From an optimization exercise on the open Yosys and OpenROAD flow, aimed at small area and a short achievable clock period; shortcuts taken in it are not production practice. Where RTL was checked, it was by simulation tests only, not by an equivalence proof against the original. Not every run is shown, and edits may drop behaviour that the tests do not exercise. The RTL of run 1 was laid out without a check of its function. Power is estimated from default activity; no workload was simulated.

`flow/flow/fixinv.py`:
```
#!/usr/bin/env python3
"""Removes inverters between full adders in a flat sky130 netlist written by Yosys.

A full adder is self-dual: FA(~a, ~b, ~c) = (~cout, ~sum). Each fa cell may
therefore be "flipped" (its outputs then carry the complements of their
values, and its inputs must be fed complemented) without changing the
circuit. This picks flips greedily to minimise the number of nets that need
an inverted copy, then rewrites the netlist with one inverter per such net.

usage: fixinv.py IN.v OUT.v"""
import re
import sys

INV = re.compile(r"sky130_fd_sc_hd__(clk)?inv_\d+$")
FA = re.compile(r"sky130_fd_sc_hd__fa_\d+$")
OUT_PINS = {"X", "Y", "Q", "Q_N", "SUM", "COUT", "HI", "LO"}

src = open(sys.argv[1]).read()
m = re.search(r"^module\s+(\S+)\s*\((.*?)\);", src, re.S | re.M)
head_end = src.index(";", m.end() - 1) + 1
end = src.rindex("endmodule")
body = re.sub(r"\(\*.*?\*\)", "", src[head_end:end], flags=re.S)

# split the body into statements
stmts = [s.strip() for s in re.split(r";\s*\n", body) if s.strip()]
cells = []          # [type, name, [(pin, net)]]
others = []         # declarations and assigns, kept verbatim
ports_out = set()
cell_re = re.compile(r"^(sky130_fd_sc_hd__\w+)\s+(\S+)\s*\((.*)\)\s*$", re.S)
pin_re = re.compile(r"\.(\w+)\(\s*((?:\\\S+\s)|[^()]*?)\s*\)")
for s in stmts:
    s2 = s.rstrip(";").strip()
    cm = cell_re.match(s2)
    if cm:
        pins = [(p, n.strip()) for p, n in pin_re.findall(cm.group(3))]
        cells.append([cm.group(1), cm.group(2), pins])
    else:
        others.append(s2)
        om = re.match(r"output\s+(?:\[(\d+):(\d+)\]\s+)?(\S+)", s2)
        if om:
            if om.group(1):
                hi, lo = int(om.group(1)), int(om.group(2))
                for i in range(min(hi, lo), max(hi, lo) + 1):
                    ports_out.add(f"{om.group(3)}[{i}]")
            else:
                ports_out.add(om.group(3))
# nets used by assign statements count as fixed loads/drivers: keep them untouched
assign_nets = set()
for s in others:
    if s.startswith("assign"):
        for tok in re.findall(r"\\\S+|[A-Za-z_][\w$]*(?:\[\d+\])?", s[6:]):
            assign_nets.add(tok)

# inverters we may remove: output not a port and not used by an assign
inv_of = {}
removable = set()
for i, (t, name, pins) in enumerate(cells):
    if INV.match(t):
        d = dict(pins)
        y, a = d.get("Y"), d.get("A")
        if y and a and y not in ports_out and y not in assign_nets and a not in assign_nets:
            inv_of[y] = a
            removable.add(i)

def lit(net):
    pol = 0
    seen = 0
    while net in inv_of and seen < 100:
        net = inv_of[net]
        pol ^= 1
        seen += 1
    return net, pol

driver_fa = {}      # base net -> fa cell index
fa_ids = []
for i, (t, name, pins) in enumerate(cells):
    if FA.match(t):
        fa_ids.append(i)
        for p, n in pins:
            if p in ("SUM", "COUT"):
                driver_fa[n] = i

# loads: (cell index, pin, base, pol)
loads = []
for i, (t, name, pins) in enumerate(cells):
    if i in removable:
        continue
    for p, n in pins:
        if p in OUT_PINS:
            continue
        b, pol = lit(n)
        loads.append((i, p, b, pol))

x = {i: 0 for i in fa_ids}
loads_by_net = {}
for k, (i, p, b, pol) in enumerate(loads):
    loads_by_net.setdefault(b, []).append(k)
nets_of_fa = {i: set() for i in fa_ids}
for k, (i, p, b, pol) in enumerate(loads):
    if i in x:
        nets_of_fa[i].add(b)
for b, i in driver_fa.items():
    nets_of_fa[i].add(b)

def need_inv(k):
    i, p, b, pol = loads[k]
    par = pol ^ x.get(driver_fa.get(b, -1), 0)
    if i in x:
        par ^= x[i]
    return par

def net_cost(b):
    return 1 if any(need_inv(k) for k in loads_by_net.get(b, ())) else 0

def total():
    return sum(net_cost(b) for b in loads_by_net)

before = total()
improved = True
rounds = 0
while improved and rounds < 50:
    improved = False
    rounds += 1
    for f in fa_ids:
        nets = nets_of_fa[f]
        c0 = sum(net_cost(b) for b in nets)
        x[f] ^= 1
        c1 = sum(net_cost(b) for b in nets)
        if c1 < c0:
            improved = True
        else:
            x[f] ^= 1
after = total()

# rewrite
new_inv = {}
out_cells = []
for i, (t, name, pins) in enumerate(cells):
    if i in removable:
        continue
    newpins = []
    for p, n in pins:
        if p in OUT_PINS:
            newpins.append((p, n))
            continue
        b, pol = lit(n)
        par = pol ^ x.get(driver_fa.get(b, -1), 0)
        if i in x:
            par ^= x[i]
        if par:
            if b not in new_inv:
                new_inv[b] = f"fixinv_n{len(new_inv)}"
            newpins.append((p, new_inv[b]))
        else:
            newpins.append((p, b))
    out_cells.append((t, name, newpins))

lines = [src[:head_end]]
for s in others:
    lines.append("  " + s + " ;")
for b, nn in new_inv.items():
    lines.append(f"  wire {nn};")
for t, name, pins in out_cells:
    ps = ",\n".join(f"    .{p}({n}{' ' if n.startswith(chr(92)) else ''})" for p, n in pins)
    lines.append(f"  {t} {name} (\n{ps}\n  );")
for k, (b, nn) in enumerate(new_inv.items()):
    bb = b + (" " if b.startswith("\\") else "")
    lines.append(f"  sky130_fd_sc_hd__inv_1 fixinv_{k} (\n    .A({bb}),\n    .Y({nn})\n  );")
lines.append("endmodule")
open(sys.argv[2], "w").write("\n".join(lines) + "\n")
sys.stderr.write(f"fixinv: {len(fa_ids)} full adders, {sum(x.values())} flipped; "
                 f"{len(removable)} inverters removed, {len(new_inv)} inserted "
                 f"(nets needing inversion {before} -> {after})\n")
```
`flow/design.v`:
```
module register #(
    parameter N = 32
) (
    input  logic         clk,
    input  logic         reset,
    input  logic         enable,
    input  logic [N-1:0] dataIn,
    output logic [N-1:0] dataOut
);
    always_ff @(posedge clk or posedge reset) begin
        if (reset)       dataOut <= '0;
        else if (enable) dataOut <= dataIn;
    end
endmodule
module alu_pre (
    input  logic [31:0] a, b,
    input  logic [2:0]  op,
    output logic [132:0] q
);
    wire is_mul = op == 3'd4;
    wire is_add = op == 3'd2 || op == 3'd3 || op == 3'd7;
    wire [32:0] bx = {b, 1'b0};
    logic [15:0] one, two, neg;
    genvar j;
    generate for (j = 0; j < 16; j = j + 1) begin : enc
        wire b1 = bx[2*j+2], b0 = bx[2*j+1], bl = bx[2*j];
        if (j == 0) assign one[j] = (is_mul & (b0 ^ bl)) | is_add;
        else        assign one[j] = is_mul & (b0 ^ bl);
        assign two[j] = is_mul & ((b1 & ~b0 & ~bl) | (~b1 & b0 & bl));
        assign neg[j] = is_mul & b1 & ~(b0 & bl);
    end endgenerate
    wire [32:0] ax = {a, 1'b0};
    wire [39:0] X = {a, 8'b0} | {8'b0, a};
    logic [8:0] sel;
    always_comb for (int k = 0; k < 9; k++)
        sel[k] = (op == 3'd5 && b[2:0] == k) || (op == 3'd6 && 4'd8 - b[2:0] == k);
    logic [31:0] sh;
    always_comb for (int i = 0; i < 32; i++) begin
        sh[i] = 1'b0;
        for (int k = 0; k < 9; k++) sh[i] = sh[i] | (sel[k] & X[i+k]);
    end
    logic [31:0] bb;
    always_comb
        case (op)
            3'd1: bb = a ^ b;
            3'd2: bb = b;
            3'd3: bb = ~b;
            3'd7: bb = 32'd4;
            default: bb = sh;
        endcase
    wire cin = op == 3'd3;
    wire [31:0] pp0 = (({32{one[0]}} & ax[32:1]) | ({32{two[0]}} & ax[31:0])) ^ {32{neg[0]}};
    wire [29:0] pp1 = (({30{one[1]}} & ax[30:1]) | ({30{two[1]}} & ax[29:0])) ^ {30{neg[1]}};
    wire [27:0] pp2 = (({28{one[2]}} & ax[28:1]) | ({28{two[2]}} & ax[27:0])) ^ {28{neg[2]}};
    wire [25:0] pp3 = (({26{one[3]}} & ax[26:1]) | ({26{two[3]}} & ax[25:0])) ^ {26{neg[3]}};
    wire [23:0] pp4 = (({24{one[4]}} & ax[24:1]) | ({24{two[4]}} & ax[23:0])) ^ {24{neg[4]}};
    wire [21:0] pp5 = (({22{one[5]}} & ax[22:1]) | ({22{two[5]}} & ax[21:0])) ^ {22{neg[5]}};
    wire [19:0] pp6 = (({20{one[6]}} & ax[20:1]) | ({20{two[6]}} & ax[19:0])) ^ {20{neg[6]}};
    wire [17:0] pp7 = (({18{one[7]}} & ax[18:1]) | ({18{two[7]}} & ax[17:0])) ^ {18{neg[7]}};
    wire [15:0] pp8 = (({16{one[8]}} & ax[16:1]) | ({16{two[8]}} & ax[15:0])) ^ {16{neg[8]}};
    wire [13:0] pp9 = (({14{one[9]}} & ax[14:1]) | ({14{two[9]}} & ax[13:0])) ^ {14{neg[9]}};
    wire [11:0] pp10 = (({12{one[10]}} & ax[12:1]) | ({12{two[10]}} & ax[11:0])) ^ {12{neg[10]}};
    wire [9:0] pp11 = (({10{one[11]}} & ax[10:1]) | ({10{two[11]}} & ax[9:0])) ^ {10{neg[11]}};
    wire [7:0] pp12 = (({8{one[12]}} & ax[8:1]) | ({8{two[12]}} & ax[7:0])) ^ {8{neg[12]}};
    wire [5:0] pp13 = (({6{one[13]}} & ax[6:1]) | ({6{two[13]}} & ax[5:0])) ^ {6{neg[13]}};
    wire [3:0] pp14 = (({4{one[14]}} & ax[4:1]) | ({4{two[14]}} & ax[3:0])) ^ {4{neg[14]}};
    wire [1:0] pp15 = (({2{one[15]}} & ax[2:1]) | ({2{two[15]}} & ax[1:0])) ^ {2{neg[15]}};
    wire fs0 = cin ^ neg[0] ^ pp0[0];
    wire fc0 = (cin & neg[0]) | (pp0[0] & (cin | neg[0]));
    wire fs1 = pp0[1] ^ fc0 ^ bb[1];
    wire fc1 = (pp0[1] & fc0) | (bb[1] & (pp0[1] | fc0));
    wire fs2 = neg[1] ^ pp0[2] ^ pp1[0];
    wire fc2 = (neg[1] & pp0[2]) | (pp1[0] & (neg[1] | pp0[2]));
    wire fs3 = pp0[3] ^ pp1[1] ^ fc2;
    wire fc3 = (pp0[3] & pp1[1]) | (fc2 & (pp0[3] | pp1[1]));
    wire fs4 = neg[2] ^ pp0[4] ^ pp1[2];
    wire fc4 = (neg[2] & pp0[4]) | (pp1[2] & (neg[2] | pp0[4]));
    wire fs5 = pp2[0] ^ fs4 ^ fc3;
    wire fc5 = (pp2[0] & fs4) | (fc3 & (pp2[0] | fs4));
    wire fs6 = pp0[5] ^ pp1[3] ^ pp2[1];
    wire fc6 = (pp0[5] & pp1[3]) | (pp2[1] & (pp0[5] | pp1[3]));
    wire fs7 = fc4 ^ fs6 ^ bb[5];
    wire fc7 = (fc4 & fs6) | (bb[5] & (fc4 | fs6));
    wire fs8 = neg[3] ^ pp0[6] ^ pp1[4];
    wire fc8 = (neg[3] & pp0[6]) | (pp1[4] & (neg[3] | pp0[6]));
    wire fs9 = pp2[2] ^ pp3[0] ^ fc6;
    wire fc9 = (pp2[2] & pp3[0]) | (fc6 & (pp2[2] | pp3[0]));
    wire fs10 = fs8 ^ fs9 ^ bb[6];
    wire fc10 = (fs8 & fs9) | (bb[6] & (fs8 | fs9));
    wire fs11 = pp0[7] ^ pp1[5] ^ pp2[3];
    wire fc11 = (pp0[7] & pp1[5]) | (pp2[3] & (pp0[7] | pp1[5]));
    wire fs12 = pp3[1] ^ fc8 ^ fs11;
    wire fc12 = (pp3[1] & fc8) | (fs11 & (pp3[1] | fc8));
    wire fs13 = fc9 ^ fs12 ^ bb[7];
    wire fc13 = (fc9 & fs12) | (bb[7] & (fc9 | fs12));
    wire fs14 = neg[4] ^ pp0[8] ^ pp1[6];
    wire fc14 = (neg[4] & pp0[8]) | (pp1[6] & (neg[4] | pp0[8]));
    wire fs15 = pp2[4] ^ pp3[2] ^ pp4[0];
    wire fc15 = (pp2[4] & pp3[2]) | (pp4[0] & (pp2[4] | pp3[2]));
    wire fs16 = fc11 ^ fs14 ^ fs15;
    wire fc16 = (fc11 & fs14) | (fs15 & (fc11 | fs14));
    wire fs17 = fc12 ^ fs16 ^ bb[8];
    wire fc17 = (fc12 & fs16) | (bb[8] & (fc12 | fs16));
    wire fs18 = pp0[9] ^ pp1[7] ^ pp2[5];
    wire fc18 = (pp0[9] & pp1[7]) | (pp2[5] & (pp0[9] | pp1[7]));
    wire fs19 = pp3[3] ^ pp4[1] ^ fc14;
    wire fc19 = (pp3[3] & pp4[1]) | (fc14 & (pp3[3] | pp4[1]));
    wire fs20 = fc15 ^ fs18 ^ fc16;
    wire fc20 = (fc15 & fs18) | (fc16 & (fc15 | fs18));
    wire fs21 = neg[5] ^ pp0[10] ^ pp1[8];
    wire fc21 = (neg[5] & pp0[10]) | (pp1[8] & (neg[5] | pp0[10]));
    wire fs22 = pp2[6] ^ pp3[4] ^ pp4[2];
    wire fc22 = (pp2[6] & pp3[4]) | (pp4[2] & (pp2[6] | pp3[4]));
    wire hs23 = pp5[0] ^ fc18;
    wire hc23 = pp5[0] & fc18;
    wire fs24 = fs21 ^ fs22 ^ hs23;
    wire fc24 = (fs21 & fs22) | (hs23 & (fs21 | fs22));
    wire fs25 = pp0[11] ^ pp1[9] ^ pp2[7];
    wire fc25 = (pp0[11] & pp1[9]) | (pp2[7] & (pp0[11] | pp1[9]));
    wire fs26 = pp3[5] ^ pp4[3] ^ pp5[1];
    wire fc26 = (pp3[5] & pp4[3]) | (pp5[1] & (pp3[5] | pp4[3]));
    wire hs27 = fc21 ^ fc22;
    wire hc27 = fc21 & fc22;
    wire fs28 = fs25 ^ fs26 ^ hc23;
    wire fc28 = (fs25 & fs26) | (hc23 & (fs25 | fs26));
    wire fs29 = hs27 ^ bb[11] ^ fc24;
    wire fc29 = (hs27 & bb[11]) | (fc24 & (hs27 | bb[11]));
    wire fs30 = neg[6] ^ pp0[12] ^ pp1[10];
    wire fc30 = (neg[6] & pp0[12]) | (pp1[10] & (neg[6] | pp0[12]));
    wire fs31 = pp2[8] ^ pp3[6] ^ pp4[4];
    wire fc31 = (pp2[8] & pp3[6]) | (pp4[4] & (pp2[8] | pp3[6]));
    wire fs32 = pp5[2] ^ pp6[0] ^ fc25;
    wire fc32 = (pp5[2] & pp6[0]) | (fc25 & (pp5[2] | pp6[0]));
    wire fs33 = fc26 ^ fs30 ^ fs31;
    wire fc33 = (fc26 & fs30) | (fs31 & (fc26 | fs30));
    wire fs34 = hc27 ^ fs32 ^ fs33;
    wire fc34 = (hc27 & fs32) | (fs33 & (hc27 | fs32));
    wire fs35 = pp0[13] ^ pp1[11] ^ pp2[9];
    wire fc35 = (pp0[13] & pp1[11]) | (pp2[9] & (pp0[13] | pp1[11]));
    wire fs36 = pp3[7] ^ pp4[5] ^ pp5[3];
    wire fc36 = (pp3[7] & pp4[5]) | (pp5[3] & (pp3[7] | pp4[5]));
    wire fs37 = pp6[1] ^ fc30 ^ fc31;
    wire fc37 = (pp6[1] & fc30) | (fc31 & (pp6[1] | fc30));
    wire hs38 = fs35 ^ fs36;
    wire hc38 = fs35 & fs36;
    wire fs39 = hs38 ^ fc32 ^ fc33;
    wire fc39 = (hs38 & fc32) | (fc33 & (hs38 | fc32));
    wire fs40 = neg[7] ^ pp0[14] ^ pp1[12];
    wire fc40 = (neg[7] & pp0[14]) | (pp1[12] & (neg[7] | pp0[14]));
    wire fs41 = pp2[10] ^ pp3[8] ^ pp4[6];
    wire fc41 = (pp2[10] & pp3[8]) | (pp4[6] & (pp2[10] | pp3[8]));
    wire fs42 = pp5[4] ^ pp6[2] ^ pp7[0];
    wire fc42 = (pp5[4] & pp6[2]) | (pp7[0] & (pp5[4] | pp6[2]));
    wire fs43 = fc35 ^ fc36 ^ fs40;
    wire fc43 = (fc35 & fc36) | (fs40 & (fc35 | fc36));
    wire hs44 = fs41 ^ fs42;
    wire hc44 = fs41 & fs42;
    wire fs45 = hc38 ^ hs44 ^ fc37;
    wire fc45 = (hc38 & hs44) | (fc37 & (hc38 | hs44));
    wire fs46 = pp0[15] ^ pp1[13] ^ pp2[11];
    wire fc46 = (pp0[15] & pp1[13]) | (pp2[11] & (pp0[15] | pp1[13]));
    wire fs47 = pp3[9] ^ pp4[7] ^ pp5[5];
    wire fc47 = (pp3[9] & pp4[7]) | (pp5[5] & (pp3[9] | pp4[7]));
    wire fs48 = pp6[3] ^ pp7[1] ^ fc40;
    wire fc48 = (pp6[3] & pp7[1]) | (fc40 & (pp6[3] | pp7[1]));
    wire fs49 = fc41 ^ fc42 ^ fs46;
    wire fc49 = (fc41 & fc42) | (fs46 & (fc41 | fc42));
    wire hs50 = fs47 ^ hc44;
    wire hc50 = fs47 & hc44;
    wire fs51 = fc43 ^ fs48 ^ fs49;
    wire fc51 = (fc43 & fs48) | (fs49 & (fc43 | fs48));
    wire fs52 = neg[8] ^ pp0[16] ^ pp1[14];
    wire fc52 = (neg[8] & pp0[16]) | (pp1[14] & (neg[8] | pp0[16]));
    wire fs53 = pp2[12] ^ pp3[10] ^ pp4[8];
    wire fc53 = (pp2[12] & pp3[10]) | (pp4[8] & (pp2[12] | pp3[10]));
    wire fs54 = pp5[6] ^ pp6[4] ^ pp7[2];
    wire fc54 = (pp5[6] & pp6[4]) | (pp7[2] & (pp5[6] | pp6[4]));
    wire fs55 = pp8[0] ^ fc46 ^ fc47;
    wire fc55 = (pp8[0] & fc46) | (fc47 & (pp8[0] | fc46));
    wire fs56 = fs52 ^ fs53 ^ fs54;
    wire fc56 = (fs52 & fs53) | (fs54 & (fs52 | fs53));
    wire hs57 = fc48 ^ fc49;
    wire hc57 = fc48 & fc49;
    wire fs58 = fs55 ^ fs56 ^ hc50;
    wire fc58 = (fs55 & fs56) | (hc50 & (fs55 | fs56));
    wire fs59 = pp0[17] ^ pp1[15] ^ pp2[13];
    wire fc59 = (pp0[17] & pp1[15]) | (pp2[13] & (pp0[17] | pp1[15]));
    wire fs60 = pp3[11] ^ pp4[9] ^ pp5[7];
    wire fc60 = (pp3[11] & pp4[9]) | (pp5[7] & (pp3[11] | pp4[9]));
    wire fs61 = pp6[5] ^ pp7[3] ^ pp8[1];
    wire fc61 = (pp6[5] & pp7[3]) | (pp8[1] & (pp6[5] | pp7[3]));
    wire fs62 = fc52 ^ fc53 ^ fc54;
    wire fc62 = (fc52 & fc53) | (fc54 & (fc52 | fc53));
    wire fs63 = fs59 ^ fs60 ^ fs61;
    wire fc63 = (fs59 & fs60) | (fs61 & (fs59 | fs60));
    wire hs64 = fc55 ^ fc56;
    wire hc64 = fc55 & fc56;
    wire fs65 = fs62 ^ fs63 ^ bb[17];
    wire fc65 = (fs62 & fs63) | (bb[17] & (fs62 | fs63));
    wire fs66 = neg[9] ^ pp0[18] ^ pp1[16];
    wire fc66 = (neg[9] & pp0[18]) | (pp1[16] & (neg[9] | pp0[18]));
    wire fs67 = pp2[14] ^ pp3[12] ^ pp4[10];
    wire fc67 = (pp2[14] & pp3[12]) | (pp4[10] & (pp2[14] | pp3[12]));
    wire fs68 = pp5[8] ^ pp6[6] ^ pp7[4];
    wire fc68 = (pp5[8] & pp6[6]) | (pp7[4] & (pp5[8] | pp6[6]));
    wire fs69 = pp8[2] ^ pp9[0] ^ fc59;
    wire fc69 = (pp8[2] & pp9[0]) | (fc59 & (pp8[2] | pp9[0]));
    wire fs70 = fc60 ^ fc61 ^ fs66;
    wire fc70 = (fc60 & fc61) | (fs66 & (fc60 | fc61));
    wire fs71 = fs67 ^ fs68 ^ fc62;
    wire fc71 = (fs67 & fs68) | (fc62 & (fs67 | fs68));
    wire hs72 = fc63 ^ fs69;
    wire hc72 = fc63 & fs69;
    wire fs73 = fs70 ^ bb[18] ^ hc64;
    wire fc73 = (fs70 & bb[18]) | (hc64 & (fs70 | bb[18]));
    wire fs74 = pp0[19] ^ pp1[17] ^ pp2[15];
    wire fc74 = (pp0[19] & pp1[17]) | (pp2[15] & (pp0[19] | pp1[17]));
    wire fs75 = pp3[13] ^ pp4[11] ^ pp5[9];
    wire fc75 = (pp3[13] & pp4[11]) | (pp5[9] & (pp3[13] | pp4[11]));
    wire fs76 = pp6[7] ^ pp7[5] ^ pp8[3];
    wire fc76 = (pp6[7] & pp7[5]) | (pp8[3] & (pp6[7] | pp7[5]));
    wire fs77 = pp9[1] ^ fc66 ^ fc67;
    wire fc77 = (pp9[1] & fc66) | (fc67 & (pp9[1] | fc66));
    wire fs78 = fc68 ^ fs74 ^ fs75;
    wire fc78 = (fc68 & fs74) | (fs75 & (fc68 | fs74));
    wire fs79 = fs76 ^ fc69 ^ fc70;
    wire fc79 = (fs76 & fc69) | (fc70 & (fs76 | fc69));
    wire hs80 = fs77 ^ fs78;
    wire hc80 = fs77 & fs78;
    wire fs81 = neg[10] ^ pp0[20] ^ pp10[0];
    wire fc81 = (neg[10] & pp0[20]) | (pp10[0] & (neg[10] | pp0[20]));
    wire fs82 = pp1[18] ^ pp2[16] ^ pp3[14];
    wire fc82 = (pp1[18] & pp2[16]) | (pp3[14] & (pp1[18] | pp2[16]));
    wire fs83 = pp4[12] ^ pp5[10] ^ pp6[8];
    wire fc83 = (pp4[12] & pp5[10]) | (pp6[8] & (pp4[12] | pp5[10]));
    wire fs84 = pp7[6] ^ pp8[4] ^ pp9[2];
    wire fc84 = (pp7[6] & pp8[4]) | (pp9[2] & (pp7[6] | pp8[4]));
    wire fs85 = fc74 ^ fc75 ^ fc76;
    wire fc85 = (fc74 & fc75) | (fc76 & (fc74 | fc75));
    wire fs86 = fs81 ^ fs82 ^ fs83;
    wire fc86 = (fs81 & fs82) | (fs83 & (fs81 | fs82));
    wire fs87 = fs84 ^ fc77 ^ fc78;
    wire fc87 = (fs84 & fc77) | (fc78 & (fs84 | fc77));
    wire fs88 = fs85 ^ fs86 ^ bb[20];
    wire fc88 = (fs85 & fs86) | (bb[20] & (fs85 | fs86));
    wire fs89 = pp0[21] ^ pp10[1] ^ pp1[19];
    wire fc89 = (pp0[21] & pp10[1]) | (pp1[19] & (pp0[21] | pp10[1]));
    wire fs90 = pp2[17] ^ pp3[15] ^ pp4[13];
    wire fc90 = (pp2[17] & pp3[15]) | (pp4[13] & (pp2[17] | pp3[15]));
    wire fs91 = pp5[11] ^ pp6[9] ^ pp7[7];
    wire fc91 = (pp5[11] & pp6[9]) | (pp7[7] & (pp5[11] | pp6[9]));
    wire fs92 = pp8[5] ^ pp9[3] ^ fc81;
    wire fc92 = (pp8[5] & pp9[3]) | (fc81 & (pp8[5] | pp9[3]));
    wire fs93 = fc82 ^ fc83 ^ fc84;
    wire fc93 = (fc82 & fc83) | (fc84 & (fc82 | fc83));
    wire fs94 = fs89 ^ fs90 ^ fs91;
    wire fc94 = (fs89 & fs90) | (fs91 & (fs89 | fs90));
    wire fs95 = fc85 ^ fc86 ^ fs92;
    wire fc95 = (fc85 & fc86) | (fs92 & (fc85 | fc86));
    wire fs96 = fs93 ^ fs94 ^ bb[21];
    wire fc96 = (fs93 & fs94) | (bb[21] & (fs93 | fs94));
    wire fs97 = neg[11] ^ pp0[22] ^ pp10[2];
    wire fc97 = (neg[11] & pp0[22]) | (pp10[2] & (neg[11] | pp0[22]));
    wire fs98 = pp11[0] ^ pp1[20] ^ pp2[18];
    wire fc98 = (pp11[0] & pp1[20]) | (pp2[18] & (pp11[0] | pp1[20]));
    wire fs99 = pp3[16] ^ pp4[14] ^ pp5[12];
    wire fc99 = (pp3[16] & pp4[14]) | (pp5[12] & (pp3[16] | pp4[14]));
    wire fs100 = pp6[10] ^ pp7[8] ^ pp8[6];
    wire fc100 = (pp6[10] & pp7[8]) | (pp8[6] & (pp6[10] | pp7[8]));
    wire fs101 = pp9[4] ^ fc89 ^ fc90;
    wire fc101 = (pp9[4] & fc89) | (fc90 & (pp9[4] | fc89));
    wire fs102 = fc91 ^ fs100 ^ fs97;
    wire fc102 = (fc91 & fs100) | (fs97 & (fc91 | fs100));
    wire fs103 = fs98 ^ fs99 ^ fc92;
    wire fc103 = (fs98 & fs99) | (fc92 & (fs98 | fs99));
    wire fs104 = fc93 ^ fc94 ^ fs101;
    wire fc104 = (fc93 & fc94) | (fs101 & (fc93 | fc94));
    wire fs105 = pp0[23] ^ pp10[3] ^ pp11[1];
    wire fc105 = (pp0[23] & pp10[3]) | (pp11[1] & (pp0[23] | pp10[3]));
    wire fs106 = pp1[21] ^ pp2[19] ^ pp3[17];
    wire fc106 = (pp1[21] & pp2[19]) | (pp3[17] & (pp1[21] | pp2[19]));
    wire fs107 = pp4[15] ^ pp5[13] ^ pp6[11];
    wire fc107 = (pp4[15] & pp5[13]) | (pp6[11] & (pp4[15] | pp5[13]));
    wire fs108 = pp7[9] ^ pp8[7] ^ pp9[5];
    wire fc108 = (pp7[9] & pp8[7]) | (pp9[5] & (pp7[9] | pp8[7]));
    wire fs109 = fc100 ^ fc97 ^ fc98;
    wire fc109 = (fc100 & fc97) | (fc98 & (fc100 | fc97));
    wire fs110 = fc99 ^ fs105 ^ fs106;
    wire fc110 = (fc99 & fs105) | (fs106 & (fc99 | fs105));
    wire fs111 = fs107 ^ fs108 ^ fc101;
    wire fc111 = (fs107 & fs108) | (fc101 & (fs107 | fs108));
    wire hs112 = fc102 ^ fs109;
    wire hc112 = fc102 & fs109;
    wire fs113 = fs110 ^ bb[23] ^ hs112;
    wire fc113 = (fs110 & bb[23]) | (hs112 & (fs110 | bb[23]));
    wire fs114 = neg[12] ^ pp0[24] ^ pp10[4];
    wire fc114 = (neg[12] & pp0[24]) | (pp10[4] & (neg[12] | pp0[24]));
    wire fs115 = pp11[2] ^ pp12[0] ^ pp1[22];
    wire fc115 = (pp11[2] & pp12[0]) | (pp1[22] & (pp11[2] | pp12[0]));
    wire fs116 = pp2[20] ^ pp3[18] ^ pp4[16];
    wire fc116 = (pp2[20] & pp3[18]) | (pp4[16] & (pp2[20] | pp3[18]));
    wire fs117 = pp5[14] ^ pp6[12] ^ pp7[10];
    wire fc117 = (pp5[14] & pp6[12]) | (pp7[10] & (pp5[14] | pp6[12]));
    wire fs118 = pp8[8] ^ pp9[6] ^ fc105;
    wire fc118 = (pp8[8] & pp9[6]) | (fc105 & (pp8[8] | pp9[6]));
    wire fs119 = fc106 ^ fc107 ^ fc108;
    wire fc119 = (fc106 & fc107) | (fc108 & (fc106 | fc107));
    wire fs120 = fs114 ^ fs115 ^ fs116;
    wire fc120 = (fs114 & fs115) | (fs116 & (fs114 | fs115));
    wire fs121 = fs117 ^ fc109 ^ fc110;
    wire fc121 = (fs117 & fc109) | (fc110 & (fs117 | fc109));
    wire fs122 = fs118 ^ fs119 ^ fs120;
    wire fc122 = (fs118 & fs119) | (fs120 & (fs118 | fs119));
    wire fs123 = pp0[25] ^ pp10[5] ^ pp11[3];
    wire fc123 = (pp0[25] & pp10[5]) | (pp11[3] & (pp0[25] | pp10[5]));
    wire fs124 = pp12[1] ^ pp1[23] ^ pp2[21];
    wire fc124 = (pp12[1] & pp1[23]) | (pp2[21] & (pp12[1] | pp1[23]));
    wire fs125 = pp3[19] ^ pp4[17] ^ pp5[15];
    wire fc125 = (pp3[19] & pp4[17]) | (pp5[15] & (pp3[19] | pp4[17]));
    wire fs126 = pp6[13] ^ pp7[11] ^ pp8[9];
    wire fc126 = (pp6[13] & pp7[11]) | (pp8[9] & (pp6[13] | pp7[11]));
    wire fs127 = pp9[7] ^ fc114 ^ fc115;
    wire fc127 = (pp9[7] & fc114) | (fc115 & (pp9[7] | fc114));
    wire fs128 = fc116 ^ fc117 ^ fs123;
    wire fc128 = (fc116 & fc117) | (fs123 & (fc116 | fc117));
    wire fs129 = fs124 ^ fs125 ^ fs126;
    wire fc129 = (fs124 & fs125) | (fs126 & (fs124 | fs125));
    wire fs130 = fc118 ^ fc119 ^ fc120;
    wire fc130 = (fc118 & fc119) | (fc120 & (fc118 | fc119));
    wire hs131 = fs127 ^ fs128;
    wire hc131 = fs127 & fs128;
    wire fs132 = neg[13] ^ pp0[26] ^ pp10[6];
    wire fc132 = (neg[13] & pp0[26]) | (pp10[6] & (neg[13] | pp0[26]));
    wire fs133 = pp11[4] ^ pp12[2] ^ pp13[0];
    wire fc133 = (pp11[4] & pp12[2]) | (pp13[0] & (pp11[4] | pp12[2]));
    wire fs134 = pp1[24] ^ pp2[22] ^ pp3[20];
    wire fc134 = (pp1[24] & pp2[22]) | (pp3[20] & (pp1[24] | pp2[22]));
    wire fs135 = pp4[18] ^ pp5[16] ^ pp6[14];
    wire fc135 = (pp4[18] & pp5[16]) | (pp6[14] & (pp4[18] | pp5[16]));
    wire fs136 = pp7[12] ^ pp8[10] ^ pp9[8];
    wire fc136 = (pp7[12] & pp8[10]) | (pp9[8] & (pp7[12] | pp8[10]));
    wire fs137 = fc123 ^ fc124 ^ fc125;
    wire fc137 = (fc123 & fc124) | (fc125 & (fc123 | fc124));
    wire fs138 = fc126 ^ fs132 ^ fs133;
    wire fc138 = (fc126 & fs132) | (fs133 & (fc126 | fs132));
    wire fs139 = fs134 ^ fs135 ^ fs136;
    wire fc139 = (fs134 & fs135) | (fs136 & (fs134 | fs135));
    wire fs140 = fc127 ^ fc128 ^ fc129;
    wire fc140 = (fc127 & fc128) | (fc129 & (fc127 | fc128));
    wire hs141 = fs137 ^ fs138;
    wire hc141 = fs137 & fs138;
    wire fs142 = fs139 ^ bb[26] ^ hc131;
    wire fc142 = (fs139 & bb[26]) | (hc131 & (fs139 | bb[26]));
    wire fs143 = pp0[27] ^ pp10[7] ^ pp11[5];
    wire fc143 = (pp0[27] & pp10[7]) | (pp11[5] & (pp0[27] | pp10[7]));
    wire fs144 = pp12[3] ^ pp13[1] ^ pp1[25];
    wire fc144 = (pp12[3] & pp13[1]) | (pp1[25] & (pp12[3] | pp13[1]));
    wire fs145 = pp2[23] ^ pp3[21] ^ pp4[19];
    wire fc145 = (pp2[23] & pp3[21]) | (pp4[19] & (pp2[23] | pp3[21]));
    wire fs146 = pp5[17] ^ pp6[15] ^ pp7[13];
    wire fc146 = (pp5[17] & pp6[15]) | (pp7[13] & (pp5[17] | pp6[15]));
    wire fs147 = pp8[11] ^ pp9[9] ^ fc132;
    wire fc147 = (pp8[11] & pp9[9]) | (fc132 & (pp8[11] | pp9[9]));
    wire fs148 = fc133 ^ fc134 ^ fc135;
    wire fc148 = (fc133 & fc134) | (fc135 & (fc133 | fc134));
    wire fs149 = fc136 ^ fs143 ^ fs144;
    wire fc149 = (fc136 & fs143) | (fs144 & (fc136 | fs143));
    wire fs150 = fs145 ^ fs146 ^ fc137;
    wire fc150 = (fs145 & fs146) | (fc137 & (fs145 | fs146));
    wire fs151 = fc138 ^ fc139 ^ fs147;
    wire fc151 = (fc138 & fc139) | (fs147 & (fc138 | fc139));
    wire fs152 = fs148 ^ fs149 ^ bb[27];
    wire fc152 = (fs148 & fs149) | (bb[27] & (fs148 | fs149));
    wire fs153 = neg[14] ^ pp0[28] ^ pp10[8];
    wire fc153 = (neg[14] & pp0[28]) | (pp10[8] & (neg[14] | pp0[28]));
    wire fs154 = pp11[6] ^ pp12[4] ^ pp13[2];
    wire fc154 = (pp11[6] & pp12[4]) | (pp13[2] & (pp11[6] | pp12[4]));
    wire fs155 = pp14[0] ^ pp1[26] ^ pp2[24];
    wire fc155 = (pp14[0] & pp1[26]) | (pp2[24] & (pp14[0] | pp1[26]));
    wire fs156 = pp3[22] ^ pp4[20] ^ pp5[18];
    wire fc156 = (pp3[22] & pp4[20]) | (pp5[18] & (pp3[22] | pp4[20]));
    wire fs157 = pp6[16] ^ pp7[14] ^ pp8[12];
    wire fc157 = (pp6[16] & pp7[14]) | (pp8[12] & (pp6[16] | pp7[14]));
    wire fs158 = pp9[10] ^ fc143 ^ fc144;
    wire fc158 = (pp9[10] & fc143) | (fc144 & (pp9[10] | fc143));
    wire fs159 = fc145 ^ fc146 ^ fs153;
    wire fc159 = (fc145 & fc146) | (fs153 & (fc145 | fc146));
    wire fs160 = fs154 ^ fs155 ^ fs156;
    wire fc160 = (fs154 & fs155) | (fs156 & (fs154 | fs155));
    wire fs161 = fs157 ^ fc147 ^ fc148;
    wire fc161 = (fs157 & fc147) | (fc148 & (fs157 | fc147));
    wire fs162 = fc149 ^ fs158 ^ fs159;
    wire fc162 = (fc149 & fs158) | (fs159 & (fc149 | fs158));
    wire hs163 = fs160 ^ bb[28];
    wire hc163 = fs160 & bb[28];
    wire fs164 = pp0[29] ^ pp10[9] ^ pp11[7];
    wire fc164 = (pp0[29] & pp10[9]) | (pp11[7] & (pp0[29] | pp10[9]));
    wire fs165 = pp12[5] ^ pp13[3] ^ pp14[1];
    wire fc165 = (pp12[5] & pp13[3]) | (pp14[1] & (pp12[5] | pp13[3]));
    wire fs166 = pp1[27] ^ pp2[25] ^ pp3[23];
    wire fc166 = (pp1[27] & pp2[25]) | (pp3[23] & (pp1[27] | pp2[25]));
    wire fs167 = pp4[21] ^ pp5[19] ^ pp6[17];
    wire fc167 = (pp4[21] & pp5[19]) | (pp6[17] & (pp4[21] | pp5[19]));
    wire fs168 = pp7[15] ^ pp8[13] ^ pp9[11];
    wire fc168 = (pp7[15] & pp8[13]) | (pp9[11] & (pp7[15] | pp8[13]));
    wire fs169 = fc153 ^ fc154 ^ fc155;
    wire fc169 = (fc153 & fc154) | (fc155 & (fc153 | fc154));
    wire fs170 = fc156 ^ fc157 ^ fs164;
    wire fc170 = (fc156 & fc157) | (fs164 & (fc156 | fc157));
    wire fs171 = fs165 ^ fs166 ^ fs167;
    wire fc171 = (fs165 & fs166) | (fs167 & (fs165 | fs166));
    wire fs172 = fs168 ^ fc158 ^ fc159;
    wire fc172 = (fs168 & fc158) | (fc159 & (fs168 | fc158));
    wire fs173 = fc160 ^ fs169 ^ fs170;
    wire fc173 = (fc160 & fs169) | (fs170 & (fc160 | fs169));
    wire hs174 = fs171 ^ bb[29];
    wire hc174 = fs171 & bb[29];
    wire fs175 = neg[15] ^ pp0[30] ^ pp10[10];
    wire fc175 = (neg[15] & pp0[30]) | (pp10[10] & (neg[15] | pp0[30]));
    wire fs176 = pp11[8] ^ pp12[6] ^ pp13[4];
    wire fc176 = (pp11[8] & pp12[6]) | (pp13[4] & (pp11[8] | pp12[6]));
    wire fs177 = pp14[2] ^ pp15[0] ^ pp1[28];
    wire fc177 = (pp14[2] & pp15[0]) | (pp1[28] & (pp14[2] | pp15[0]));
    wire fs178 = pp2[26] ^ pp3[24] ^ pp4[22];
    wire fc178 = (pp2[26] & pp3[24]) | (pp4[22] & (pp2[26] | pp3[24]));
    wire fs179 = pp5[20] ^ pp6[18] ^ pp7[16];
    wire fc179 = (pp5[20] & pp6[18]) | (pp7[16] & (pp5[20] | pp6[18]));
    wire fs180 = pp8[14] ^ pp9[12] ^ fc164;
    wire fc180 = (pp8[14] & pp9[12]) | (fc164 & (pp8[14] | pp9[12]));
    wire fs181 = fc165 ^ fc166 ^ fc167;
    wire fc181 = (fc165 & fc166) | (fc167 & (fc165 | fc166));
    wire fs182 = fc168 ^ fs175 ^ fs176;
    wire fc182 = (fc168 & fs175) | (fs176 & (fc168 | fs175));
    wire fs183 = fs177 ^ fs178 ^ fs179;
    wire fc183 = (fs177 & fs178) | (fs179 & (fs177 | fs178));
    wire fs184 = fc169 ^ fc170 ^ fc171;
    wire fc184 = (fc169 & fc170) | (fc171 & (fc169 | fc170));
    wire fs185 = fs180 ^ fs181 ^ fs182;
    wire fc185 = (fs180 & fs181) | (fs182 & (fs180 | fs181));
    wire hs186 = fs183 ^ bb[30];
    wire hc186 = fs183 & bb[30];
    wire xs187 = pp0[31] ^ pp10[11] ^ pp11[9];
    wire xs188 = pp12[7] ^ pp13[5] ^ pp14[3];
    wire xs189 = pp15[1] ^ pp1[29] ^ pp2[27];
    wire xs190 = pp3[25] ^ pp4[23] ^ pp5[21];
    wire xs191 = pp6[19] ^ pp7[17] ^ pp8[15];
    wire xs192 = pp9[13] ^ xs187 ^ xs188;
    wire xs193 = xs189 ^ xs190 ^ xs191;
    wire xs194 = xs192 ^ xs193 ^ bb[31];
    assign q[0] = fs0;
    assign q[1] = bb[0];
    assign q[2] = fs1;
    assign q[3] = fs2;
    assign q[4] = bb[2];
    assign q[5] = fc1;
    assign q[6] = fs3;
    assign q[7] = bb[3];
    assign q[8] = bb[4];
    assign q[9] = fs5;
    assign q[10] = fc5;
    assign q[11] = fs7;
    assign q[12] = fc7;
    assign q[13] = fs10;
    assign q[14] = fc10;
    assign q[15] = fs13;
    assign q[16] = fc13;
    assign q[17] = fs17;
    assign q[18] = fs19;
    assign q[19] = bb[9];
    assign q[20] = fs20;
    assign q[21] = fc17;
    assign q[22] = fc19;
    assign q[23] = bb[10];
    assign q[24] = fs24;
    assign q[25] = fc20;
    assign q[26] = fs28;
    assign q[27] = fs29;
    assign q[28] = fc28;
    assign q[29] = bb[12];
    assign q[30] = fs34;
    assign q[31] = fc29;
    assign q[32] = fs37;
    assign q[33] = bb[13];
    assign q[34] = fc34;
    assign q[35] = fs39;
    assign q[36] = fs43;
    assign q[37] = bb[14];
    assign q[38] = fc39;
    assign q[39] = fs45;
    assign q[40] = hs50;
    assign q[41] = bb[15];
    assign q[42] = fc45;
    assign q[43] = fs51;
    assign q[44] = bb[16];
    assign q[45] = hs57;
    assign q[46] = fc51;
    assign q[47] = fs58;
    assign q[48] = hc57;
    assign q[49] = hs64;
    assign q[50] = fc58;
    assign q[51] = fs65;
    assign q[52] = hs72;
    assign q[53] = fs71;
    assign q[54] = fc65;
    assign q[55] = fs73;
    assign q[56] = bb[19];
    assign q[57] = hc72;
    assign q[58] = fc71;
    assign q[59] = hs80;
    assign q[60] = fs79;
    assign q[61] = fc73;
    assign q[62] = hc80;
    assign q[63] = fc79;
    assign q[64] = fs87;
    assign q[65] = fs88;
    assign q[66] = fc87;
    assign q[67] = fs95;
    assign q[68] = fc88;
    assign q[69] = fs96;
    assign q[70] = fs102;
    assign q[71] = bb[22];
    assign q[72] = fc95;
    assign q[73] = fs103;
    assign q[74] = fs104;
    assign q[75] = fc96;
    assign q[76] = fc103;
    assign q[77] = fc104;
    assign q[78] = fs111;
    assign q[79] = fs113;
    assign q[80] = bb[24];
    assign q[81] = hc112;
    assign q[82] = fc111;
    assign q[83] = fs121;
    assign q[84] = fs122;
    assign q[85] = fc113;
    assign q[86] = fs129;
    assign q[87] = bb[25];
    assign q[88] = hs131;
    assign q[89] = fc121;
    assign q[90] = fc122;
    assign q[91] = fs130;
    assign q[92] = hs141;
    assign q[93] = fc130;
    assign q[94] = fs140;
    assign q[95] = fs142;
    assign q[96] = hc141;
    assign q[97] = fc140;
    assign q[98] = fs150;
    assign q[99] = fs151;
    assign q[100] = fc142;
    assign q[101] = fs152;
    assign q[102] = fc150;
    assign q[103] = fc151;
    assign q[104] = fs161;
    assign q[105] = fs162;
    assign q[106] = hs163;
    assign q[107] = fc152;
    assign q[108] = fc161;
    assign q[109] = fc162;
    assign q[110] = fs172;
    assign q[111] = fs173;
    assign q[112] = hc163;
    assign q[113] = hs174;
    assign q[114] = fc172;
    assign q[115] = fc173;
    assign q[116] = fs184;
    assign q[117] = fs185;
    assign q[118] = hc174;
    assign q[119] = hs186;
    assign q[120] = fc175;
    assign q[121] = fc176;
    assign q[122] = fc177;
    assign q[123] = fc178;
    assign q[124] = fc179;
    assign q[125] = fc180;
    assign q[126] = fc181;
    assign q[127] = fc182;
    assign q[128] = fc183;
    assign q[129] = fc184;
    assign q[130] = fc185;
    assign q[131] = hc186;
    assign q[132] = xs194;
endmodule
module alu_post (
    input  logic [132:0] q,
    output logic [31:0] result,
    output logic        zero
);
    wire fs195 = q[56] ^ q[57] ^ q[58];
    wire fc195 = (q[56] & q[57]) | (q[58] & (q[56] | q[57]));
    wire hs196 = q[62] ^ q[63];
    wire hc196 = q[62] & q[63];
    wire hs197 = q[66] ^ q[67];
    wire hc197 = q[66] & q[67];
    wire fs198 = q[70] ^ q[71] ^ q[72];
    wire fc198 = (q[70] & q[71]) | (q[72] & (q[70] | q[71]));
    wire hs199 = q[73] ^ q[74];
    wire hc199 = q[73] & q[74];
    wire fs200 = q[76] ^ q[77] ^ q[78];
    wire fc200 = (q[76] & q[77]) | (q[78] & (q[76] | q[77]));
    wire fs201 = q[80] ^ q[81] ^ q[82];
    wire fc201 = (q[80] & q[81]) | (q[82] & (q[80] | q[81]));
    wire hs202 = q[83] ^ q[84];
    wire hc202 = q[83] & q[84];
    wire fs203 = q[86] ^ q[87] ^ q[88];
    wire fc203 = (q[86] & q[87]) | (q[88] & (q[86] | q[87]));
    wire fs204 = q[89] ^ q[90] ^ q[91];
    wire fc204 = (q[89] & q[90]) | (q[91] & (q[89] | q[90]));
    wire fs205 = q[92] ^ q[93] ^ q[94];
    wire fc205 = (q[92] & q[93]) | (q[94] & (q[92] | q[93]));
    wire fs206 = q[100] ^ q[101] ^ q[96];
    wire fc206 = (q[100] & q[101]) | (q[96] & (q[100] | q[101]));
    wire hs207 = q[97] ^ q[98];
    wire hc207 = q[97] & q[98];
    wire fs208 = q[102] ^ q[103] ^ q[104];
    wire fc208 = (q[102] & q[103]) | (q[104] & (q[102] | q[103]));
    wire fs209 = q[105] ^ q[106] ^ q[107];
    wire fc209 = (q[105] & q[106]) | (q[107] & (q[105] | q[106]));
    wire fs210 = q[108] ^ q[109] ^ q[110];
    wire fc210 = (q[108] & q[109]) | (q[110] & (q[108] | q[109]));
    wire fs211 = q[111] ^ q[112] ^ q[113];
    wire fc211 = (q[111] & q[112]) | (q[113] & (q[111] | q[112]));
    wire fs212 = q[114] ^ q[115] ^ q[116];
    wire fc212 = (q[114] & q[115]) | (q[116] & (q[114] | q[115]));
    wire fs213 = q[117] ^ q[118] ^ q[119];
    wire fc213 = (q[117] & q[118]) | (q[119] & (q[117] | q[118]));
    wire hs214 = q[18] ^ q[19];
    wire hc214 = q[18] & q[19];
    wire fs215 = q[22] ^ q[23] ^ q[24];
    wire fc215 = (q[22] & q[23]) | (q[24] & (q[22] | q[23]));
    wire hs216 = q[28] ^ q[29];
    wire hc216 = q[28] & q[29];
    wire fs217 = q[32] ^ q[33] ^ q[34];
    wire fc217 = (q[32] & q[33]) | (q[34] & (q[32] | q[33]));
    wire fs218 = q[36] ^ q[37] ^ q[38];
    wire fc218 = (q[36] & q[37]) | (q[38] & (q[36] | q[37]));
    wire fs219 = q[40] ^ q[41] ^ q[42];
    wire fc219 = (q[40] & q[41]) | (q[42] & (q[40] | q[41]));
    wire fs220 = q[44] ^ q[45] ^ q[46];
    wire fc220 = (q[44] & q[45]) | (q[46] & (q[44] | q[45]));
    wire fs221 = q[48] ^ q[49] ^ q[50];
    wire fc221 = (q[48] & q[49]) | (q[50] & (q[48] | q[49]));
    wire fs222 = q[52] ^ q[53] ^ q[54];
    wire fc222 = (q[52] & q[53]) | (q[54] & (q[52] | q[53]));
    wire fs223 = q[59] ^ q[60] ^ q[61];
    wire fc223 = (q[59] & q[60]) | (q[61] & (q[59] | q[60]));
    wire fs224 = q[64] ^ q[65] ^ hs196;
    wire fc224 = (q[64] & q[65]) | (hs196 & (q[64] | q[65]));
    wire fs225 = q[68] ^ q[69] ^ hc196;
    wire fc225 = (q[68] & q[69]) | (hc196 & (q[68] | q[69]));
    wire fs226 = q[75] ^ hc197 ^ hs199;
    wire fc226 = (q[75] & hc197) | (hs199 & (q[75] | hc197));
    wire fs227 = q[79] ^ hc199 ^ fc198;
    wire fc227 = (q[79] & hc199) | (fc198 & (q[79] | hc199));
    wire fs228 = q[85] ^ hs202 ^ fc200;
    wire fc228 = (q[85] & hs202) | (fc200 & (q[85] | hs202));
    wire fs229 = hc202 ^ fc201 ^ fs203;
    wire fc229 = (hc202 & fc201) | (fs203 & (hc202 | fc201));
    wire fs230 = q[95] ^ fc203 ^ fc204;
    wire fc230 = (q[95] & fc203) | (fc204 & (q[95] | fc203));
    wire fs231 = q[99] ^ hs207 ^ fc205;
    wire fc231 = (q[99] & hs207) | (fc205 & (q[99] | hs207));
    wire fs232 = hc207 ^ fc206 ^ fs208;
    wire fc232 = (hc207 & fc206) | (fs208 & (hc207 | fc206));
    wire fs233 = fc208 ^ fc209 ^ fs210;
    wire fc233 = (fc208 & fc209) | (fs210 & (fc208 | fc209));
    wire fs234 = fc210 ^ fc211 ^ fs212;
    wire fc234 = (fc210 & fc211) | (fs212 & (fc210 | fc211));
    wire hs235 = q[3] ^ q[4];
    wire hc235 = q[3] & q[4];
    wire hs236 = q[6] ^ q[7];
    wire hc236 = q[6] & q[7];
    wire hs237 = q[8] ^ q[9];
    wire hc237 = q[8] & q[9];
    wire hs238 = q[10] ^ q[11];
    wire hc238 = q[10] & q[11];
    wire hs239 = q[12] ^ q[13];
    wire hc239 = q[12] & q[13];
    wire hs240 = q[14] ^ q[15];
    wire hc240 = q[14] & q[15];
    wire hs241 = q[16] ^ q[17];
    wire hc241 = q[16] & q[17];
    wire fs242 = q[20] ^ q[21] ^ hs214;
    wire fc242 = (q[20] & q[21]) | (hs214 & (q[20] | q[21]));
    wire fs243 = q[25] ^ hc214 ^ fs215;
    wire fc243 = (q[25] & hc214) | (fs215 & (q[25] | hc214));
    wire fs244 = q[26] ^ q[27] ^ fc215;
    wire fc244 = (q[26] & q[27]) | (fc215 & (q[26] | q[27]));
    wire fs245 = q[30] ^ q[31] ^ hs216;
    wire fc245 = (q[30] & q[31]) | (hs216 & (q[30] | q[31]));
    wire fs246 = q[35] ^ hc216 ^ fs217;
    wire fc246 = (q[35] & hc216) | (fs217 & (q[35] | hc216));
    wire fs247 = q[39] ^ fc217 ^ fs218;
    wire fc247 = (q[39] & fc217) | (fs218 & (q[39] | fc217));
    wire fs248 = q[43] ^ fc218 ^ fs219;
    wire fc248 = (q[43] & fc218) | (fs219 & (q[43] | fc218));
    wire fs249 = q[47] ^ fc219 ^ fs220;
    wire fc249 = (q[47] & fc219) | (fs220 & (q[47] | fc219));
    wire fs250 = q[51] ^ fc220 ^ fs221;
    wire fc250 = (q[51] & fc220) | (fs221 & (q[51] | fc220));
    wire fs251 = q[55] ^ fc221 ^ fs222;
    wire fc251 = (q[55] & fc221) | (fs222 & (q[55] | fc221));
    wire fs252 = fc222 ^ fs195 ^ fs223;
    wire fc252 = (fc222 & fs195) | (fs223 & (fc222 | fs195));
    wire fs253 = fc195 ^ fc223 ^ fs224;
    wire fc253 = (fc195 & fc223) | (fs224 & (fc195 | fc223));
    wire fs254 = hs197 ^ fc224 ^ fs225;
    wire fc254 = (hs197 & fc224) | (fs225 & (hs197 | fc224));
    wire fs255 = fs198 ^ fc225 ^ fs226;
    wire fc255 = (fs198 & fc225) | (fs226 & (fs198 | fc225));
    wire fs256 = fs200 ^ fc226 ^ fs227;
    wire fc256 = (fs200 & fc226) | (fs227 & (fs200 | fc226));
    wire fs257 = fs201 ^ fc227 ^ fs228;
    wire fc257 = (fs201 & fc227) | (fs228 & (fs201 | fc227));
    wire fs258 = fs204 ^ fc228 ^ fs229;
    wire fc258 = (fs204 & fc228) | (fs229 & (fs204 | fc228));
    wire fs259 = fs205 ^ fc229 ^ fs230;
    wire fc259 = (fs205 & fc229) | (fs230 & (fs205 | fc229));
    wire fs260 = fs206 ^ fc230 ^ fs231;
    wire fc260 = (fs206 & fc230) | (fs231 & (fs206 | fc230));
    wire fs261 = fs209 ^ fc231 ^ fs232;
    wire fc261 = (fs209 & fc231) | (fs232 & (fs209 | fc231));
    wire fs262 = fs211 ^ fc232 ^ fs233;
    wire fc262 = (fs211 & fc232) | (fs233 & (fs211 | fc232));
    wire fs263 = fs213 ^ fc233 ^ fs234;
    wire fc263 = (fs213 & fc233) | (fs234 & (fs213 | fc233));
    logic [31:0] ms, mc;
    wire top_par = q[120] ^ q[121] ^ q[122] ^ q[123] ^ q[124] ^ q[125] ^ q[126] ^ q[127] ^ q[128] ^ q[129] ^ q[130] ^ q[131] ^ q[132] ^ fc212 ^ fc213 ^ fc234 ^ fc263;
    assign ms[0] = q[0];
    assign mc[0] = q[1];
    assign ms[1] = q[2];
    assign mc[1] = 1'b0;
    assign ms[2] = q[5];
    assign mc[2] = hs235;
    assign ms[3] = hc235;
    assign mc[3] = hs236;
    assign ms[4] = hc236;
    assign mc[4] = hs237;
    assign ms[5] = hc237;
    assign mc[5] = hs238;
    assign ms[6] = hc238;
    assign mc[6] = hs239;
    assign ms[7] = hc239;
    assign mc[7] = hs240;
    assign ms[8] = hc240;
    assign mc[8] = hs241;
    assign ms[9] = hc241;
    assign mc[9] = fs242;
    assign ms[10] = fc242;
    assign mc[10] = fs243;
    assign ms[11] = fc243;
    assign mc[11] = fs244;
    assign ms[12] = fs245;
    assign mc[12] = fc244;
    assign ms[13] = fc245;
    assign mc[13] = fs246;
    assign ms[14] = fc246;
    assign mc[14] = fs247;
    assign ms[15] = fc247;
    assign mc[15] = fs248;
    assign ms[16] = fc248;
    assign mc[16] = fs249;
    assign ms[17] = fc249;
    assign mc[17] = fs250;
    assign ms[18] = fc250;
    assign mc[18] = fs251;
    assign ms[19] = fc251;
    assign mc[19] = fs252;
    assign ms[20] = fc252;
    assign mc[20] = fs253;
    assign ms[21] = fc253;
    assign mc[21] = fs254;
    assign ms[22] = fc254;
    assign mc[22] = fs255;
    assign ms[23] = fc255;
    assign mc[23] = fs256;
    assign ms[24] = fc256;
    assign mc[24] = fs257;
    assign ms[25] = fc257;
    assign mc[25] = fs258;
    assign ms[26] = fs259;
    assign mc[26] = fc258;
    assign ms[27] = fc259;
    assign mc[27] = fs260;
    assign ms[28] = fc260;
    assign mc[28] = fs261;
    assign ms[29] = fc261;
    assign mc[29] = fs262;
    assign ms[30] = fc262;
    assign mc[30] = fs263;
    assign ms[31] = top_par;
    assign mc[31] = 1'b0;
    assign result = ms + mc;
    assign zero = (ms ^ mc) == {ms[30:0] | mc[30:0], 1'b0};
endmodule
module execute #(
    parameter NQ = 133
) (
    input  logic            clk, reset, overwriteFlags,
    input  logic [2:0]      pcWrEn,    
    input  logic [4*NQ-1:0] q,         
    input  logic [3:0]      a31,       
    output logic [127:0]    vectOut_d,
    input  logic [127:0]    vectOut_q,
    output logic            pcWrEnOut
);
    logic [3:0] zeroFlags, zero_q, a31_q, negativeFlags;
    logic       Z, N_stored, N, pendN;
    genvar i;
    generate for (i = 0; i < 4; i = i + 1) begin : alu_block
        alu_post alu (
            .q(q[NQ*i +: NQ]), .result(vectOut_d[32*i +: 32]), .zero(zeroFlags[i])
        );
        assign negativeFlags[i] = (a31_q[i] != vectOut_q[32*i + 31]) && !zero_q[i];
    end endgenerate
    always_ff @(posedge clk) begin
        zero_q <= zeroFlags;
        a31_q  <= a31;
    end
    register #(1) zeroFlag_register (
        .clk(clk), .reset(reset), .enable(overwriteFlags),
        .dataIn(&zeroFlags), .dataOut(Z)
    );
    register #(1) pend_register (
        .clk(clk), .reset(reset), .enable(1'b1),
        .dataIn(overwriteFlags), .dataOut(pendN)
    );
    assign N = pendN ? |negativeFlags : N_stored;
    register #(1) negative_flag_register (
        .clk(clk), .reset(reset), .enable(pendN),
        .dataIn(|negativeFlags), .dataOut(N_stored)
    );
    assign pcWrEnOut = (pcWrEn[2] & ~Z) | (pcWrEn[1] & Z) | (pcWrEn[0] & N);
endmodule
module simd_alu_top (
    input  logic         clk,
    input  logic         rst,
    input  logic         overwriteFlags,
    input  logic [2:0]   pcWrEn,
    input  logic [2:0]   ExecuteOp,
    input  logic [127:0] vect1,
    input  logic [127:0] vect2,
    output logic [127:0] vectOut,
    output logic         pcWrEnOut
);
    localparam NQ = 133;
    logic            overwriteFlags_q;
    logic [2:0]      pcWrEn_q;
    logic [4*NQ-1:0] q_d, q_q;
    logic [3:0]      a31_q;
    logic [127:0]    vectOut_d;
    genvar i;
    generate for (i = 0; i < 4; i = i + 1) begin : lane
        alu_pre alu_pre (
            .a(vect1[32*i +: 32]), .b(vect2[32*i +: 32]), .op(ExecuteOp),
            .q(q_d[NQ*i +: NQ])
        );
    end endgenerate
    always_ff @(posedge clk) begin
        overwriteFlags_q <= overwriteFlags;
        pcWrEn_q         <= {pcWrEn == 3'b100, pcWrEn == 3'b010, pcWrEn == 3'b001};
        q_q              <= q_d;
        a31_q            <= {vect1[127], vect1[95], vect1[63], vect1[31]};
        vectOut          <= vectOut_d;
    end
    execute #(
        .NQ(NQ)
    ) execute_stage (
        .clk(clk),
        .reset(rst),
        .overwriteFlags(overwriteFlags_q),
        .pcWrEn(pcWrEn_q),
        .q(q_q),
        .a31(a31_q),
        .vectOut_d(vectOut_d),
        .vectOut_q(vectOut),
        .pcWrEnOut(pcWrEnOut)
    );
endmodule
```
`flow/standard.sh`:
```
#!/bin/bash
# synth_recipe.tcl (not shown) runs the flow's synth.tcl, then flattens the netlist and writes it again
# the make line also repeats each setting of config.mk as NAME=value (left out here)
make -C /OpenROAD-flow-scripts/flow DESIGN_CONFIG=/design/flow/config.mk WORK_HOME=/design/flow/orfs CLKGATE_MAP_FILE= SYNTH_SCRIPT=/design/flow/synth_recipe.tcl "${@:-finish}"
```
`flow/config.mk`:
```
export PLATFORM = sky130hd
export DESIGN_NAME = simd_alu_top
export DESIGN_NICKNAME = simd_alu_top
export VERILOG_FILES = /design/flow/design.v
export SDC_FILE = /design/flow/constraint.sdc
export NUM_CORES = 4
export LEC_CHECK = 0
export CAP_MARGIN = 20
export CELL_PAD_IN_SITES_DETAIL_PLACEMENT = 2
export CELL_PAD_IN_SITES_GLOBAL_PLACEMENT = 4
export CORE_MARGIN = 2
export CORE_UTILIZATION = 30
export SLEW_MARGIN = 20
```
`flow/constraint.sdc`:
```
create_clock -name core_clock -period 12.0 [get_ports {clk}]
set_input_delay 2.4000 -clock core_clock [delete_from_list [all_inputs] [get_ports {clk}]]
set_output_delay 2.4000 -clock core_clock [all_outputs]
set_load 0.01 [all_outputs]
```
`flow/flow/run.sh`:
```
#!/bin/bash
# Standard layout, with one netlist clean-up between synthesis and floorplan:
# flow/fixinv.py removes the inverters that Yosys's full-adder extraction
# leaves between full adders (a full adder is self-dual, so flipping the
# polarity of some adders cancels them). Registers are not touched.
# Every port is buffered as in the standard flow, with the library's smallest
# buffer (buf_1) rather than buffer_ports' default pick.
# Timing repair aims at a setup slack of $MARGIN ns at the design's clock.
set -euo pipefail
MARGIN=6.5
RES=orfs/results/$FLOW_PLATFORM/simd_alu_top/base
bash standard.sh synth > synth.log 2>&1
python3 flow/fixinv.py $RES/1_2_yosys.v $RES/1_2_yosys.fixinv.v > fixinv.log 2>&1
cp $RES/1_2_yosys.v $RES/1_2_yosys.orig.v
mv $RES/1_2_yosys.fixinv.v $RES/1_2_yosys.v
rm -f $RES/1_synth.odb $RES/1_synth.sdc
bash standard.sh SETUP_SLACK_MARGIN=$MARGIN "BUFFER_PORTS_ARGS=-buffer_cell sky130_fd_sc_hd__buf_1" finish > layout.log 2>&1
```
==> run_1/layers.png <==
(1 px per um) Only two layers are drawn.
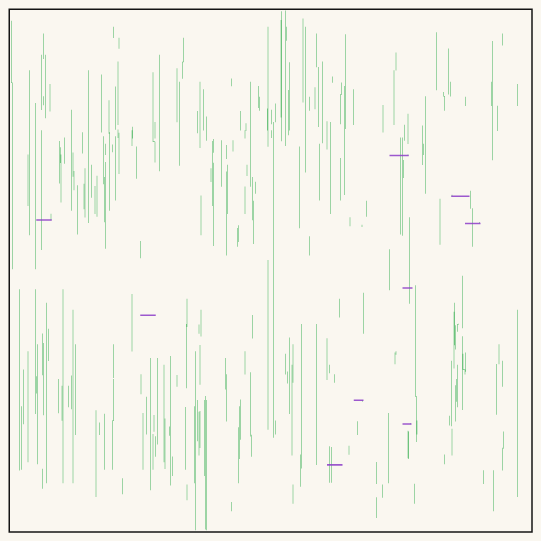
M4: marked green, wire length 13,000 um. M5: marked purple, wire length 113 um.

==> run_1/closeup.png <==
Window x 376 to 406, y 115 to 145 um. Cells in grey, sequential cells in the stronger grey; small squares are vias.
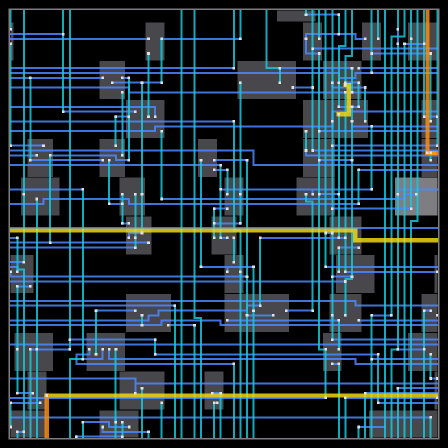
M3: marked yellow. M2: marked cyan. M1: marked blue. M4: marked orange.
Most frequent: buf_4 (5), nand2_1 (4). Sequential cells in the window: 0. 36 logic cells have their middle in the window.

==> run_1/floorplan.png <==
(1 px per um) Pins as bars on the die edge. Tap cells in grey.
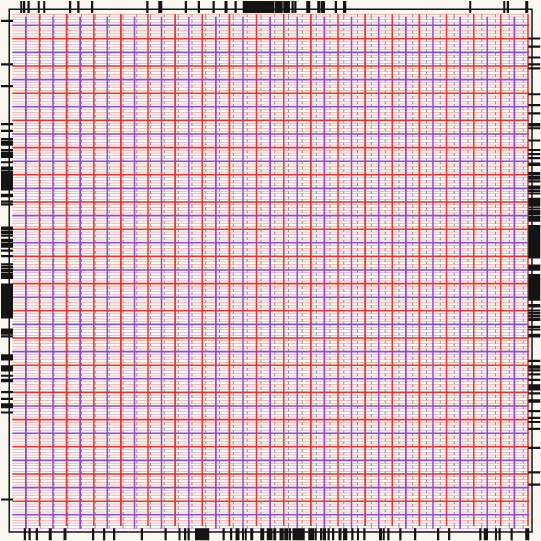
VDD: marked red. VSS: marked purple.
190 met1 rails follow the rows. 394 signal pins sit on the boundary. 3,533 tap cells.

==> impl_metrics.toml, run 1 <==
[status]
status = "complete, no violations"

[critical_path]
crit_cells = 11
cp-startpoint = "ExecuteOp[0]"
worstSetupPathType = "in2reg"
critPathRequiredTime_ns = 12.78
cp_max_fo = 51
r2r_start = "q_q[22]"

[drt]
drtIter0Drc = 5978
finalWirelength_um = 426000
first_pass_iters = 6
vias = 73800

[pwr]
pg_seq_w = 0.00333
cellPowerDensity_mw_per_mm2 = 207
power_frac_seq_pct = 17.6
switchingPower_w = 0.00944
combPwrFrac_pct = 65.0

[layout]
fin_util_pct = 34.5
layout_commonest_cell = "a22oi_1"
fillCellCount = 29300
clock_area_share_pct = 3.84
antenna_cells = 31
final_cell_mix = "a22oi_1 (896), xnor2_1 (882), fa_1 (804)"
ff_latch_area_mm2 = 0.0136
seq_area_share_pct = 14.9
finalInstanceArea_mm2 = 0.0916
nFlopsAndLatches = 679

[sta]
slew_headroom_pct = 29.4
layout_min_cycle_time_ns = 5.52
grt_setup_unrepaired = "true"
worstMarginPinSlew_ns = 1.06

[place]
port_buffers = 393
place_inst = 12300
place_area_mm2 = 0.0859
place_hpwl_um = 295000

[clock_network]
cts.sink_count = 679
cts_buffers = 100
root_buffer = "clkbuf_16"
cts_tree = "done"

[hold_path]
min_path_type = "reg2reg"
holdCritStartpoint = "a31_q[2]"
min_path_cells = 0

[floorplanning]
well_tap_count = 3533
fp.dieArea_mm2 = 0.272
die_y_um = 521
core.rowCount = 189

[synth]
synthCells = 8956
yosys_warnings = 4
syn_nets = 10600

[global_route]
antenna_found_initial = 58
grt_max_degree = 81
overflow = 0
==> run_1/placed.png <==
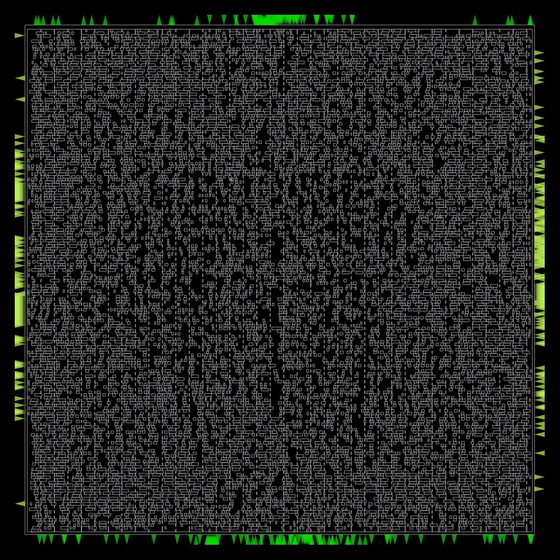

## Run 2: what changed since run 1
--- a/flow/design.v
+++ b/flow/design.v
@@ -28,5 +28,6 @@
         else        assign one[j] = is_mul & (b0 ^ bl);
         assign two[j] = is_mul & ((b1 & ~b0 & ~bl) | (~b1 & b0 & bl));
-        assign neg[j] = is_mul & b1 & ~(b0 & bl);
+        if (j == 0) assign neg[j] = is_mul & b1;
+        else        assign neg[j] = b1 & ~(b0 & bl);
     end endgenerate
     wire [32:0] ax = {a, 1'b0};
==> run_2/placed.png <==
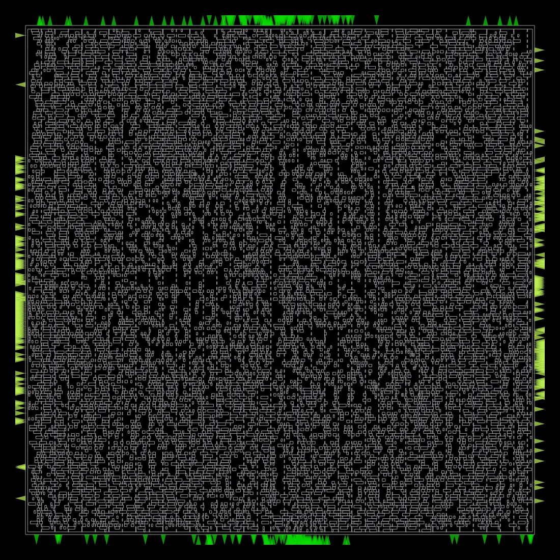
core area: 0.265 mm2
final core occ: 34.3%
tap cells: 3,533

==> run_2/floorplan.png <==
(1 px per um) Pins as bars on the die edge. Tap cells in grey.
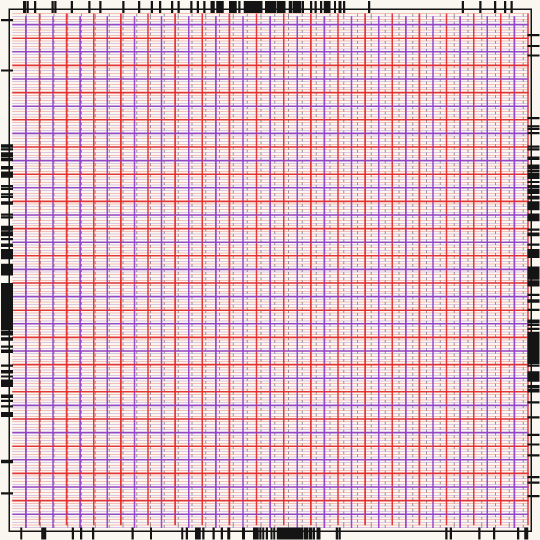
VDD: marked red. VSS: marked purple.
394 signal pins sit on the boundary. 190 met1 rails follow the rows. 3,533 tap cells. The core has 189 rows. 37 straps on met5.
Die Wd: 521 um
Max IR drop VDD: 0.723 mV
Die Span Y: 521 um

==> run_2/closeup.png <==
Window x 375 to 405, y 115 to 145 um. Cells in grey, sequential cells in the stronger grey; small squares are vias.
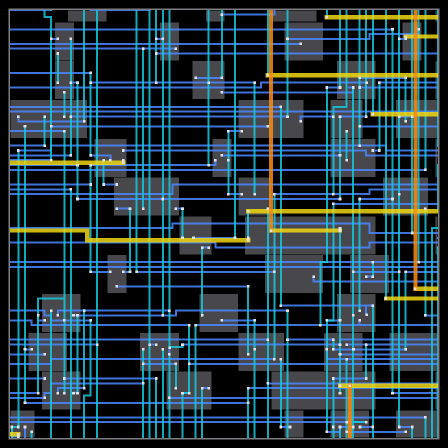
M1: marked blue. M3: marked yellow. M4: marked orange. M2: marked cyan.
Sequential cells in the window: 0. 36 logic cells have their middle in the window. Most frequent: a22oi_1 (7), xor2_1 (4), buf_4 (4).

==> impl_metrics.toml, run 2 <==
[layout]
finalInstanceArea_mm2 = 0.0910
ff_latch_area_mm2 = 0.0136
area_growth_pct = 13.8
seq_area_share_pct = 14.9
multi_input_area_mm2 = 0.0612
largest_reg_flops = 532
largest_cell_class = "multi-input combinational cells"
clock_buffers = 119
nFlopsAndLatches = 679
nonClockInverterCount = 672
final_cell_mix = "xnor2_1 (961), a22oi_1 (894), fa_1 (882)"
final_cells = 12500
top_regs = "q_q x532, vectOut x128"
antenna_cells = 26
clock_area_share_pct = 3.52
buffer_area_share_pct = 6.56
multi_input_area_share_pct = 67.2
fillCellCount = 29300
layout_commonest_cell = "xnor2_1"

[critical_path]
crit_buf_inv = 7
endpoint_kind = "register"
crit_cells = 14
setup.worst_path.end = "q_q[117]"
critPathArrivalTime_ns = 6.19
rr_worst_depth = 10
r2r_start = "q_q[368]"
worstSetupPathType = "in2reg"
r2r_end = "execute_stage.zeroFlag_register.dataOut"
cp-startpoint = "ExecuteOp[1]"
start_kind = "primary input"
cp_max_fo = 36
critPathRequiredTime_ns = 12.64

[pwr]
cellPowerDensity_mw_per_mm2 = 368
top_power_group = "combinational logic"
power_frac_seq_pct = 12.1
switchingPower_w = 0.0182
combPwrFrac_pct = 78.9
comb_cell_power_w = 0.0264
pg_seq_w = 0.00405
clock_net_power_w = 0.00300
finalPower_w = 0.0335

[sta]
worst_slack_ns = 6.44
slew_headroom_pct = 17.2
hold_viol_final = 0
grt_setup_unrepaired = "true"
finalClockSkew_ns = 0.0596
tns_ns = 0
fmax_mhz = 180
worstMarginPinSlew_ns = 1.24
setup_viol = 0
layout_min_cycle_time_ns = 5.56

[hold_path]
whs_endpoint = "execute_stage.a31_q[1]"
holdCritStartpoint = "a31_q[1]"
min_path_type = "reg2reg"
min_path_cells = 0

[synth]
syn-cell-area_mm2 = 0.0800
yosys_warnings = 4
syn_nets = 10400
syn_avg_cell_area_um2 = 9.07
synthCells = 8822

[drt]
vias_per_cell = 5.83
vias = 72800
drc = 0
drtIter0Drc = 6206
first_pass_iters = 7
finalWirelength_um = 422000
ant_nets = 0
wl_met1_um = 188000
wl_per_cell_um = 33.8

[clock_network]
cts_hold_buf = 0
htree_num_levels = 3
cts_tree = "done"
cts_buffers = 93
clk_latency_ns = 0.78
cts.sink_count = 679
ctsLongestPathBuffers = 3
root_buffer = "clkbuf_16"
clkTransAtPathRegs_ns = 0.06
post_cts_buffers = 113

[global_route]
grt_max_degree = 64
gr-usage-met2_pct = 49.7
overflow = 0
use_met1_pct = 41.1
antenna_found_initial = 69
grt-busiest-layer = "met2"
grt_pass1_vias = 78500

[floorplanning]
start_util_pct = 30.2
core.rowCount = 189
fp.dieArea_mm2 = 0.271

[place]
place_inst = 12100
gp_congestion = 0.837
place_hpwl_um = 286000
place_area_mm2 = 0.0848
port_buffers = 393

[job]
max_cap_violations = 0

[status]
status = "complete, no violations"
==> run_2/layers.png <==
(1 px per um) Only two layers are drawn.
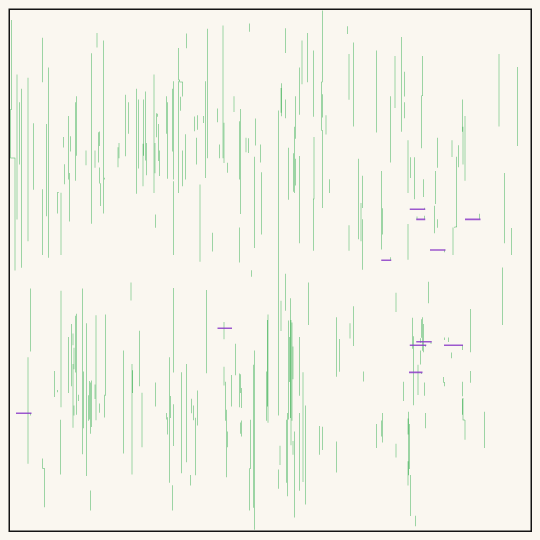

## Run 3: what changed since run 2
--- a/flow/flow/run.sh
+++ b/flow/flow/run.sh
@@ -8,5 +8,5 @@
 # Timing repair aims at a setup slack of $MARGIN ns at the design's clock.
 set -euo pipefail
-MARGIN=6.5
+MARGIN=6.75
 RES=orfs/results/$FLOW_PLATFORM/simd_alu_top/base
 bash standard.sh synth > synth.log 2>&1
==> run_3/layers.png <==
(1 px per um) Only two layers are drawn.
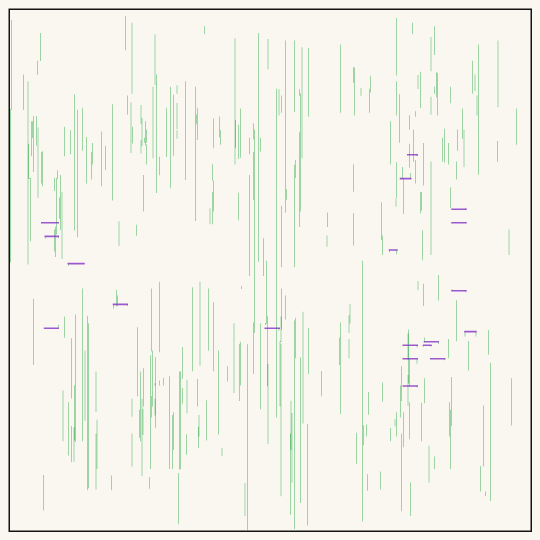
M5: marked purple, wire length 242 um. M4: marked green, wire length 13,800 um.
via count: 73.7k
total track usage: 30.7%
drt wl/cell: 34.2 um
Post-Route WL: 430,000 um

==> run_3/floorplan.png <==
(1 px per um) Pins as bars on the die edge. Tap cells in grey.
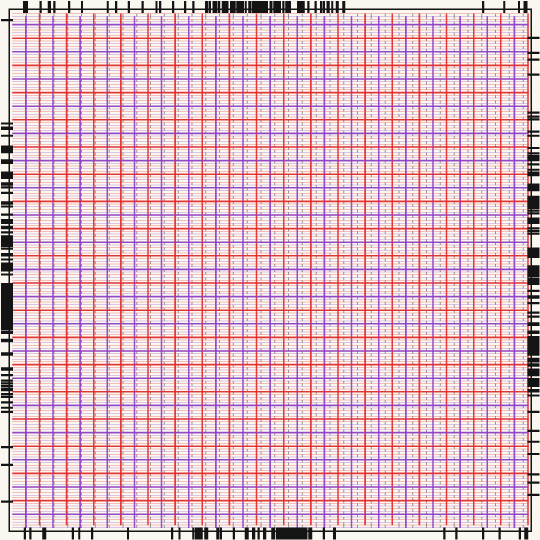
VSS: marked purple. VDD: marked red.
394 signal pins sit on the boundary. 38 straps on met4. 190 met1 rails follow the rows.

==> run_3/placed.png <==
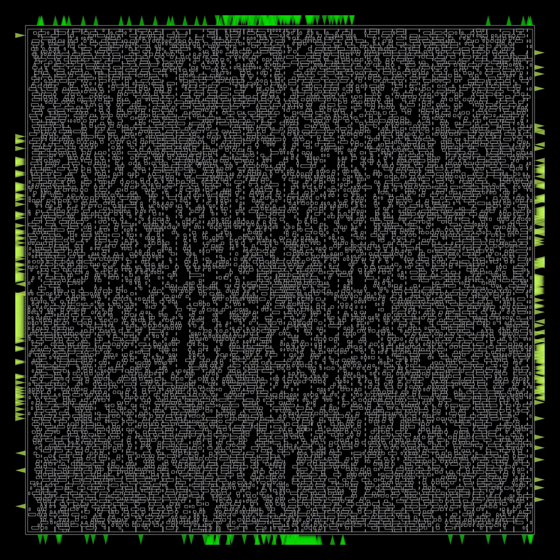
fillers: 29.1k
FF+latch count: 679
final core occ: 34.9%
Layout Cells excl Fill: 12.6k
sequential share of cell area: 14.7%

==> impl_metrics.toml, run 3 <==
[status]
status = "complete, no violations"

[drt]
wl_met1_um = 190000
first_pass_iters = 6
vias_per_cell = 5.87
ant_nets = 0
drc = 0
drtIter0Drc = 6596

[floorplanning]
fp.dieArea_mm2 = 0.271
core.rowCount = 189
die_y_um = 521
well_tap_count = 3533
die-width_um = 521
core_mm2 = 0.265
start_util_pct = 30.2

[sta]
layout_min_cycle_time_ns = 5.24
slew_headroom_pct = 19.2
hold_viol_final = 0
fmax_mhz = 191
tns_ns = 0
worstMarginPinSlew_ns = 1.21
setup_viol = 0
grt_setup_unrepaired = "true"
finalClockSkew_ns = 0.110
worst_slack_ns = 6.76

[pwr]
cellPowerDensity_mw_per_mm2 = 366
pg_seq_w = 0.00405
switchingPower_w = 0.0184
combPwrFrac_pct = 78.9
top_power_group = "combinational logic"
comb_cell_power_w = 0.0267
power_frac_seq_pct = 11.9
clock_net_power_w = 0.00311
finalPower_w = 0.0339

[layout]
clock_area_share_pct = 3.59
clock_buffers = 122
buffer_area_share_pct = 7.60
antenna_cells = 18
top_regs = "q_q x532, vectOut x128"
multi_input_area_share_pct = 66.5
area_growth_pct = 15.7
multi_input_area_mm2 = 0.0616
ff_latch_area_mm2 = 0.0136
largest_cell_class = "multi-input combinational cells"
largest_reg_flops = 532
layout_commonest_cell = "xnor2_1"
final_cell_mix = "xnor2_1 (958), a22oi_1 (892), fa_1 (834)"
nonClockInverterCount = 672
finalInstanceArea_mm2 = 0.0926

[global_route]
grt_max_degree = 66
use_met1_pct = 41.8
overflow = 0
grt-busiest-layer = "met2"
grt_pass1_vias = 79500
antenna_found_initial = 62
gr-usage-met2_pct = 50.6

[synth]
syn_nets = 10400
syn_avg_cell_area_um2 = 9.07
syn-cell-area_mm2 = 0.0800
synthCells = 8822
yosys_warnings = 4

[hold_path]
min_path_type = "reg2reg"
whs_endpoint = "execute_stage.a31_q[2]"
holdCritStartpoint = "a31_q[2]"
min_path_cells = 0

[critical_path]
r2r_start = "q_q[507]"
worstSetupPathType = "in2reg"
start_kind = "primary input"
cp_max_fo = 13
rr_worst_depth = 10
critPathRequiredTime_ns = 12.72
r2r_end = "execute_stage.zeroFlag_register.dataOut"
setup.worst_path.end = "q_q[148]"
endpoint_kind = "register"
crit_cells = 11
crit_buf_inv = 4

[clock_network]
ctsLongestPathBuffers = 4
clk_latency_ns = 0.89
cts.sink_count = 679
cts_hold_buf = 0
post_cts_buffers = 148
clkTransAtPathRegs_ns = 0.05
cts_tree = "done"
root_buffer = "clkbuf_16"
cts_buffers = 98

[place]
place_inst = 12100
gp_congestion = 0.817
port_buffers = 393
place_area_mm2 = 0.0850
place_hpwl_um = 287000

[job]
max_cap_violations = 0
==> run_3/closeup.png <==
Window x 375 to 405, y 115 to 145 um. Cells in grey, sequential cells in the stronger grey; small squares are vias.
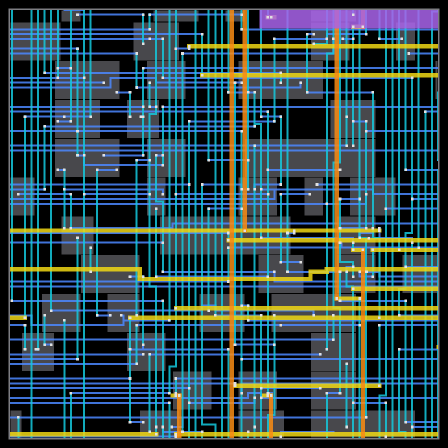

## Run 4: what changed since run 3
--- a/flow/flow/run.sh
+++ b/flow/flow/run.sh
@@ -8,5 +8,5 @@
 # Timing repair aims at a setup slack of $MARGIN ns at the design's clock.
 set -euo pipefail
-MARGIN=6.75
+MARGIN=7.0
 RES=orfs/results/$FLOW_PLATFORM/simd_alu_top/base
 bash standard.sh synth > synth.log 2>&1
==> run_4/closeup.png <==
Window x 375 to 405, y 115 to 145 um. Cells in grey, sequential cells in the stronger grey; small squares are vias.
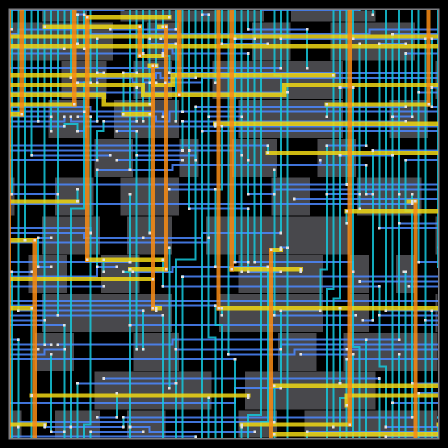
M1: marked blue. M4: marked orange. M3: marked yellow. M2: marked cyan.
Most frequent: buf_4 (10), a22oi_1 (4), xnor2_1 (4). 40 logic cells have their middle in the window. Sequential cells in the window: 0.

==> run_4/floorplan.png <==
(1 px per um) Pins as bars on the die edge. Tap cells in grey.
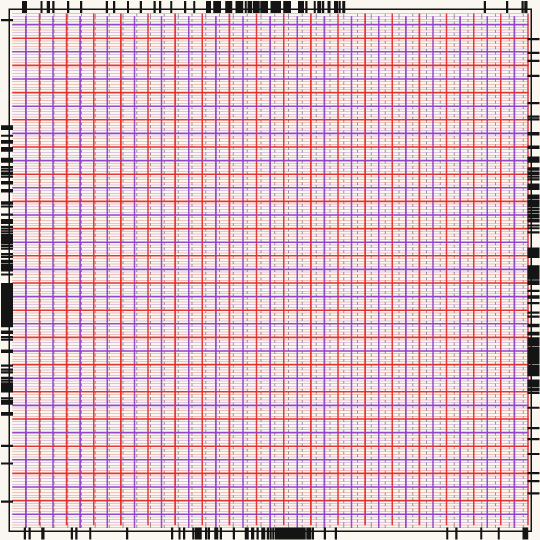
VSS: marked purple. VDD: marked red.
The core has 189 rows. 394 signal pins sit on the boundary. 38 straps on met4.

==> run_4/layers.png <==
(1 px per um) Only two layers are drawn.
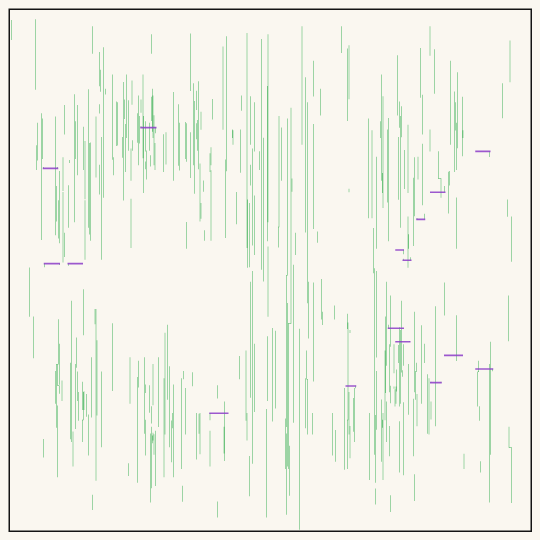
M5: marked purple, wire length 206 um. M4: marked green, wire length 18,400 um.

==> impl_metrics.toml, run 4 <==
[status]
status = "complete, no violations"

[global_route]
grtUsageTotal_pct = 32.4
grt-busiest-layer = "met2"
use_met1_pct = 43.0
grt_max_degree = 68
overflow = 0
grt_pass1_vias = 81100
gr-usage-met2_pct = 53.2
antenna_found_initial = 59

[critical_path]
r2r_end = "execute_stage.zeroFlag_register.dataOut"
reg2reg_slack_ns = 7.15
setup.worst_path.end = "q_q[176]"
rr_worst_depth = 11
r2r_start = "q_q[114]"
crit_buf_inv = 5
critPathRequiredTime_ns = 12.72
start_kind = "primary input"
crit_cells = 12
cp_max_fo = 14
worstSetupPathType = "in2reg"
endpoint_kind = "register"

[drt]
finalWirelength_um = 463000
first_pass_iters = 6
vias = 76700
ant_nets = 0
drc = 0
drtIter0Drc = 7019
wl_met1_um = 196000
vias_per_cell = 5.89
wl_per_cell_um = 35.5

[hold_path]
min_path_type = "reg2reg"
min_path_cells = 0
holdCritStartpoint = "a31_q[2]"
whs_endpoint = "execute_stage.a31_q[2]"

[layout]
antenna_cells = 29
area_growth_pct = 27.6
seq_area_share_pct = 13.3
largest_reg_flops = 532
clock_buffers = 124
layout_commonest_cell = "xnor2_1"
ff_latch_area_mm2 = 0.0136
largest_cell_class = "multi-input combinational cells"
final_cell_mix = "xnor2_1 (882), a22oi_1 (707), dfxtp_1 (673)"
fin_util_pct = 38.5
nFlopsAndLatches = 679
top_regs = "q_q x532, vectOut x128"
buffers_excl_clock = 1345
multi_input_area_mm2 = 0.0649
finalInstanceArea_mm2 = 0.102
nonClockInverterCount = 672
final_cells = 13000
multi_input_gates = 6597
multi_input_area_share_pct = 63.5
clock_area_share_pct = 3.35
fillCellCount = 28400
buffer_area_share_pct = 12.9

[sta]
hold_viol_final = 0
layout_min_cycle_time_ns = 5.27
grt_setup_unrepaired = "true"
tns_ns = 0
fin_crit_sh_pct = 43.9
fmax_mhz = 190
slew_headroom_pct = 16.9
worst_slack_ns = 6.73
worstMarginPinSlew_ns = 1.25
setup_viol = 0
finalClockSkew_ns = 0.0481

[clock_network]
cts_hold_buf = 0
cts.sink_count = 679
clkTransAtPathRegs_ns = 0.06
cts_tree = "done"
ctsLongestPathBuffers = 3
clk_latency_ns = 0.80
cts_buffers = 97
post_cts_buffers = 380
root_buffer = "clkbuf_16"

[synth]
syn_nets = 10400
yosys_warnings = 4
syn_avg_cell_area_um2 = 9.07
synthCells = 8822
syn-cell-area_mm2 = 0.0800

[place]
place_area_mm2 = 0.0850
gp_congestion = 0.825
port_buffers = 393
place_inst = 12100
place_hpwl_um = 287000

[pwr]
finalPower_w = 0.0347
p_int_w = 0.0159
top_power_group = "combinational logic"
comb_cell_power_w = 0.0274
clock_net_power_w = 0.00323
pg_seq_w = 0.00408
switchingPower_w = 0.0187
combPwrFrac_pct = 78.9
power_frac_seq_pct = 11.8

[floorplanning]
well_tap_count = 3533
core_mm2 = 0.265
die_y_um = 521
fp.dieArea_mm2 = 0.271
die-width_um = 521
core.rowCount = 189
start_util_pct = 30.2

[job]
max_cap_violations = 0
==> run_4/placed.png <==
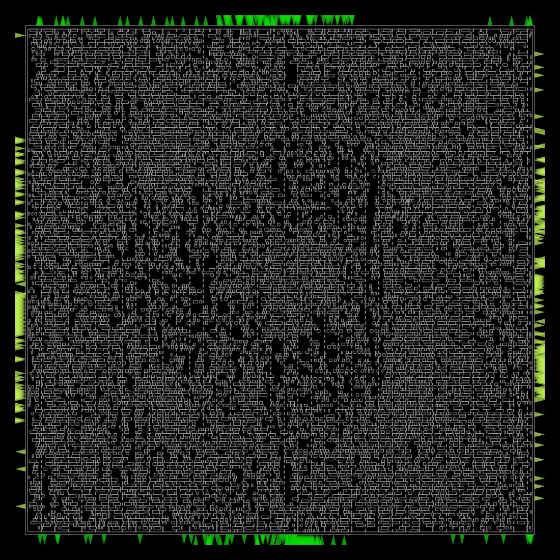

## Run 5: what changed since run 4
--- a/flow/flow/run.sh
+++ b/flow/flow/run.sh
@@ -8,5 +8,5 @@
 # Timing repair aims at a setup slack of $MARGIN ns at the design's clock.
 set -euo pipefail
-MARGIN=7.0
+MARGIN=6.75
 RES=orfs/results/$FLOW_PLATFORM/simd_alu_top/base
 bash standard.sh synth > synth.log 2>&1
--- a/flow/config.mk
+++ b/flow/config.mk
@@ -11,3 +11,6 @@
 export CORE_MARGIN = 2
 export CORE_UTILIZATION = 30
+export CTS_BUF_LIST = sky130_fd_sc_hd__clkbuf_4 sky130_fd_sc_hd__clkbuf_8
+export CTS_CLUSTER_DIAMETER = 60
+export CTS_CLUSTER_SIZE = 20
 export SLEW_MARGIN = 20
==> run_5/placed.png <==
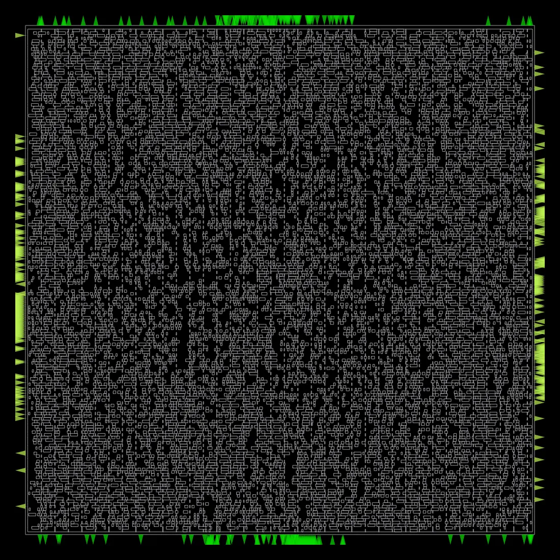
Core Rows: 189
sequential share of cell area: 15.0%
fillers: 29.3k
final core occ: 34.1%

==> run_5/closeup.png <==
Window x 375 to 405, y 115 to 145 um. Cells in grey, sequential cells in the stronger grey; small squares are vias.
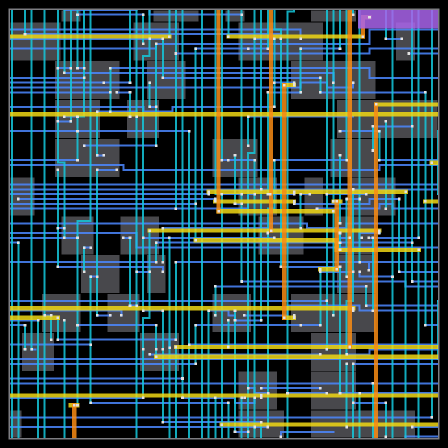
M3: marked yellow. M1: marked blue. M2: marked cyan. M4: marked orange. M5: marked purple.
Most frequent: xnor2_1 (7), a22oi_1 (6), buf_4 (4). Sequential cells in the window: 0. 33 logic cells have their middle in the window.

==> impl_metrics.toml, run 5 <==
[status]
status = "complete, no violations"

[global_route]
grt-busiest-layer = "met2"
grt_max_degree = 66
grtUsageTotal_pct = 30.0
gr-usage-met2_pct = 49.4
overflow = 0
grt_pass1_vias = 78600

[place]
port_buffers = 393
place_hpwl_um = 287000

[floorplanning]
fp.dieArea_mm2 = 0.271
die-width_um = 521
die_y_um = 521

[layout]
top_regs = "q_q x532, vectOut x128"
largest_cell_class = "multi-input combinational cells"
multi_input_area_mm2 = 0.0615
final_cells = 12500
clock_area_share_pct = 2.96
multi_input_area_share_pct = 68.0
area_growth_pct = 13.0
ff_latch_area_mm2 = 0.0136
clock_buffers = 124
nonClockInverterCount = 672

[job]
max_cap_violations = 0

[sta]
grt_setup_unrepaired = "true"
worst_slack_ns = 6.72
fin_crit_sh_pct = 44.0
slew_headroom_pct = 24.9
setup_viol = 0
hold_viol_final = 0
finalClockSkew_ns = 0.0961

[clock_network]
cts_tree = "done"
ctsLongestPathBuffers = 4
cts.sink_count = 679
root_buffer = "clkbuf_8"

[pwr]
finalPower_w = 0.0332
switchingPower_w = 0.0183
clock_net_power_w = 0.00257
top_power_group = "combinational logic"
comb_cell_power_w = 0.0266
pg_seq_w = 0.00404

[drt]
drc = 0
wl_per_cell_um = 33.6
vias_per_cell = 5.83
wl_met1_um = 185000
drtIter0Drc = 6151
finalWirelength_um = 420000
ant_nets = 0

[critical_path]
r2r_start = "q_q[368]"
worstSetupPathType = "in2reg"
cp_max_fo = 15

[hold_path]
min_path_type = "reg2reg"
whs_endpoint = "execute_stage.a31_q[0]"
holdCritStartpoint = "a31_q[0]"

[synth]
synthCells = 8822
yosys_warnings = 4
==> run_5/layers.png <==
(1 px per um) Only two layers are drawn.
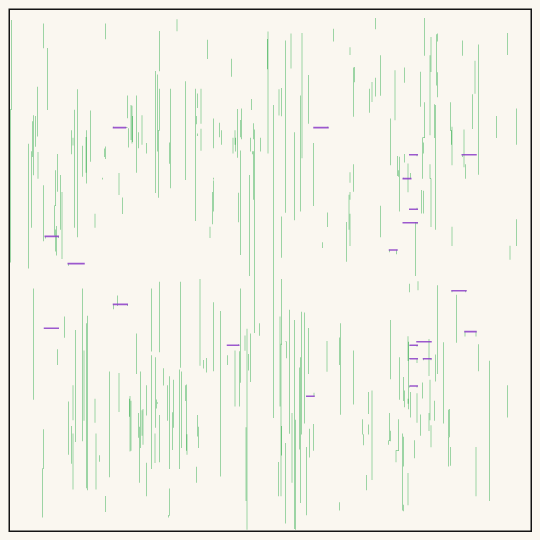
M5: marked purple, wire length 224 um. M4: marked green, wire length 13,700 um.

[re-timing with driven ports]
The results above use ideal ports. As a check the final layouts listed here were re-extracted and re-timed, cells and wires unchanged. Step 1 sets driving cells, clkbuf_16 on the clock port and buf_2 on the other inputs (assumed; they add their load-dependent delay and slew). Step 2 times the ports against the registers' clock, not the clock port: input delays grow and output delays shrink by t, the midpoint of the rising clock arrivals with the driver on. a / b / c = ideal / step 1 / step 2; a / b = the first two.
run	t, ns	setup WS [ns]	hold WS [ns]	clock arrival spread, ns	worst register clock-pin slew, ns
run 1	0.963	6.482 / 6.535 / 5.572	0.326 / 0.326 / 0.326	0.098 / 0.098	0.07 / 0.07
run 2	0.848	6.444 / 6.292 / 5.444	0.326 / 0.326 / 0.326	0.075 / 0.074	0.07 / 0.07
run 3	0.940	6.757 / 6.524 / 5.585	0.327 / 0.327 / 0.327	0.113 / 0.113	0.08 / 0.08
run 4	0.887	6.732 / 6.599 / 5.713	0.322 / 0.322 / 0.322	0.052 / 0.051	0.08 / 0.08
run 5	1.125	6.718 / 6.691 / 5.566	0.337 / 0.337 / 0.337	0.119 / 0.118	0.10 / 0.10
After both steps setup and hold are still met in every run listed. The setup slack of run 3, which loses most, moves by -0.233 ns with the drivers and by -1.172 ns with both steps.
